Background: an optimization exercise with open tools, aiming at small area. Do not read the settings as production practice.
Where RTL was checked, it was by simulation tests only, not by an equivalence proof against the original.
Some runs may be left out. An edit can pass the tests and still lose a function that they never use.
For run 4, only the layout was checked, not whether the RTL still works.
Power and IR drop assume default switching activity.

==> flow/run.sh <==
#!/bin/bash
# synth_recipe.tcl (not shown) runs the flow's synth.tcl, then flattens the netlist and writes it again
# the make line also repeats each setting of config.mk as NAME=value (left out here)
make -C /OpenROAD-flow-scripts/flow DESIGN_CONFIG=/design/flow/config.mk WORK_HOME=/design/flow/orfs CLKGATE_MAP_FILE= SYNTH_SCRIPT=/design/flow/synth_recipe.tcl finish
==> flow/config.mk <==
export PLATFORM = sky130hd
export DESIGN_NAME = can_top
export DESIGN_NICKNAME = can_top
export VERILOG_FILES = /design/flow/design.v
export SDC_FILE = /design/flow/constraint.sdc
export NUM_CORES = 4
export LEC_CHECK = 0
export CAP_MARGIN = 20
export CORE_MARGIN = 2
export CORE_UTILIZATION = 40
export SLEW_MARGIN = 20
==> flow/constraint.sdc <==
create_clock -name core_clock -period 5.0 [get_ports {clk}]
set_input_delay 1.0000 -clock core_clock [delete_from_list [all_inputs] [get_ports {clk}]]
set_output_delay 1.0000 -clock core_clock [all_outputs]
set_load 0.01 [all_outputs]
==> flow/design.v <==
`timescale 1ns / 1ps
module can_tx(
    input        clk,
    input        rst,
    input        start,
    input [10:0] id,  
    input [3:0]  dlc,  
    input [63:0] data, 
    output reg   tx,
    output reg   busy,
    output reg   done
);
reg f1_valid;
reg [10:0] f1_id;
reg [3:0]  f1_dlc;
reg [63:0] f1_data;
reg f2_valid;
reg         f2_sof;  
reg [10:0]  f2_id;   
reg         f2_rtr;  
reg         f2_ide;  
reg         f2_r0;   
reg [3:0]   f2_dlc;  
reg [63:0]  f2_data; 
reg         f3_valid;
reg [10:0]  f3_id;
reg          f3_rtr;
reg          f3_ide;
reg          f3_r0;
reg [3:0]   f3_dlc;
reg [63:0]  f3_data;
reg [14:0]  f3_crc;  
reg         f4_valid;
reg[10:0] f4_id;
reg         f4_rtr;
reg         f4_ide;
reg         f4_r0;
reg [3:0]  f4_dlc;
reg [63:0] f4_data;
reg [14:0] f4_crc;
reg [2:0]  cons_count;  
reg        last_bit;    
reg [6:0]  bit_index;    
reg bus_busy;
reg next_bit;                
reg [7:0] byte_index;        
reg [3:0] bit_position;      
reg [3:0] crc_bit_index;     
always @(posedge clk or posedge rst) begin
    if(rst) begin
        f1_valid <= 0;
    end else if(start) begin
        f1_valid <= 1;
        f1_id    <= id;
        f1_dlc   <= dlc;
        f1_data  <= data;
    end else begin
       f1_valid <= 0; 
end
end
always @(posedge clk or posedge rst) begin
    if(rst) begin
        f2_valid <= 0;
    end else if(f1_valid) begin
        f2_valid <= 1'b1;
        f2_sof  <= 1'b0;  
        f2_id   <= f1_id;
        f2_rtr  <= 1'b0;  
        f2_ide  <= 1'b0;   
        f2_r0   <= 1'b0; 
        f2_dlc  <= f1_dlc;
        f2_data <= f1_data;
    end else begin
        f2_valid <= 0;
    end
end
always @(posedge clk or posedge rst) begin
    if(rst) begin
        f3_valid <= 0;
        end else if(f2_valid) begin
        f3_valid <= 1'b1;  
        f3_id    <= f2_id;
        f3_rtr   <= f2_rtr;
        f3_ide   <= f2_ide;
        f3_r0    <= f2_r0;
        f3_dlc   <= f2_dlc;
        f3_data  <= f2_data;
        f3_crc   <= {f2_id[0] ^ f2_dlc[0] ^ f2_data[0], 14'b0};
    end 
    else begin
        f3_valid <= 0;
    end
end
always @(posedge clk or posedge rst) begin
    if(rst) begin
        f4_valid <= 0;
    end else if(f3_valid) begin
        f4_valid <= 1'b1;  
        f4_id    <= f3_id;
        f4_rtr   <= f3_rtr;
        f4_ide   <= f3_ide;
        f4_r0    <= f3_r0;
        f4_dlc   <= f3_dlc;
        f4_data  <= f3_data;
        f4_crc   <= f3_crc;
        end else if(f4_valid && !bus_busy) begin
        f4_valid <= 1'b0;  
        end else if(f4_valid) begin
        f4_valid <= 1'b1;  
        end else begin
        f4_valid <= 0;
    end
end
always @(*) begin
        byte_index = 8'd0;
        bit_position = 4'd0;
        crc_bit_index = 4'd0;
        if (bit_index == 0) begin
            next_bit = 1'b0;  
        end else if (bit_index <= 11) begin
            next_bit = f4_id[11 - bit_index];  
        end else if (bit_index == 12) begin
            next_bit = f4_rtr;
        end else if (bit_index == 13) begin
            next_bit = f4_ide;
        end else if (bit_index == 14) begin
            next_bit = f4_r0;
        end else if (bit_index >= 15 && bit_index < 19) begin
            next_bit = f4_dlc[18 - bit_index];  
        end else if (bit_index >= 19 && bit_index < (19 + f4_dlc * 8)) begin
            byte_index = (bit_index - 19) / 8;
            bit_position = 7 - ((bit_index - 19) % 8);
            next_bit = f4_data[byte_index*8 + bit_position];
        end else if (bit_index >= (19 + f4_dlc * 8) && bit_index < (19 + f4_dlc * 8 + 15)) begin
            crc_bit_index = 14 - (bit_index - (19 + f4_dlc * 8));
            next_bit = f4_crc[crc_bit_index];
        end else begin
            next_bit = 1'b1;  
        end
end
always @(posedge clk or posedge rst) begin
    if(rst) begin
        tx <= 1'b1;  
        busy <= 1'b0;
        done <= 1'b0;
        bus_busy <= 1'b0;
        bit_index <= 0;
        cons_count <= 0;
        last_bit <= 1'b1;
    end else if(f4_valid && !bus_busy) begin
        busy <= 1'b1;
        done <= 1'b0;
        bus_busy <= 1'b1;
        tx <= 1'b0;  
        last_bit <= 1'b0;
        cons_count <= 3'b1;
        bit_index <= 7'b1;  
    end else if (bus_busy) begin
        if (next_bit == last_bit) begin
            cons_count <= cons_count + 1;
        end else begin
            cons_count <= 3'b1;  
        end
        if (cons_count == 5) begin
            tx <= ~last_bit;  
            last_bit <= ~last_bit;
            cons_count <= 3'b1; 
        end else begin
            tx <= next_bit;
            last_bit <= next_bit;
            bit_index <= bit_index + 1;
        end
        if (bit_index >= (19 + f4_dlc * 8 + 15 + 7)) begin  
            busy <= 1'b0;
            done <= 1'b1;
            bus_busy <= 1'b0;
            tx <= 1'b1;  
            bit_index <= 0;
        end
    end else begin
        if (done) begin
            done <= 1'b0;  
        end
        if (!bus_busy) begin
            tx <= 1'b1;
        end
    end
end
endmodule
`timescale 1ns / 1ps
module can_rx(
    input        clk,
    input        rst,
    input        can_rx,  
    output reg [10:0] rx_id,
    output reg [3:0]  rx_dlc,
    output reg [63:0] rx_data,
    output reg        rx_valid
);
localparam IDLE       = 4'd0;
localparam RX_ID      = 4'd1;
localparam RX_RTR     = 4'd2;
localparam RX_IDE     = 4'd3;
localparam RX_R0      = 4'd4;
localparam RX_DLC     = 4'd5;
localparam RX_DATA    = 4'd6;
localparam RX_CRC     = 4'd7;
localparam RX_ACK     = 4'd8;
localparam RX_ACK_DEL = 4'd9;
localparam RX_EOF     = 4'd10;
reg [3:0] state;
reg [3:0] bit_idx;
reg [3:0] byte_idx;
reg [3:0] dlc_index;
reg [3:0] crc_index;
reg [2:0] stuff_count;
reg       skip;
reg       last_bit;
reg [7:0] data_byte;
reg [14:0] rx_crc;
reg        rtr, ide, r0;
always @(posedge clk or posedge rst) begin
    if (rst) begin
        state <= IDLE;
        rx_valid <= 1'b0;
        rx_id <= 11'b0;
        rx_dlc <= 4'b0;
        rx_data <= 64'b0;
        rtr <= 1'b0; 
        ide <= 1'b0; 
        r0 <= 1'b0;
        stuff_count <= 3'b0;
        skip <= 1'b0;
        last_bit <= 1'b1;
        bit_idx <= 4'b0;
        byte_idx <= 4'b0;
        dlc_index <= 4'd3;
        crc_index <= 4'd14;
        data_byte <= 8'b0;
        rx_crc <= 15'b0;
    end else begin
        if (rx_valid) begin
            rx_valid <= 1'b0;
        end
        case (state)
            IDLE: begin
                if (can_rx === 1'b0) begin
                    state <= RX_ID;
                    stuff_count <= 3'b001;
                    skip <= 1'b0;
                    last_bit <= 1'b0;
                    bit_idx <= 4'd10;
                    rx_id <= 11'b0;
                    rx_data <= 64'b0;  
                    dlc_index <= 4'd3;
                    crc_index <= 4'd14;
                end
            end
            RX_ID: begin
                if (skip) begin
                    skip <= 1'b0;
                    stuff_count <= 3'b001;
                    last_bit <= can_rx;
                end else begin
                    if (can_rx === last_bit)
                        stuff_count <= stuff_count + 1;
                    else
                        stuff_count <= 3'b001;
                    last_bit <= can_rx;
                    if (can_rx === last_bit && stuff_count == 3'd4)  
                        skip <= 1'b1;
                    if (can_rx === 1'b0 || can_rx === 1'b1) begin
                        rx_id[bit_idx] <= can_rx;
                    end
                    if (bit_idx == 0) begin  
                        state <= RX_RTR;
                    end else begin
                        bit_idx <= bit_idx - 1;
                    end
                end
            end
            RX_RTR: begin
                if (skip) begin
                    skip <= 1'b0;
                    stuff_count <= 3'b001;
                    last_bit <= can_rx;
                end else begin
                    if (can_rx === last_bit)
                        stuff_count <= stuff_count + 1;
                    else
                        stuff_count <= 3'b001;
                    last_bit <= can_rx;
                    if (can_rx === last_bit && stuff_count == 3'd4)  
                        skip <= 1'b1;
                    if (can_rx === 1'b0 || can_rx === 1'b1) begin
                        rtr <= can_rx;
                    end
                    state <= RX_IDE;
                end
            end
            RX_IDE: begin
                if (skip) begin
                    skip <= 1'b0;
                    stuff_count <= 3'b001;
                    last_bit <= can_rx;
                end else begin
                    if (can_rx === last_bit)
                        stuff_count <= stuff_count + 1;
                    else
                        stuff_count <= 3'b001;
                    last_bit <= can_rx;
                    if (can_rx === last_bit && stuff_count == 3'd4)  
                        skip <= 1'b1;
                    if (can_rx === 1'b0 || can_rx === 1'b1) begin
                        ide <= can_rx;
                    end
                    state <= RX_R0;
                end
            end
            RX_R0: begin
                if (skip) begin
                    skip <= 1'b0;
                    stuff_count <= 3'b001;
                    last_bit <= can_rx;
                end else begin
                    if (can_rx === last_bit)
                        stuff_count <= stuff_count + 1;
                    else
                        stuff_count <= 3'b001;
                    last_bit <= can_rx;
                    if (can_rx === last_bit && stuff_count == 3'd4)  
                        skip <= 1'b1;
                    if (can_rx === 1'b0 || can_rx === 1'b1) begin
                        r0 <= can_rx;
                    end
                    state <= RX_DLC;
                end
            end
            RX_DLC: begin
                if (skip) begin
                    skip <= 1'b0;
                    stuff_count <= 3'b001;
                    last_bit <= can_rx;
                end else begin
                    if (can_rx === last_bit)
                        stuff_count <= stuff_count + 1;
                    else
                        stuff_count <= 3'b001;
                    last_bit <= can_rx;
                    if (can_rx === last_bit && stuff_count == 3'd4)  
                        skip <= 1'b1;
                    if (can_rx === 1'b0 || can_rx === 1'b1) begin
                        rx_dlc[dlc_index] <= can_rx;
                    end
                    if (dlc_index == 0) begin
                        if ({rx_dlc[3:1], can_rx} == 4'b0000) begin  
                            state <= RX_CRC;
                        end else begin
                            state <= RX_DATA;
                            byte_idx <= 4'b0;
                            bit_idx <= 4'd7;
                            rx_data <= 64'b0;
                            data_byte <= 8'b0;
                        end
                    end else begin
                        dlc_index <= dlc_index - 1;
                    end
                end
            end
            RX_DATA: begin
                if (skip) begin
                    skip <= 1'b0;
                    stuff_count <= 3'b001;
                    last_bit <= can_rx;
                end else begin
                    if (can_rx === last_bit)
                        stuff_count <= stuff_count + 1;
                    else
                        stuff_count <= 3'b001;
                    last_bit <= can_rx;
                    if (can_rx === last_bit && stuff_count == 3'd4)  
                        skip <= 1'b1;
                    if (can_rx === 1'b0 || can_rx === 1'b1) begin
                        data_byte[bit_idx] <= can_rx;
                    end
                    if (bit_idx == 0) begin
                        case(byte_idx)
                            0: rx_data[7:0]   <= {data_byte[7:1], can_rx};
                            1: rx_data[15:8]  <= {data_byte[7:1], can_rx};
                            2: rx_data[23:16] <= {data_byte[7:1], can_rx};
                            3: rx_data[31:24] <= {data_byte[7:1], can_rx};
                            4: rx_data[39:32] <= {data_byte[7:1], can_rx};
                            5: rx_data[47:40] <= {data_byte[7:1], can_rx};
                            6: rx_data[55:48] <= {data_byte[7:1], can_rx};
                            7: rx_data[63:56] <= {data_byte[7:1], can_rx};
                        endcase
                        if (byte_idx == (rx_dlc - 1)) begin
                            state <= RX_CRC;
                        end else begin
                            byte_idx <= byte_idx + 1;
                            data_byte <= 8'b0;
                            bit_idx <= 4'd7;
                        end
                    end else begin
                        bit_idx <= bit_idx - 1;
                    end
                end
            end
            RX_CRC: begin
                if (skip) begin
                    skip <= 1'b0;
                    stuff_count <= 3'b001;
                    last_bit <= can_rx;
                end else begin
                    if (can_rx === last_bit)
                        stuff_count <= stuff_count + 1;
                    else
                        stuff_count <= 3'b001;
                    last_bit <= can_rx;
                    if (can_rx === last_bit && stuff_count == 3'd4)  
                        skip <= 1'b1;
                    if (can_rx === 1'b0 || can_rx === 1'b1) begin
                        rx_crc[crc_index] <= can_rx;
                    end
                    if (crc_index == 0) begin
                        state <= RX_ACK;
                    end else begin 
                        crc_index <= crc_index - 1;
                    end
                end
            end
            RX_ACK: begin
                state <= RX_ACK_DEL;
                stuff_count <= 3'b0;
                skip <= 1'b0;
            end 
            RX_ACK_DEL: begin
                state <= RX_EOF;
                bit_idx <= 4'd6;
            end
            RX_EOF: begin
                if (bit_idx == 0) begin
                    rx_valid <= 1'b1;
                    state <= IDLE;
                end else begin
                    bit_idx <= bit_idx - 1;
                end
            end
            default: begin
                state <= IDLE;
                rx_valid <= 1'b0;
            end
        endcase
    end
end
endmodule
`timescale 1ns / 1ps
module can_top (
    input clk,
    input rst,
    input tx_start,
    input [10:0] tx_id,
    input [3:0] tx_dlc,
    input [63:0] tx_data,
    output tx_busy,
    output tx_done,
    output [10:0] rx_id,
    output [3:0] rx_dlc,
    output [63:0] rx_data,
    output rx_valid
);
wire can_signal;
can_tx tx_module (
    .clk(clk), .rst(rst),
    .start(tx_start), .id(tx_id), 
    .dlc(tx_dlc), .data(tx_data),
    .tx(can_signal), .busy(tx_busy), .done(tx_done)
);
can_rx rx_module (
    .clk(clk), .rst(rst),
    .can_rx(can_signal),
    .rx_id(rx_id), .rx_dlc(rx_dlc), 
    .rx_data(rx_data), .rx_valid(rx_valid)
);
endmodule
==> run_1/sizing.png <==
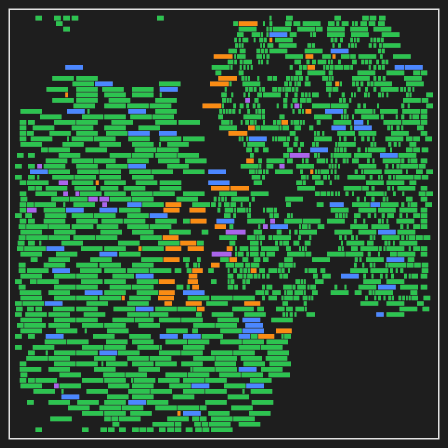
- orange: x2 (cells 50; share 3.7%)
- purple: x3 and x4 (cells 17; share 1.3%)
- green: x1 and smaller (cells 1235; share 91%)
- blue: x6 and larger (cells 57; share 4.2%)
final cell area excluding filler cells: 21080 um^2
minimum setup slack in the final design: 1.555 ns
number of signal-net buffers in the layout: 172
P&R area growth vs syn: 21.73%

==> run_1/placed.png <==
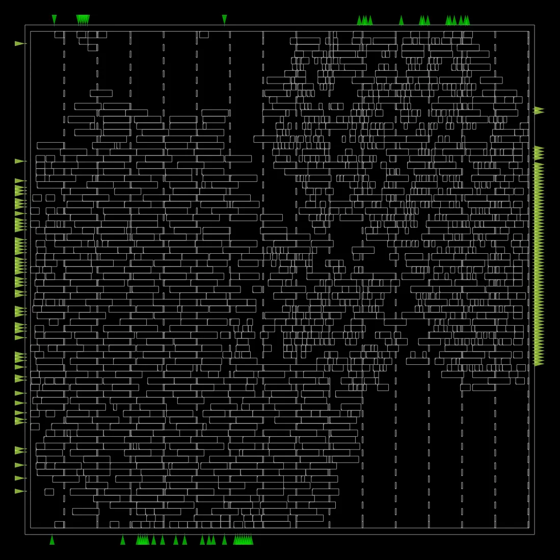
Post-Layout Cell Count: 1944
fill cell count: 3636
layout sequential cell count: 449

==> summary.txt, run 1 <==
Outcome
  • Result of the run: no timing/DRC/antenna violations

Cells and area
  • Buffering overhead: just over 8%
  • Footprint of the multi-input gates: 4225 um^2
  • Antenna diode count: 0
  • Multi-input logic portion of the cell area: between 20% and 30%
  • Final-layout clock buffer total: between 50 and 60
  • Most common library cell in the layout ignoring fill and taps: edfxtp_1
  • Layout Nets: between 1000 and 1500
  • Non-clock inverters: 28
  • Proportion of cell area spent on the clock network: 6.897%
  • Post-route core utilization: 49.15%
  • Layout cells sized above 1: 9.124%
  • Layout multi-input combinational cell count: 628
  • Biggest area consumer among cell classes: registers
  • Storage element area: 12840 um^2
  • Fraction of standard cell area that is sequential: between 60% and 70%
  • Top library cells by usage in the layout, fill and taps aside: edfxtp_1, clkdlybuf4s50_1, nand2_1

Die
  • Tapcells inserted: 585
  • Y dimension of the die: 212.1 um
  • Total Die Area: 44980 um^2
  • Num rows: 76
  • Core Footprint: between 40000 and 50000 um^2
  • Chip Width: 212.1 um

Logic synthesis
  • Most repeated cell in the gate-level netlist after synthesis: edfxtp_1
  • Complex-gate fraction of the synthesized area: 7.579%
  • Count of distinct cell types in the synthesized netlist: between 70 and 80
  • Post-synthesis mux area share: 3.670%
  • Sequential-to-total area share from yosys stat: roughly three quarters
  • Post-synth top area share: 55.14%
  • Post-synthesis share of cell area spent on xor and xnor gates: 1.980%
  • Syn avg cell area: around 15 um^2
  • Cell types with the largest area share after synthesis: edfxtp_1, dfrtp_1, o21ai_0
  • Main combinational cell family by area after synthesis: simple AND/OR/NAND/NOR gates
  • Net Count, Synth: 1271
  • Number of synthesized flops with an enable pin: 318
  • Predominant post-synthesis flop cell: edfxtp_1
  • Area share of fa/ha/maj cells after synthesis: 3.251%
  • Number of warnings issued by yosys: 2
  • Share of synthesized flip-flops with an asynchronous set or reset: a little under 30%
  • Post-synthesis simple-gate area fraction: ~7.7%
  • Syn Inst Count: 1144

Routing
  • Routed wl met2: roughly 14000 um
  • Count of TritonRoute iterations in the first routing pass: 5
  • Final Routed Wirelength: 30850 um
  • Antenna viol nets, final: 0
  • Routed wirelength normalized by instance count: about 16 um
  • Wl on met1: between 10000 and 15000 um
  • Routed wire length on met3: 1607 um
  • Via density per instance: ~4.8
  • Number of vias in the routed layout: about 9300
  • Max layer used: met4

Pwr
  • Share of total power consumed by net switching: 30.70%
  • Clock distribution power: 3.27 mW
  • Clock share of power: 31.6%
  • Leakage power: 7.752 nW
  • Seq pwr share: 44.0%
  • Seq. pwr: 4.55 mW
  • Group with the largest share of power: sequential cells
  • Power Density: between 400 and 500 nW/um^2
  • Power consumed by combinational cells: 2.53 mW
  • Internal power: ~7 mW

Critical path
  • Worst endpoint required time: 5.45 ns
  • Top delay family on crit path: adder cells
  • Delay of the slowest cell on the worst path: 0.82 ns
  • Crit Path Category: flip-flop to flip-flop
  • Crit path buffers/inverters: 1
  • Cell breakdown of the critical path: inv_1, ha_1, mux4_2, mux2_2, nand3_2, o221ai_2, nor4_2, o31ai_2, xnor2_2, a22o_1
  • Startpoint of the most critical register-to-register path: tx_module.bit_index[1]$_DFFE_PP0P_
  • Crit end category: flip-flop
  • Arrival time at the worst endpoint: 3.89 ns
  • Maximum fanout encountered on the critical timing path: 18
  • R2R depth: 10
  • End of the worst register-to-register path: tx_module.cons_count[1]$_DFFE_PP0N_
  • Startpoint class of the critical path: flip-flop
  • CP max stage cell: ha_1

CTS
  • TritonCTS clock tree: done
  • Clk latency of the worst-skew pair: 0.58 ns
  • Number of hold buffers added after cts: 0
  • CTS Root Cell: clkbuf_16
  • Total clock buffers created by CTS: 45
  • Post-CTS Setup Inserts: 0
  • Maximum root-to-sink buffer count: 3
  • Post-cts gate resize count: 0
  • Num Clock Sinks: 449
  • CTS HTree Levels: 2

STA
  • Final setup violating endpoints: 0
  • Final Max Tran Viols: 0
  • Part of the cycle the worst path needs: 68.89%
  • Worst clock skew: 0.02628 ns
  • Least-Margin Pin Slew: 1.087 ns
  • Unrepaired setup endpoints after global routing: false
  • Maximum clock rate: slightly below 300 MHz
  • Max-slew headroom at the worst pin: between 20% and 30%
  • Hold Fails Final Rpt: 0

Global route
  • GR Overflow Total: 0
  • Global-route met3 utilization: ~3.1%
  • Antenna violations before repair: 0
  • Met1 track demand over resource: roughly a fifth
  • Via count of the first global-routing pass: 9307
  • Layer with the highest usage: met2
  • Tot GR Track Use: about 14%

Place
  • Weighted congestion at the end of routability-driven global placement: around 0.82
  • Placement-stage cell area: 19630 um^2
  • Total half-perimeter wirelength after legalization and detailed placement: 21010 um
  • Post-placement worst setup slack: 1.542 ns

Min path
  • Hold/Removal Path Class: flip-flop to flip-flop
  • Min-Delay Endpoint: tx_module.f2_valid$_DFF_PP0_
  • Min-Delay Path Depth: 0

Run
  • Max-capacitance violation count: 0
==> run_1/port_trees.png <==
The bar under the picture is 50 um long.
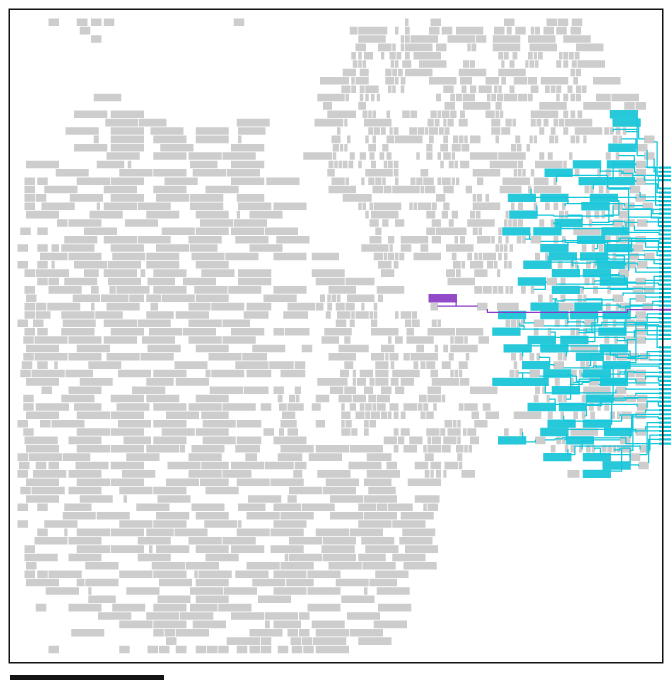
- cyan: rx_data (direction output; end cells 64; buffers 64; wire 1960 um)
- purple: tx_done (direction output; end cells 1; buffers 1; wire 72.9 um)
IO Count: 164
quantity of I/O buffers inserted on ports: 163

## run 1: per-stage QoR
stage | hold WS, ns | cells
final | 0.3778 | 1944
after global routing | 0.3937 | 1944
after CTS | 0.3833 | 1944
after detailed placement | 0.3615 | 1862
after global placement | 0.3646 | 1862
after floorplan | 0.3461 | 1144
## run 1: worst max-delay path by stage
stage                     cells past startpoint                                from  slack (ns)                                  end
after global placement                       10  tx_module.bit_index[1]$_DFFE_PP0P_        1.65  tx_module.cons_count[2]$_DFFE_PP0N_
after detailed placement                     10  tx_module.bit_index[1]$_DFFE_PP0P_        1.54  tx_module.cons_count[2]$_DFFE_PP0N_
after floorplan                               1                                 rst        0.52     rx_module.bit_idx[0]$_DFFE_PP0P_
after CTS                                    10  tx_module.bit_index[1]$_DFFE_PP0P_        1.51  tx_module.cons_count[2]$_DFFE_PP0N_
final                                        10  tx_module.bit_index[1]$_DFFE_PP0P_        1.56  tx_module.cons_count[1]$_DFFE_PP0N_
after global routing                         10  tx_module.bit_index[1]$_DFFE_PP0P_        1.31  tx_module.cons_count[2]$_DFFE_PP0N_
==> run_1/m3.png <==
The bar under the picture is 50 um long.
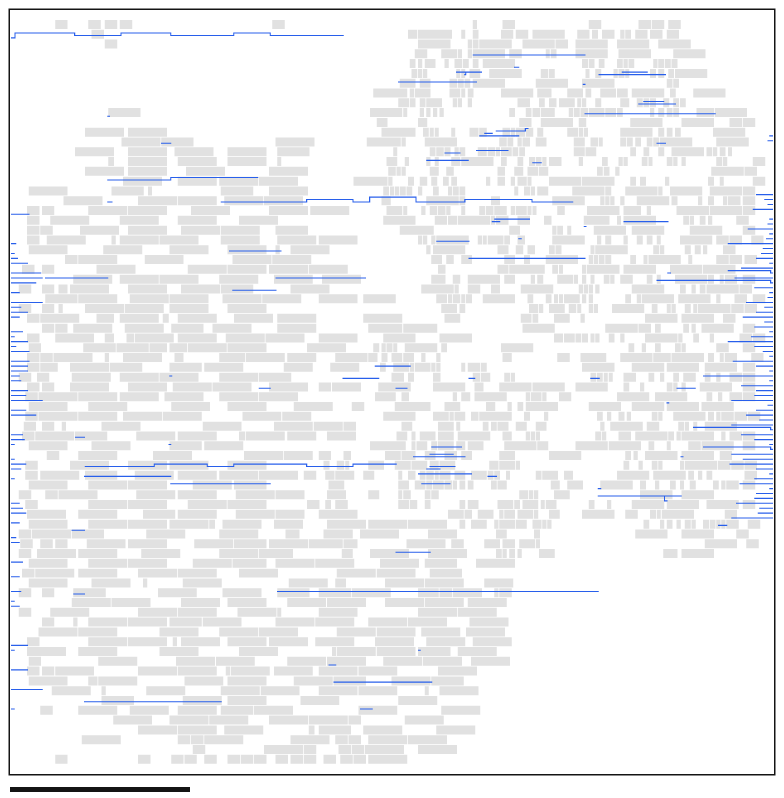

==> run 1 -> run 2 <==
==> flow/design.v (replaced) <==
`timescale 1ns / 1ps
module can_tx(
    input             clk,
    input             rst,
    input             start,
    input      [10:0] id,
    input      [3:0]  dlc,
    input      [63:0] data,
    output            busy,
    output reg        done,
    output            fin,
    output            fin_odd,
    output reg [10:0] f_id,
    output reg [3:0]  f_dlc,
    output reg [63:0] f_data
);
reg        c_valid;
reg [10:0] c_id;
reg [3:0]  c_dlc;
reg [63:0] c_data;
always @(posedge clk) begin
    c_id   <= id;
    c_dlc  <= dlc;
    c_data <= data;
end
always @(posedge clk or posedge rst) begin
    if (rst) c_valid <= 1'b0;
    else     c_valid <= start;
end
integer k;
always @(posedge clk) begin
    if (c_valid) begin
        f_id  <= c_id;
        f_dlc <= c_dlc;
        for (k = 0; k < 64; k = k + 1)
            f_data[k] <= c_data[k] & ((k < 8) ? (k == 0 || c_dlc != 4'd0) : ((k / 8) < c_dlc));
    end
end
reg [6:0] q;
reg [2:0] cons;      
reg       last;      
assign busy = (q >= 7'd6);
wire [4:0] v = {1'b0, q[6:3]} - {1'b0, f_dlc};
wire [2:0] byte_sel = q[5:3] - 3'd3;
wire [5:0] data_idx = {byte_sel, ~q[2:0]};
wire       data_bit = f_data[data_idx] & (data_idx != 6'd0 || f_dlc != 4'd0);
wire crc = f_id[0] ^ f_dlc[0] ^ f_data[0];
reg nb;              
always @(*) begin
    if (q < 7'd24) begin
        if (q <= 7'd16)      nb = f_id[5'd16 - q[4:0]];
        else if (q <= 7'd19) nb = 1'b0;
        else                 nb = f_dlc[5'd23 - q[4:0]];
    end else if (v[4] || v < 5'd3) begin
        nb = data_bit;
    end else if (v == 5'd3) begin
        nb = (q[2:0] == 3'd0) ? crc : 1'b0;
    end else if (v == 5'd4) begin
        nb = (q[2:0] == 3'd7);
    end else begin
        nb = 1'b1;
    end
end
wire stuff = (cons == 3'd5);
assign fin     = busy & (v == 5'd5) & (q[2:0] == 3'd6);
assign fin_odd = cons[0];
always @(posedge clk or posedge rst) begin
    if (rst) begin
        q    <= 7'd0;
        cons <= 3'd0;
        last <= 1'b0;
        done <= 1'b0;
    end else begin
        done <= fin;
        if (c_valid) begin
            q    <= 7'd3;
            cons <= 3'd1;      
            last <= 1'b0;
        end else if (fin) begin
            q <= 7'd0;
        end else if (busy) begin
            if (stuff) begin
                cons <= 3'd1;
                last <= ~last;
            end else begin
                cons <= (nb == last) ? cons + 3'd1 : 3'd1;
                last <= nb;
                q    <= q + 7'd1;
            end
        end else if (q != 7'd0) begin
            q <= q + 7'd1;
        end
    end
end
endmodule
`timescale 1ns / 1ps
module can_rx(
    input             clk,
    input             rst,
    input             fin,
    input             fin_odd,
    input             done,
    input      [10:0] f_id,
    input      [3:0]  f_dlc,
    input      [63:0] f_data,
    output     [10:0] rx_id,
    output     [3:0]  rx_dlc,
    output     [63:0] rx_data,
    output reg        rx_valid
);
always @(posedge clk or posedge rst) begin
    if (rst)
        rx_valid <= 1'b0;
    else
        rx_valid <= (fin & fin_odd) | (done & ~rx_valid);
end
assign rx_id   = f_id;
assign rx_dlc  = f_dlc;
assign rx_data = {f_data[63:1], f_data[0] & (f_dlc != 4'd0)};
endmodule
`timescale 1ns / 1ps
module can_top (
    input clk,
    input rst,
    input tx_start,
    input [10:0] tx_id,
    input [3:0] tx_dlc,
    input [63:0] tx_data,
    output tx_busy,
    output tx_done,
    output [10:0] rx_id,
    output [3:0] rx_dlc,
    output [63:0] rx_data,
    output rx_valid
);
wire        fin;        
wire        fin_odd;    
wire [10:0] f_id;
wire [3:0]  f_dlc;
wire [63:0] f_data;
can_tx tx_module (
    .clk(clk), .rst(rst),
    .start(tx_start), .id(tx_id),
    .dlc(tx_dlc), .data(tx_data),
    .busy(tx_busy), .done(tx_done),
    .fin(fin), .fin_odd(fin_odd),
    .f_id(f_id), .f_dlc(f_dlc), .f_data(f_data)
);
can_rx rx_module (
    .clk(clk), .rst(rst),
    .fin(fin), .fin_odd(fin_odd), .done(tx_done),
    .f_id(f_id), .f_dlc(f_dlc), .f_data(f_data),
    .rx_id(rx_id), .rx_dlc(rx_dlc),
    .rx_data(rx_data), .rx_valid(rx_valid)
);
endmodule
==> run_2/m3.png <==
The bar under the picture is 50 um long.
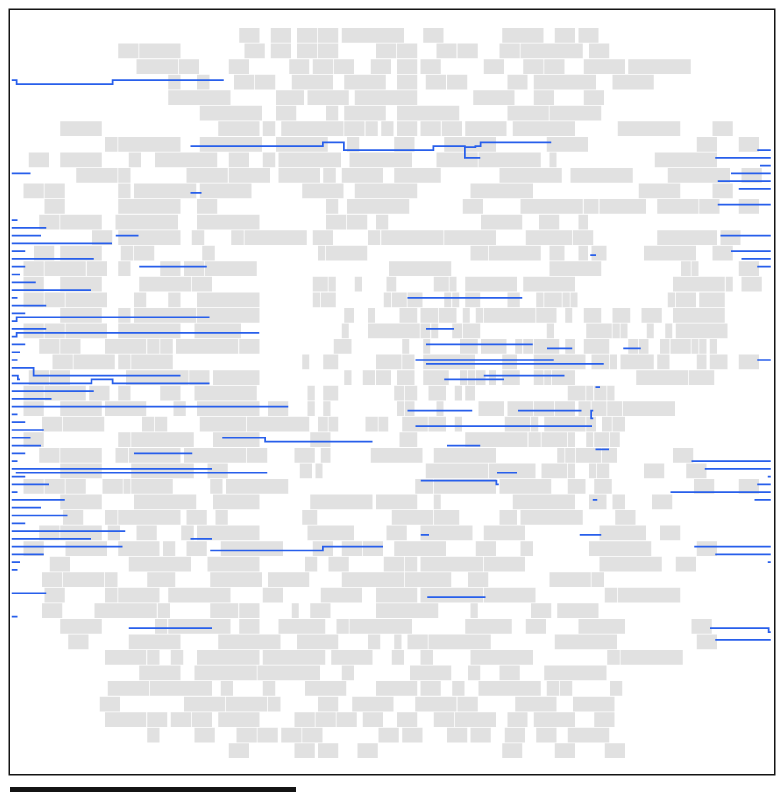
- longest straight run: 48.1 um
- main direction: horizontal
Final Routed Wirelength: 14250 um
number of vias in the routed layout: 3909
global-route met3 utilization: 6.431%

==> summary.txt, run 2 <==
STA
  • Least-Margin Pin Slew: 0.9193 ns
  • Final Critical Period: 3.528 ns
  • Total negative setup slack: 0 ns
  • Final Max Tran Viols: 0
  • Worst clock skew: approximately 0.016 ns
  • Max-slew headroom at the worst pin: 38.34%
  • Maximum clock rate: ~280 MHz
  • Final setup violating endpoints: 0
  • Part of the cycle the worst path needs: between 70% and 80%
  • Unrepaired setup endpoints after global routing: false
  • Hold Fails Final Rpt: 0

Global route
  • Antenna violations before repair: 0
  • Met2 Usage GRT: 27.63%
  • Via count of the first global-routing pass: ~4200
  • Largest net degree at the start of global routing: 53
  • Tot GR Track Use: between 10% and 20%
  • Layer with the highest usage: met2
  • Global-route wire length before repair: 22580 um
  • GR Overflow Total: 0
  • Met1 track demand over resource: 20.16%

Pwr
  • Fraction of power consumed by combinational cells: between 20% and 30%
  • Leakage power: about 3.3 nW
  • Worst supply voltage drop on vdd: 0.2385 mV
  • Power spent charging and discharging nets: 1.016 mW
  • Power Density: 438.3 nW/um^2
  • Share of total power consumed by net switching: a little over a quarter
  • Internal power: 2.796 mW
  • Clock share of power: 34.0%
  • Seq pwr share: 45.3%

Run
  • Max-capacitance violation count: 0

Logic synthesis
  • Post-synthesis simple-gate area fraction: 10.59%
  • Main combinational cell family by area after synthesis: simple AND/OR/NAND/NOR gates
  • Syn avg cell area: 13.72 um^2
  • Number of synthesized flops with an enable pin: 79
  • #FFs+latches synth: 172
  • Syn Inst Count: a little under 500
  • Count of distinct cell types in the synthesized netlist: 54
  • Area share of fa/ha/maj cells after synthesis: 2.903%
  • Sequential-to-total area share from yosys stat: about 64%
  • Net Count, Synth: roughly 600
  • Post-synthesis share of cell area spent on xor and xnor gates: 1.544%
  • Post-synthesis mux area share: 6.959%
  • Complex-gate fraction of the synthesized area: under 10%
  • Post-synthesis cell type with the largest combined area: edfxtp_1
  • Predominant post-synthesis flop cell: edfxtp_1
  • Cell types with the largest area share after synthesis: edfxtp_1, dfxtp_1, buf_4
  • Number of warnings issued by yosys: 2
  • Share of synthesized flip-flops with an asynchronous set or reset: 8.140%
  • List of most frequent post-synthesis cells: dfxtp_1, edfxtp_1, buf_4
  • Post-synth top area share: 35.28%
  • Post-synthesis instance area: 6724 um^2

Cells and area
  • Layout sequential cell count: about 170
  • P&R area growth vs syn: 29.34%
  • Largest registers ranked by flip-flop count: tx_module.c_data: 64 flops, tx_module.f_data: 64 flops
  • Fill cell count: 1393
  • Layout cells sized above 1: 9.431%
  • Proportion of cell area spent on the clock network: approximately 6.8%
  • Post-Layout Cell Count: roughly 840
  • Buffering overhead: a little under a fifth
  • Layout Nets: 699
  • Multi-input logic portion of the cell area: 20.75%
  • Most common library cell in the layout ignoring fill and taps: clkdlybuf4s50_1
  • Non-clock inverters: 18
  • Final-layout clock buffer total: 23
  • Number of signal-net buffers in the layout: 166
  • Footprint of the multi-input gates: roughly 1800 um^2
  • Layout multi-input combinational cell count: 227
  • Top library cells by usage in the layout, fill and taps aside: clkdlybuf4s50_1, dfxtp_1, edfxtp_1
  • Biggest area consumer among cell classes: registers
  • Antenna diode count: 0
  • Fraction of standard cell area that is sequential: 49.53%
  • Storage element area: 4308 um^2

Place
  • Total placed cells including tap cells: around 800
  • Quantity of I/O buffers inserted on ports: 163
  • Total half-perimeter wirelength after legalization and detailed placement: 10490 um
  • Weighted congestion at the end of routability-driven global placement: 0.8556

Critical path
  • Crit path buffers/inverters: 2
  • Startpoint of the most critical register-to-register path: tx_module.q[3]$_DFFE_PP0P_
  • End of the worst register-to-register path: tx_module.cons[1]$_DFFE_PP0P_
  • Crit path from: tx_module.q[3]$_DFFE_PP0P_
  • Crit Path Category: flip-flop to flip-flop
  • Arrival time at the worst endpoint: 3.84 ns
  • R2R depth: 10
  • Crit end category: flip-flop
  • Startpoint class of the critical path: flip-flop
  • Worst endpoint required time: 5.31 ns
  • Top delay family on crit path: compound AO/OA/AOI/OAI gates
  • Cell breakdown of the critical path: clkinv_1, ha_1, inv_1, fa_1, or4b_2, a21boi_0, o32ai_1, a31o_2, xnor2_2, a32o_1
  • CP max stage cell: or4b_2
  • Maximum fanout encountered on the critical timing path: 9
  • Capturing instance or port of the critical path: tx_module.cons[1]$_DFFE_PP0P_
  • Setup slack of the worst register-to-register path: around 1.5 ns
  • Stages on worst setup path: 10
  • Delay of the slowest cell on the worst path: around 0.68 ns

Routing
  • Antenna viol nets, final: 0
  • Routed wirelength normalized by instance count: 17.06 um
  • Count of TritonRoute iterations in the first routing pass: 4
  • Wl on met1: 5892 um
  • Routed wl met2: 7041 um
  • DRT iter0 DRCs: 210
  • Via density per instance: about 4.7
  • Count of unresolved DRC violations after routing: 0
  • Max layer used: met4
  • Routed wire length on met3: between 1000 and 1500 um

CTS
  • Clk latency of the worst-skew pair: 0.42 ns
  • Number of hold buffers added after cts: 0
  • Total clock buffers created by CTS: 17
  • CTS HTree Levels: 4
  • TritonCTS clock tree: done
  • Clock transition at path regs: 0.06 ns
  • Maximum root-to-sink buffer count: 2
  • Post-CTS Setup Inserts: 0
  • Num Clock Sinks: approximately 170
  • CTS Root Cell: clkbuf_16
  • Post-cts gate resize count: 0

Die
  • Total Die Area: 17860 um^2
  • IO Count: 164
  • Chip Width: approximately 130 um
  • Num rows: 47
  • Y dimension of the die: 133.7 um
  • Core Footprint: between 15000 and 20000 um^2
  • Starting density of the core: roughly two fifths
  • Tapcells inserted: between 200 and 250

Min path
  • Min-Delay Path Depth: 0
  • Hold Startpoint: tx_module.c_id[0]$_DFF_P_
  • Hold/Removal Path Class: flip-flop to flip-flop
  • Min-Delay Endpoint: tx_module.f_id[0]$_DFFE_PP_

Outcome
  • Result of the run: no timing/DRC/antenna violations
==> run_2/ff_map.png <==
Other sequential cells in the stronger gray, the rest of the logic in the fainter gray.
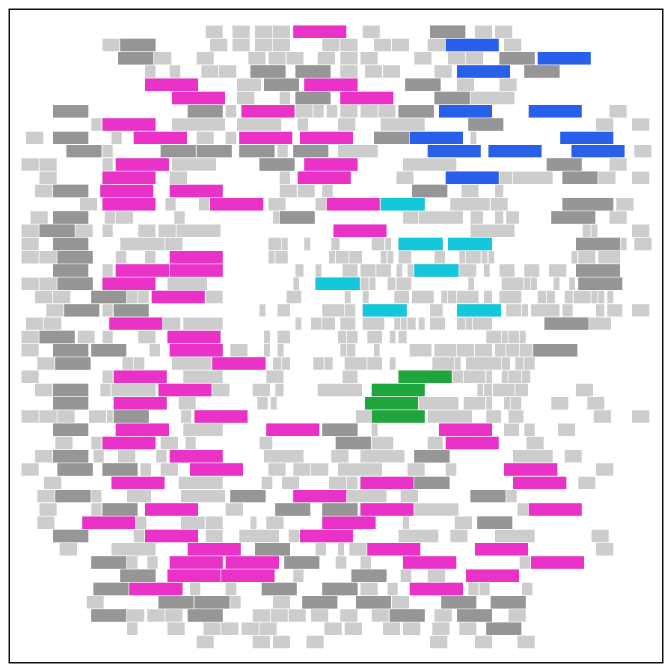
- cyan: tx_module.q (sequential cells 7)
- green: tx_module.f_dlc (sequential cells 4; where center)
- magenta: tx_module.f_data (sequential cells 64)
- blue: tx_module.f_id (sequential cells 11; where upper right)

[run 2: cell types whose count changed after synthesis, moves of 32 or more]
| cell | previous run | this run |
|---|---|---|
| dfxtp_1 | 0 | 79 |
| nor2b_1 | 17 | 49 |
| buf_4 | 1 | 63 |
| edfxtp_1 | 318 | 79 |
| nand2_1 | 145 | 19 |
| o21ai_0 | 126 | 8 |
| dfrtp_1 | 123 | 14 |
[run 2: stage by stage]
stage / setup WS [ns] / util (%) / area, um^2 / power [mW] / hold slack, ns
finish: 1.472 / 52.63 / 8697 / 3.812 / 0.4020
detailed placement: 1.533 / 49.00 / 8098 / 2.553 / 0.3887
floorplan: 1.931 / - / 6724 / 2.283 / 0.3855
CTS: 1.507 / 52.56 / 8686 / 3.859 / 0.4040
global route: 1.273 / 52.63 / 8697 / 3.998 / 0.4136
global placement: 1.671 / 49.00 / 8098 / 2.531 / 0.3862
[run 2: power by group through the flow]
stage | clock [mW] | combinational, mW | sequential, mW
final | 1.29 | 0.792 | 1.72
after global routing | 1.39 | 0.866 | 1.75
after CTS | 1.33 | 0.799 | 1.73
after detailed placement | 0 | 0.795 | 1.76
after global placement | 0 | 0.779 | 1.75
after floorplan | 0 | 0.599 | 1.68
==> run_2/pinout.png <==
Pins as bars across the die edge, other pins in gray.
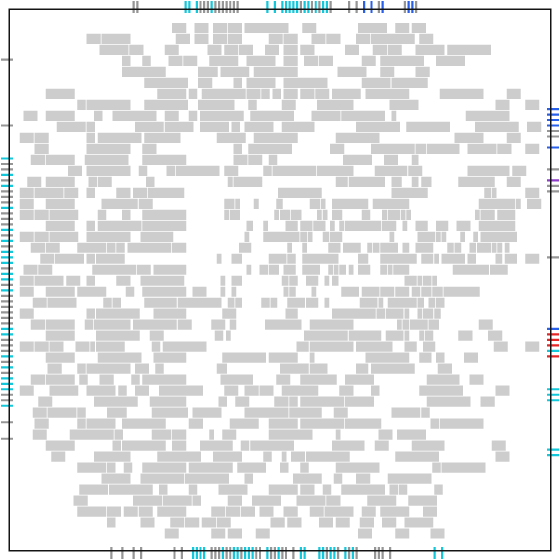

==> run 2 -> run 3 <==
==> flow/flow/run.sh (new file) <==
#!/bin/bash
# Standard ORFS layout with smaller port buffers and a lighter clock tree.
set -euo pipefail
export BUFFER_PORTS_ARGS="-buffer_cell sky130_fd_sc_hd__buf_1"
export CTS_ARGS="-sink_clustering_enable -repair_clock_nets -dont_use_dummy_load"
bash standard.sh > standard.log 2>&1
==> flow/standard.sh (new file) <==
#!/bin/bash
# synth_recipe.tcl (not shown) runs the flow's synth.tcl, then flattens the netlist and writes it again
# the make line also repeats each setting of config.mk as NAME=value (left out here)
make -C /OpenROAD-flow-scripts/flow DESIGN_CONFIG=/design/flow/config.mk WORK_HOME=/design/flow/orfs CLKGATE_MAP_FILE= SYNTH_SCRIPT=/design/flow/synth_recipe.tcl "${@:-finish}"
--- a/flow/config.mk
+++ b/flow/config.mk
@@ -8,4 +8,5 @@
 export CAP_MARGIN = 20
 export CORE_MARGIN = 2
 export CORE_UTILIZATION = 40
+export CTS_BUF_LIST = sky130_fd_sc_hd__clkbuf_4
 export SLEW_MARGIN = 20
removed: flow/run.sh
==> run_3/pinout.png <==
Pins as bars across the die edge, other pins in gray.
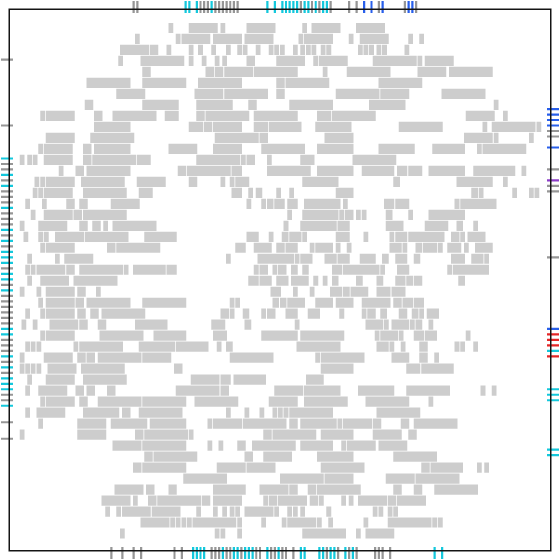
- cyan: rx_data (pins 64; direction output; edge 22 bottom, 20 left, 16 top, 6 right)
- blue: rx_id (pins 11; direction output; edge 6 right, 5 top)
- red: rx_dlc (pins 4; direction output; edge right)
- purple: tx_done (pins 1; direction output; edge right)
- all pins by edge: 50 left, 49 bottom, 42 top, 23 right

==> summary.txt, run 3 <==
Critical path
  • End of the worst register-to-register path: tx_module.cons[1]$_DFFE_PP0P_
  • Delay of the slowest cell on the worst path: roughly 0.67 ns
  • Worst endpoint required time: 5.29 ns
  • Crit path buffers/inverters: 2
  • Crit path from: tx_module.q[3]$_DFFE_PP0P_
  • Setup slack of the worst register-to-register path: roughly 1.6 ns
  • Startpoint class of the critical path: flip-flop
  • Maximum fanout encountered on the critical timing path: 9
  • Cell breakdown of the critical path: clkinv_1, ha_1, inv_1, fa_1, or4b_2, a21boi_0, o32ai_1, a31o_2, xnor2_2, a32o_1
  • Startpoint of the most critical register-to-register path: tx_module.q[3]$_DFFE_PP0P_
  • Top delay family on crit path: compound AO/OA/AOI/OAI gates
  • R2R depth: 10

Outcome
  • Result of the run: no timing/DRC/antenna violations

Pwr
  • Power Density: 455.3 nW/um^2
  • Clock share of power: 30.1%
  • Worst supply voltage drop on vdd: ~0.27 mV
  • Internal power: 2.499 mW
  • Fraction of power consumed by combinational cells: 19.7%
  • Power spent charging and discharging nets: 0.9289 mW
  • Leakage power: 2.794 nW
  • Power consumed by combinational cells: between 0.6 and 0.7 mW

Die
  • Num rows: 47
  • IO Count: approximately 160
  • Total Die Area: 17860 um^2
  • Core Footprint: roughly 17000 um^2
  • Y dimension of the die: ~130 um

Logic synthesis
  • Syn Inst Count: 490
  • Complex-gate fraction of the synthesized area: 4.671%
  • Post-synthesis mux area share: 6.959%
  • Post-synthesis instance area: 6724 um^2
  • Main combinational cell family by area after synthesis: simple AND/OR/NAND/NOR gates
  • List of most frequent post-synthesis cells: dfxtp_1, edfxtp_1, buf_4
  • Net Count, Synth: 587

Min path
  • Min-Delay Endpoint: tx_module.f_id[1]$_DFFE_PP_
  • Hold Startpoint: tx_module.c_id[1]$_DFF_P_
  • Min-Delay Path Depth: 0
  • Hold/Removal Path Class: flip-flop to flip-flop

Cells and area
  • Fill cell count: 1518
  • Layout cells sized above 1: ~8%
  • Non-clock inverters: 18
  • Buffering overhead: 8.594%
  • Top library cells by usage in the layout, fill and taps aside: buf_1, dfxtp_1, edfxtp_1
  • Proportion of cell area spent on the clock network: 5.652%
  • Most common library cell in the layout ignoring fill and taps: buf_1
  • Biggest area consumer among cell classes: registers

Routing
  • Count of unresolved DRC violations after routing: 0
  • Number of vias in the routed layout: 3892
  • Via density per instance: roughly 4.7
  • Final Routed Wirelength: approximately 14000 um

CTS
  • Clock transition at path regs: around 0.060 ns
  • TritonCTS clock tree: done
  • Clk latency of the worst-skew pair: roughly 0.41 ns
  • Number of hold buffers added after cts: 0
  • Maximum root-to-sink buffer count: 2
  • Total clock buffers created by CTS: 17

Global route
  • Met1 track demand over resource: 20.46%
  • Layer with the highest usage: met2
  • Global-route met3 utilization: just under 5%
  • Largest net degree at the start of global routing: slightly above 90
  • Met2 Usage GRT: 26.29%

STA
  • Worst clock skew: roughly 0.019 ns
  • Final setup violating endpoints: 0
  • Hold Fails Final Rpt: 0
  • Max-slew headroom at the worst pin: 37.50%
  • Final Max Tran Viols: 0

Place
  • Weighted congestion at the end of routability-driven global placement: 0.8489

Run
  • Max-capacitance violation count: 0
==> run_3/sizing.png <==
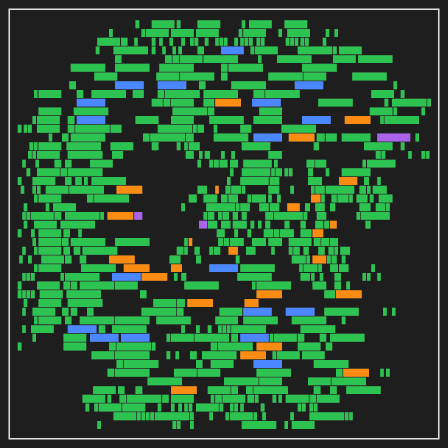
- green: x1 and smaller (cells 553; share 92%)
- orange: x2 (cells 26; share 4.3%)
- blue: x6 and larger (cells 18; share 3.0%)
- purple: x3 and x4 (cells 3; share 0.50%)
minimum setup slack in the final design: 1.591 ns
P&R area growth vs syn: 11.95%
number of signal-net buffers in the layout: 166

==> run 3: cell counts after synthesis <==
Identical to the previous run, type by type.
==> run 3: worst max path at each step <==
stage | to | depth (start not counted)
final | tx_module.cons[1]$_DFFE_PP0P_ | 10
after CTS | tx_module.cons[1]$_DFFE_PP0P_ | 10
after global placement | tx_module.cons[1]$_DFFE_PP0P_ | 10
after detailed placement | tx_module.cons[1]$_DFFE_PP0P_ | 10
after floorplan | tx_module.cons[1]$_DFFE_PP0P_ | 11
after global routing | tx_module.cons[1]$_DFFE_PP0P_ | 10
==> run 3: routing by layer <==
metal / vias to the layer above / share of wire, %
met1: 1901 / 42
met5: - / 0
li1: 1859 / -
met3: 7 / 5.5
met4: 0 / 1.0
met2: 125 / 51
==> run 3: metrics by stage <==
step / util, % / std cells / area [um^2] / setup WS (ns)
6_report: 45.55 / 820 / 7527 / 1.591
5_1_grt: 45.55 / 820 / 7527 / 1.355
4_1_cts: 45.36 / 819 / 7496 / 1.607
3_5_place_dp: 42.79 / 802 / 7071 / 1.610
3_3_place_gp: 42.79 / 802 / 7071 / 1.683
2_1_floorplan: - / 490 / 6724 / 1.931
==> run_3/ff_map.png <==
Other sequential cells in the stronger gray, the rest of the logic in the fainter gray.
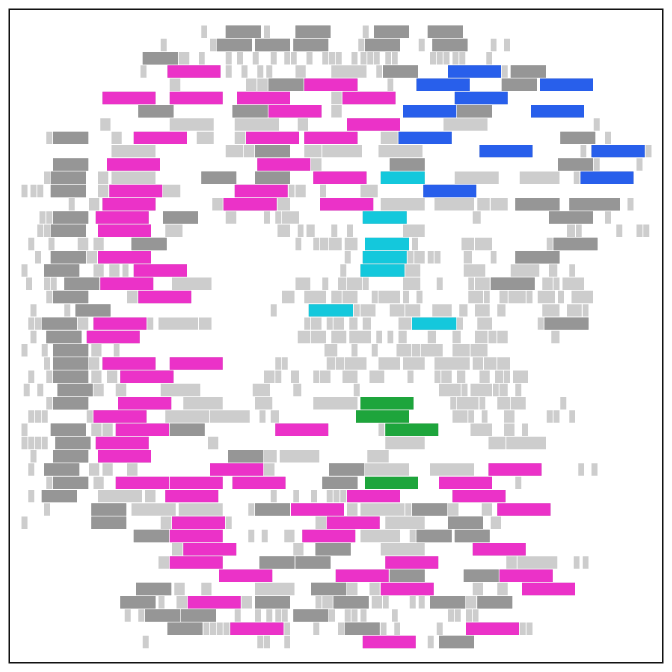

==> run 3 -> run 4 <==
--- a/flow/design.v
+++ b/flow/design.v
@@ -23,19 +23,33 @@
     c_dlc  <= dlc;
     c_data <= data;
 end
+reg c_hold;
 always @(posedge clk or posedge rst) begin
-    if (rst) c_valid <= 1'b0;
-    else     c_valid <= start;
-end
-integer k;
-always @(posedge clk) begin
-    if (c_valid) begin
-        f_id  <= c_id;
-        f_dlc <= c_dlc;
-        for (k = 0; k < 64; k = k + 1)
-            f_data[k] <= c_data[k] & ((k < 8) ? (k == 0 || c_dlc != 4'd0) : ((k / 8) < c_dlc));
+    if (rst) begin
+        c_valid <= 1'b0;
+        c_hold  <= 1'b1;
+    end else begin
+        c_valid <= start;
+        c_hold  <= ~start;
     end
 end
+wire [7:0] bload;    
+genvar g;
+generate
+    for (g = 0; g < 8; g = g + 1) begin : bl
+        assign bload[g] = c_valid & (c_dlc > g);
+    end
+endgenerate
+wire [63:0] dload;
+assign dload = {{8{bload[7]}}, {8{bload[6]}}, {8{bload[5]}}, {8{bload[4]}},
+                {8{bload[3]}}, {8{bload[2]}}, {8{bload[1]}}, {8{bload[0]}}};
+always @(posedge clk) begin
+    f_id   <= (f_id   & {11{c_hold}}) | (c_id   & {11{c_valid}});
+    f_dlc  <= (f_dlc  & {4{c_hold}})  | (c_dlc  & {4{c_valid}});
+    f_data <= (f_data & {64{c_hold}}) | (c_data & dload);
+    f_crc  <= (f_crc  & c_hold) | ((c_id[0] ^ c_dlc[0] ^ c_data[0]) & c_valid);
+end
+reg       f_crc;
 reg [6:0] q;
 reg [2:0] cons;      
 reg       last;      
@@ -43,22 +57,17 @@
 wire [4:0] v = {1'b0, q[6:3]} - {1'b0, f_dlc};
 wire [2:0] byte_sel = q[5:3] - 3'd3;
 wire [5:0] data_idx = {byte_sel, ~q[2:0]};
-wire       data_bit = f_data[data_idx] & (data_idx != 6'd0 || f_dlc != 4'd0);
-wire crc = f_id[0] ^ f_dlc[0] ^ f_data[0];
+wire       data_bit = f_data[data_idx] & (q < 7'd88);
 reg nb;              
 always @(*) begin
     if (q < 7'd24) begin
         if (q <= 7'd16)      nb = f_id[5'd16 - q[4:0]];
         else if (q <= 7'd19) nb = 1'b0;
         else                 nb = f_dlc[5'd23 - q[4:0]];
-    end else if (v[4] || v < 5'd3) begin
-        nb = data_bit;
-    end else if (v == 5'd3) begin
-        nb = (q[2:0] == 3'd0) ? crc : 1'b0;
-    end else if (v == 5'd4) begin
-        nb = (q[2:0] == 3'd7);
     end else begin
-        nb = 1'b1;
+        nb = data_bit
+           | (f_crc & (v == 5'd3) & (q[2:0] == 3'd0))
+           | (~v[4] & ((v >= 5'd5) | ((v == 5'd4) & (q[2:0] == 3'd7))));
     end
 end
 wire stuff = (cons == 3'd5);
@@ -67,28 +76,28 @@
 always @(posedge clk or posedge rst) begin
     if (rst) begin
         q    <= 7'd0;
-        cons <= 3'd0;
-        last <= 1'b0;
         done <= 1'b0;
     end else begin
         done <= fin;
-        if (c_valid) begin
-            q    <= 7'd3;
-            cons <= 3'd1;      
-            last <= 1'b0;
-        end else if (fin) begin
+        if (c_valid)
+            q <= 7'd3;
+        else if (fin)
             q <= 7'd0;
-        end else if (busy) begin
-            if (stuff) begin
-                cons <= 3'd1;
-                last <= ~last;
-            end else begin
-                cons <= (nb == last) ? cons + 3'd1 : 3'd1;
-                last <= nb;
-                q    <= q + 7'd1;
-            end
-        end else if (q != 7'd0) begin
+        else if (q != 7'd0 && !(busy && stuff))
             q <= q + 7'd1;
+    end
+end
+always @(posedge clk) begin
+    if (c_valid) begin
+        cons <= 3'd1;          
+        last <= 1'b0;
+    end else if (busy) begin
+        if (stuff) begin
+            cons <= 3'd1;
+            last <= ~last;
+        end else begin
+            cons <= (nb == last) ? cons + 3'd1 : 3'd1;
+            last <= nb;
         end
     end
 end
@@ -116,7 +125,7 @@
 end
 assign rx_id   = f_id;
 assign rx_dlc  = f_dlc;
-assign rx_data = {f_data[63:1], f_data[0] & (f_dlc != 4'd0)};
+assign rx_data = f_data;
 endmodule
 `timescale 1ns / 1ps
 module can_top (
==> flow/flow/run.sh (replaced) <==
#!/bin/bash
# Standard ORFS layout with small port buffers and a light clock tree.
set -euo pipefail
export BUFFER_PORTS_ARGS="-buffer_cell sky130_fd_sc_hd__buf_1"
export CTS_ARGS="-sink_clustering_enable -repair_clock_nets -dont_use_dummy_load -buf_list sky130_fd_sc_hd__clkbuf_8 -root_buf sky130_fd_sc_hd__clkbuf_8"
bash standard.sh > standard.log 2>&1
--- a/flow/config.mk
+++ b/flow/config.mk
@@ -8,5 +8,4 @@
 export CAP_MARGIN = 20
 export CORE_MARGIN = 2
 export CORE_UTILIZATION = 40
-export CTS_BUF_LIST = sky130_fd_sc_hd__clkbuf_4
 export SLEW_MARGIN = 20
==> run_4/ff_map.png <==
Other sequential cells in the stronger gray, the rest of the logic in the fainter gray.
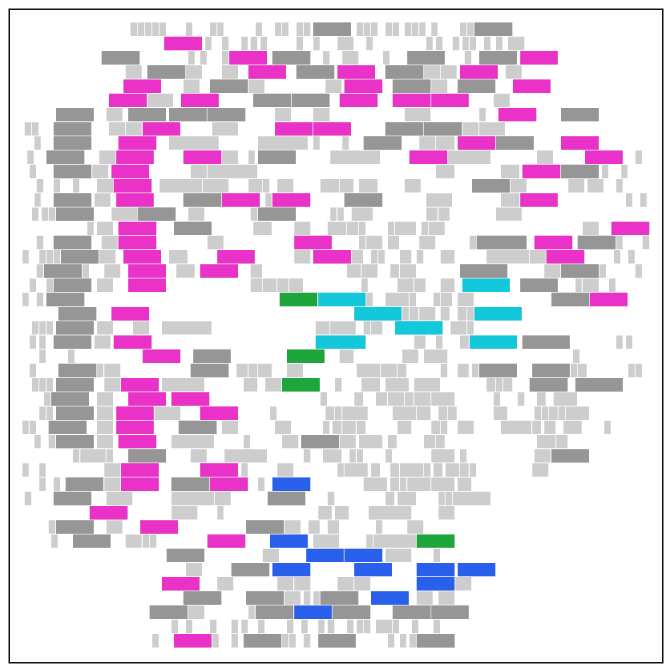
- magenta: tx_module.f_data (sequential cells 64; where widely spread)
- green: tx_module.f_dlc (sequential cells 4; where center)
- cyan: tx_module.q (sequential cells 7)
- blue: tx_module.f_id (sequential cells 11; where bottom center)
Seq. pwr: 1.68 mW
post-route core utilization: 47.38%
fraction of standard cell area that is sequential: 52.01%
storage element area: 3541 um^2

==> summary.txt, run 4 <==
Logic synthesis
  • Post-synth top area share: 55.97%
  • Post-synthesis mux area share: 8.326%
  • Post-synthesis cell type with the largest combined area: dfxtp_1
  • Net Count, Synth: ~560
  • Area share of fa/ha/maj cells after synthesis: 3.348%
  • Cell types with the largest area share after synthesis: dfxtp_1, a22o_1, dfrtp_1
  • Syn avg cell area: 12.73 um^2
  • Most repeated cell in the gate-level netlist after synthesis: dfxtp_1
  • Number of synthesized flops with an enable pin: 0
  • Post-synthesis instance area: 5831 um^2
  • Predominant post-synthesis flop cell: dfxtp_1
  • Share of synthesized flip-flops with an asynchronous set or reset: 6.322%
  • Sequential-to-total area share from yosys stat: 60.71%
  • Post-synthesis simple-gate area fraction: 4.828%

Cells and area
  • Multi-input logic portion of the cell area: 31.02%
  • Fill cell count: about 1400
  • Layout Nets: 714
  • Buffering overhead: 9.208%
  • Final cell area excluding filler cells: 6808 um^2
  • Proportion of cell area spent on the clock network: 3.437%
  • Antenna diode count: 0
  • Layout cells sized above 1: under 10%
  • Biggest area consumer among cell classes: registers
  • Layout multi-input combinational cell count: 242
  • Footprint of the multi-input gates: 2112 um^2
  • P&R area growth vs syn: 16.76%
  • Layout sequential cell count: 174

CTS
  • Clock transition at path regs: about 0.070 ns
  • Post-cts gate resize count: 0
  • Number of hold buffers added after cts: 0
  • Total clock buffers created by CTS: 17
  • Clk latency of the worst-skew pair: 0.45 ns
  • Post-CTS Setup Inserts: 0

Global route
  • Via count of the first global-routing pass: 4069
  • GR Overflow Total: 0
  • Antenna violations before repair: 0
  • Largest net degree at the start of global routing: 67

Routing
  • Number of vias in the routed layout: 4036
  • Max layer used: met4
  • Antenna viol nets, final: 0
  • Final Routed Wirelength: 13330 um
  • Via density per instance: 5.051

Place
  • Weighted congestion at the end of routability-driven global placement: 0.8544
  • Total half-perimeter wirelength after legalization and detailed placement: around 9900 um
  • Placement-stage cell area: 6574 um^2
  • Post-placement worst setup slack: 1.900 ns

Critical path
  • CP max stage cell: dfrtp_1
  • Crit end category: output port
  • Cell breakdown of the critical path: nand2_1, and3_1, inv_1, buf_1
  • Top delay family on crit path: flip-flops
  • Arrival time at the worst endpoint: ~2.1 ns
  • Crit path buffers/inverters: 2

Min path
  • Hold/Removal Path Class: flip-flop to flip-flop

STA
  • Part of the cycle the worst path needs: 62.66%
  • Final Max Tran Viols: 0
  • Final setup violating endpoints: 0
  • Max-slew headroom at the worst pin: 33.44%

Pwr
  • Seq pwr share: 54.7%
  • Overall power of the completed layout: just over 3 mW
  • Share of total power consumed by net switching: about 30%
  • Fraction of power consumed by combinational cells: between 20% and 30%
  • Power spent charging and discharging nets: about 0.9 mW
  • Clock share of power: 22.9%
  • Internal power: between 2 and 2.5 mW
  • Leakage power: 2.796 nW

Die
  • IO Count: 164
  • Core Footprint: 14370 um^2
  • Tapcells inserted: ~180
  • Total Die Area: about 16000 um^2

Outcome
  • Result of the run: no timing/DRC/antenna violations

Run
  • Max-capacitance violation count: 0
==> run_4/congestion_map.png <==
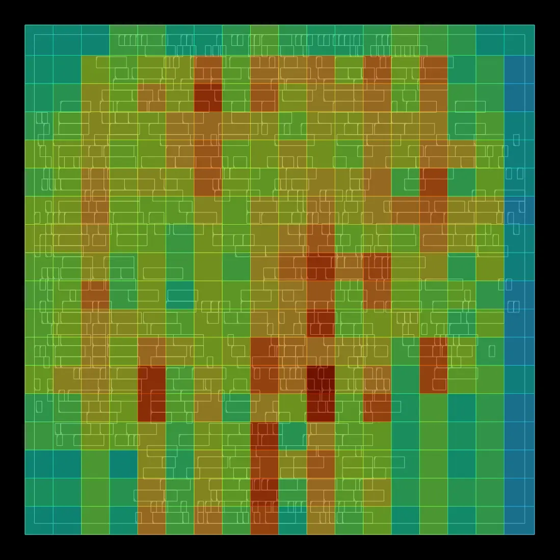
global-route met3 utilization: 5.541%
met2 Usage GRT: 27.71%
Tot GR Track Use: 17.79%
routed wirelength normalized by instance count: 16.68 um

## run 4: power by group through the flow
stage | Combinational, mW | Sequential [mW] | Clock [mW]
floorplan | 0.553 | 1.64 | 0
global route | 0.763 | 1.71 | 0.787
CTS | 0.697 | 1.69 | 0.729
global placement | 0.678 | 1.71 | 0
finish | 0.690 | 1.68 | 0.706
detailed placement | 0.694 | 1.72 | 0
## run 4: path summary, 6_finish.rpt
path                       depth (start not counted)                          from                              to  slack, ns
hold / removal                                     1  tx_module.c_data[37]$_DFF_P_    tx_module.f_data[37]$_DFF_P_       0.42
hold reg to reg                                    1  tx_module.c_data[37]$_DFF_P_    tx_module.f_data[37]$_DFF_P_       0.42
max in group asynchronous                          2                           rst      tx_module.c_hold$_DFF_PP1_       4.17
setup reg to reg                                   9    tx_module.q[0]$_DFFE_PP0P_  tx_module.cons[0]$_SDFFE_PP1N_       1.89
min in group asynchronous                          2                           rst      tx_module.q[6]$_DFFE_PP0P_       0.50
setup / recovery                                   4    tx_module.q[1]$_DFFE_PP0P_                         tx_busy       1.87
==> run_4/placed.png <==
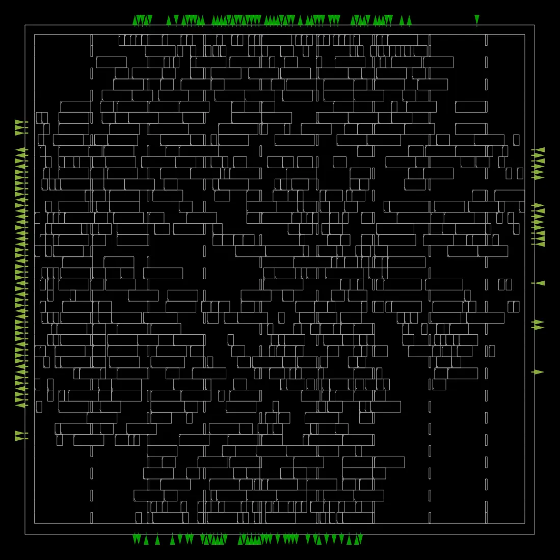

==> run 4 -> run 5 <==
--- a/flow/design.v
+++ b/flow/design.v
@@ -51,28 +51,53 @@
 end
 reg       f_crc;
 reg [6:0] q;
-reg [2:0] cons;      
+reg [2:0] run;       
 reg       last;      
 assign busy = (q >= 7'd6);
 wire [4:0] v = {1'b0, q[6:3]} - {1'b0, f_dlc};
-wire [2:0] byte_sel = q[5:3] - 3'd3;
-wire [5:0] data_idx = {byte_sel, ~q[2:0]};
-wire       data_bit = f_data[data_idx] & (q < 7'd88);
+function mux4(input [3:0] a, input [1:0] s);
+    mux4 = s[1] ? (s[0] ? a[3] : a[2]) : (s[0] ? a[1] : a[0]);
+endfunction
+wire [63:0] dvec;
+genvar p;
+generate
+    for (p = 0; p < 64; p = p + 1) begin : dv
+        assign dvec[p] = f_data[8 * (((p / 8) + 5) % 8) + 7 - (p % 8)];
+    end
+endgenerate
+wire [15:0] dm1;
+wire [3:0]  dm2;
+generate
+    for (p = 0; p < 16; p = p + 1) begin : m1
+        assign dm1[p] = mux4(dvec[4*p +: 4], q[1:0]);
+    end
+    for (p = 0; p < 4; p = p + 1) begin : m2
+        assign dm2[p] = mux4(dm1[4*p +: 4], q[3:2]);
+    end
+endgenerate
+wire data_bit = mux4(dm2, q[5:4]) & (q < 7'd88);
+wire [31:0] hvec = {8'b0, f_dlc[0], f_dlc[1], f_dlc[2], f_dlc[3], 3'b000,
+                    f_id[0], f_id[1], f_id[2], f_id[3], f_id[4], f_id[5],
+                    f_id[6], f_id[7], f_id[8], f_id[9], f_id[10], 6'b0};
+wire [7:0] hm1;
+generate
+    for (p = 0; p < 8; p = p + 1) begin : h1
+        assign hm1[p] = mux4(hvec[4*p +: 4], q[1:0]);
+    end
+endgenerate
+wire [1:0] hm2 = {mux4(hm1[7:4], q[3:2]), mux4(hm1[3:0], q[3:2])};
 reg nb;              
 always @(*) begin
-    if (q < 7'd24) begin
-        if (q <= 7'd16)      nb = f_id[5'd16 - q[4:0]];
-        else if (q <= 7'd19) nb = 1'b0;
-        else                 nb = f_dlc[5'd23 - q[4:0]];
-    end else begin
+    if (q < 7'd24)
+        nb = q[4] ? hm2[1] : hm2[0];
+    else
         nb = data_bit
            | (f_crc & (v == 5'd3) & (q[2:0] == 3'd0))
            | (~v[4] & ((v >= 5'd5) | ((v == 5'd4) & (q[2:0] == 3'd7))));
-    end
 end
-wire stuff = (cons == 3'd5);
+wire stuff = (run == 3'b110);
 assign fin     = busy & (v == 5'd5) & (q[2:0] == 3'd6);
-assign fin_odd = cons[0];
+assign fin_odd = run[1];
 always @(posedge clk or posedge rst) begin
     if (rst) begin
         q    <= 7'd0;
@@ -89,14 +114,14 @@
 end
 always @(posedge clk) begin
     if (c_valid) begin
-        cons <= 3'd1;          
+        run  <= 3'b000;        
         last <= 1'b0;
     end else if (busy) begin
         if (stuff) begin
-            cons <= 3'd1;
+            run  <= 3'b000;
             last <= ~last;
         end else begin
-            cons <= (nb == last) ? cons + 3'd1 : 3'd1;
+            run  <= (nb == last) ? {run[1:0], ~run[2]} : 3'b000;
             last <= nb;
         end
     end
==> flow/flow/run.sh (replaced) <==
#!/bin/bash
# Standard ORFS layout with small port buffers and a light clock tree.
set -euo pipefail
export BUFFER_PORTS_ARGS="-buffer_cell sky130_fd_sc_hd__buf_1"
export CTS_ARGS="-sink_clustering_enable -repair_clock_nets -dont_use_dummy_load -buf_list sky130_fd_sc_hd__clkbuf_8 -root_buf sky130_fd_sc_hd__clkbuf_8 -sink_clustering_size 24"
bash standard.sh > standard.log 2>&1
==> run_5/placed.png <==
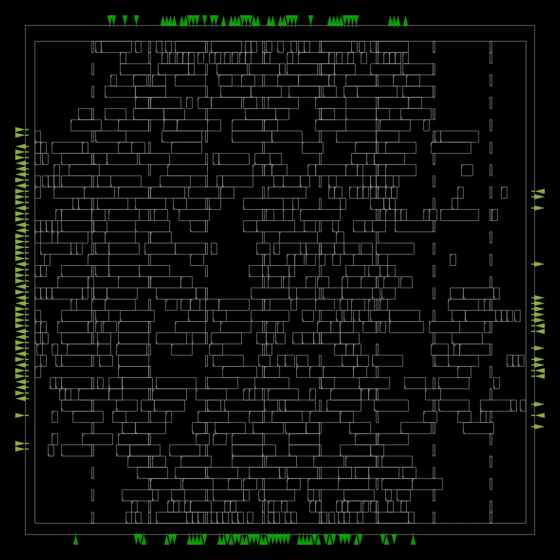
fraction of standard cell area that is sequential: 52.87%
tapcells inserted: 180
post-route core utilization: 48.07%

==> summary.txt, run 5 <==
Place
  • Post-placement worst setup slack: 1.924 ns
  • Placement-stage cell area: 6462 um^2
  • Weighted congestion at the end of routability-driven global placement: 0.7746
  • Total half-perimeter wirelength after legalization and detailed placement: 9697 um

Logic synthesis
  • Number of synthesized flops with an enable pin: 0
  • Syn Inst Count: 436
  • Post-synth top area share: a little under three fifths
  • Net Count, Synth: 527
  • Post-synthesis cell type with the largest combined area: dfxtp_1
  • List of most frequent post-synthesis cells: dfxtp_1, a22o_1, clkbuf_1
  • #FFs+latches synth: 174
  • Post-synthesis instance area: 5714 um^2
  • Count of distinct cell types in the synthesized netlist: 54
  • Number of warnings issued by yosys: 2
  • Predominant post-synthesis flop cell: dfxtp_1
  • Cell types with the largest area share after synthesis: dfxtp_1, a22o_1, dfrtp_1

Cells and area
  • Post-Layout Cell Count: 775
  • Layout sequential cell count: around 170
  • Top library cells by usage in the layout, fill and taps aside: buf_1, dfxtp_1, a22o_1
  • Layout cells sized above 1: under 10%
  • Footprint of the multi-input gates: 2026 um^2
  • Layout Nets: ~700
  • Biggest area consumer among cell classes: registers
  • Proportion of cell area spent on the clock network: 3.493%
  • Fill cell count: 1261
  • Storage element area: around 3500 um^2
  • Final cell area excluding filler cells: 6698 um^2
  • Final-layout clock buffer total: 17
  • Buffering overhead: 9.359%
  • Non-clock inverters: 12
  • Antenna diode count: 0
  • Largest registers ranked by flip-flop count: tx_module.c_data: 64 flops, tx_module.f_data: 64 flops
  • Multi-input logic portion of the cell area: 30.24%

Die
  • Total Die Area: 15260 um^2
  • Chip Width: roughly 120 um
  • Core Footprint: 13930 um^2
  • Num rows: 43
  • IO Count: 164
  • Starting density of the core: 41.01%

Min path
  • Hold Startpoint: tx_module.c_data[10]$_DFF_P_
  • Min-Delay Path Depth: 1
  • Min-Delay Endpoint: tx_module.f_data[10]$_DFF_P_

Global route
  • Antenna violations before repair: 0
  • Largest net degree at the start of global routing: 43
  • Layer with the highest usage: met2
  • Tot GR Track Use: 17.97%
  • Global-route wire length before repair: about 21000 um
  • Via count of the first global-routing pass: 4078

Routing
  • Routed wl met2: 6383 um
  • DRT iter0 DRCs: 147
  • Count of unresolved DRC violations after routing: 0
  • Via density per instance: 5.226
  • Final Routed Wirelength: 13160 um
  • Antenna viol nets, final: 0
  • Max layer used: met4
  • Number of vias in the routed layout: 4050
  • Routed wire length on met3: 700 um

Pwr
  • Worst supply voltage drop on vdd: 0.2003 mV
  • Leakage power: 2.694 nW
  • Power Density: 436.0 nW/um^2
  • Overall power of the completed layout: 2.920 mW

Critical path
  • Crit end category: output port
  • Arrival time at the worst endpoint: 2.19 ns
  • CP max stage cell: dfrtp_1
  • Crit Path Category: flip-flop to output port
  • Crit path buffers/inverters: 2
  • Startpoint class of the critical path: flip-flop
  • Setup slack of the worst register-to-register path: 2.10 ns
  • Cell breakdown of the critical path: or4_1, nor2_2, inv_2, buf_1
  • Startpoint of the most critical register-to-register path: tx_module.q[1]$_DFFE_PP0P_
  • R2R depth: 7

CTS
  • Maximum root-to-sink buffer count: 2
  • Post-CTS Setup Inserts: 0
  • CTS Root Cell: clkbuf_8
  • TritonCTS clock tree: done
  • Number of hold buffers added after cts: 0
  • Total clock buffers created by CTS: 17
  • Num Clock Sinks: 174
  • Clock transition at path regs: 0.08 ns
  • Clk latency of the worst-skew pair: 0.45 ns

STA
  • Maximum clock rate: between 300 and 400 MHz
  • Max-slew headroom at the worst pin: between 30% and 40%
  • Total negative setup slack: 0 ns
  • Final Critical Period: 3.187 ns
  • Hold WS: 0.4226 ns
  • Final Max Tran Viols: 0
  • Least-Margin Pin Slew: 1.043 ns
  • Final setup violating endpoints: 0

Run
  • Max-capacitance violation count: 0

Outcome
  • Result of the run: no timing/DRC/antenna violations
==> run_5/m3.png <==
The bar under the picture is 20 um long.
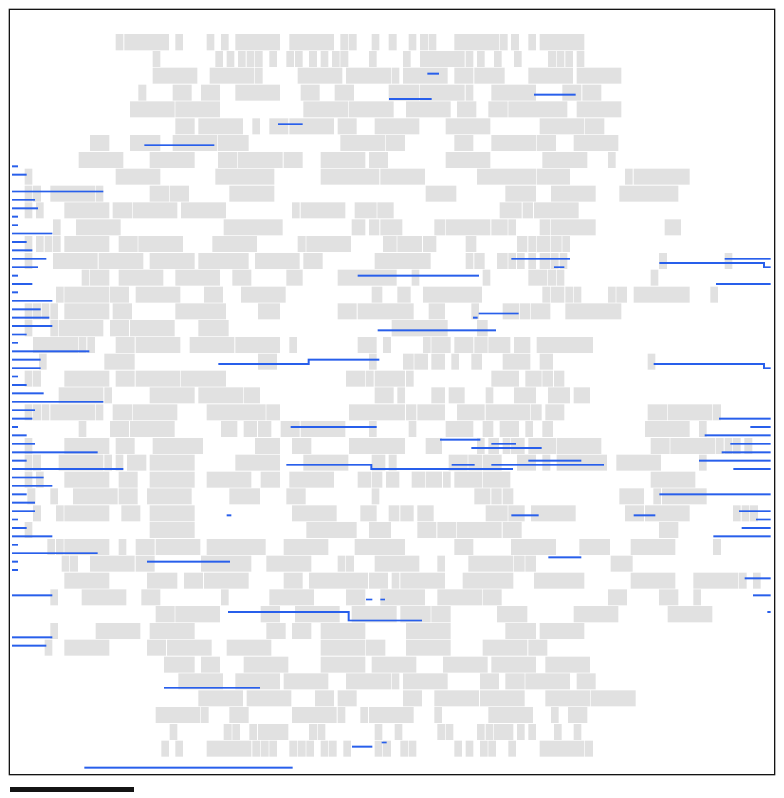
- wire length on this layer: 700 um
- nets with wire on the layer: 87
- share of all routed wire: 5.3%
- longest straight run: 33.4 um

-- run 5: worst max path at each step --
stage,end,startpoint,depth (start not counted)
after CTS,tx_busy,tx_module.q[1]$_DFFE_PP0P_,4
final,tx_busy,tx_module.q[4]$_DFFE_PP0P_,4
after detailed placement,tx_module.run[1]$_SDFFE_PP0N_,tx_module.q[0]$_DFFE_PP0P_,7
after global placement,tx_module.run[1]$_SDFFE_PP0N_,tx_module.q[0]$_DFFE_PP0P_,7
after floorplan,tx_module.run[1]$_SDFFE_PP0N_,tx_module.q[3]$_DFFE_PP0P_,12
after global routing,tx_busy,tx_module.q[4]$_DFFE_PP0P_,4
-- run 5: report_power, final --
group | switching [mW] | internal (mW)
Clock | 0.405 | 0.300
Combinational | 0.258 | 0.281
Sequential | 0.171 | 1.50
Total | 0.835 | 2.08
-- run 5: logic make-up (layout without fill, tap and decap cells) --
family | after synthesis | count (layout) | synth area share, %
AOI/OAI and AO/OA | 122 | 122 | 17.21
xor gates and xnor gates | 8 | 8 | 1.226
adders and majority gates | 9 | 9 | 2.102
buffers and inverters | 35 | 194 | 2.605
DFF | 174 | 174 | 61.94
muxes | 26 | 26 | 9.109
and+or+nand+nor | 62 | 62 | 5.803

==> screenshots <==
Congestion heat map.
picture 1
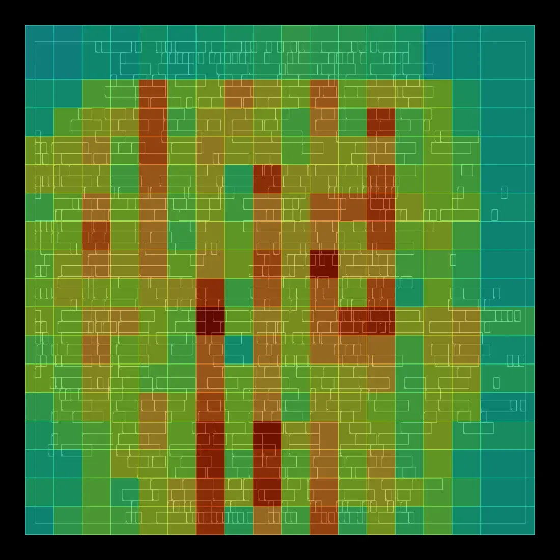
picture 2
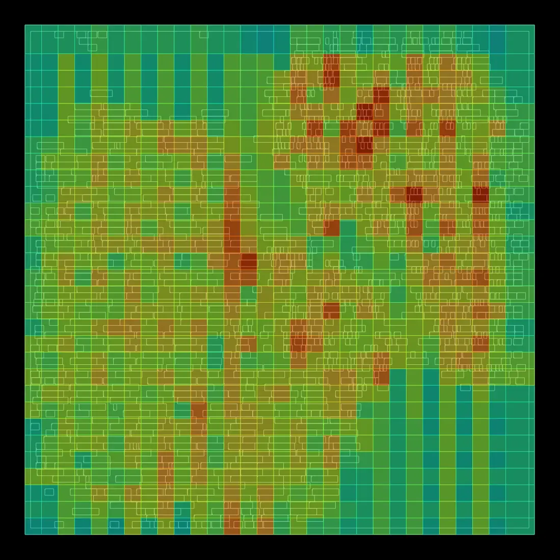
picture 3
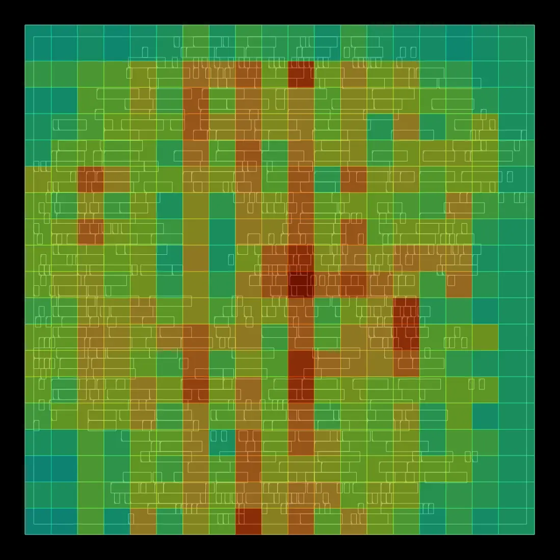
- run 1 = picture 2
- run 5 = picture 1
- run 3 = picture 3


==> notes/layouts.md <==
Pictures saved along the way, in no particular order.

Drive-strength map.
image #1
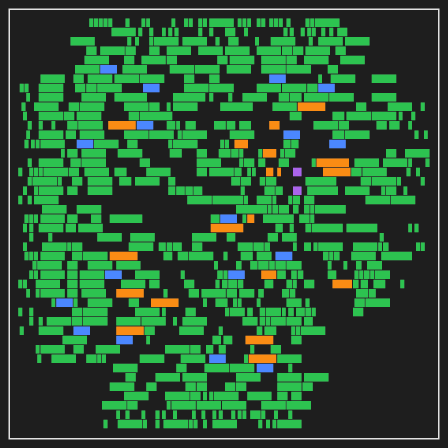
image #2
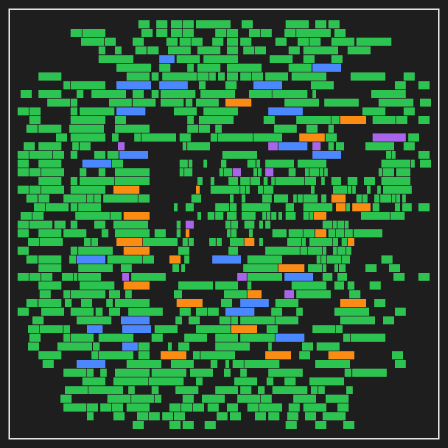
image #3
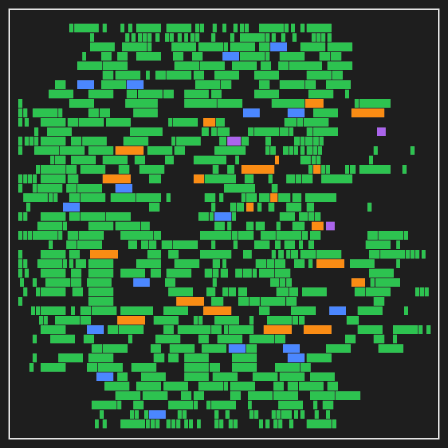
| picture | from |
|---|---|
| image #1 | run 4 |
| image #2 | run 2 |
| image #3 | run 5 |

Key to image #3:
- purple: x3 and x4 (cells 3; share 0.50%)
- orange: x2 (cells 20; share 3.4%)
- blue: x6 and larger (cells 17; share 2.9%)
- green: x1 and smaller (cells 555; share 93%)

## static timing again, ports no longer ideal
The results above use ideal ports. As a check the final layouts listed here were re-extracted and re-timed, cells and wires unchanged. Step 1, drivers: a clkbuf_16 drives clk and a buf_2 each remaining input, both assumed. Step 2 moves the port delays by t, midway between the first and last clock arrival at a register: inputs arrive t later, outputs are due t later. That takes back most of the time a late clock gives input paths. Three values: ideal ports, drivers, drivers and shift; two values: the first two.
| run | t, ns | setup slack, ns | hold WS [ns] |
|---|---|---|---|
| run 1 | 0.623 | 1.555 / 1.555 / 1.555 | 0.378 / 0.378 / 0.378 |
| run 2 | 0.457 | 1.472 / 1.472 / 1.472 | 0.402 / 0.402 / 0.402 |
| run 3 | 0.442 | 1.591 / 1.591 / 1.591 | 0.404 / 0.404 / 0.404 |
| run 4 | 0.471 | 1.867 / 1.831 / 1.888 | 0.424 / 0.424 / 0.424 |
| run 5 | 0.474 | 1.813 / 1.776 / 2.104 | 0.423 / 0.423 / 0.423 |
After both steps every run listed still meets setup and hold.
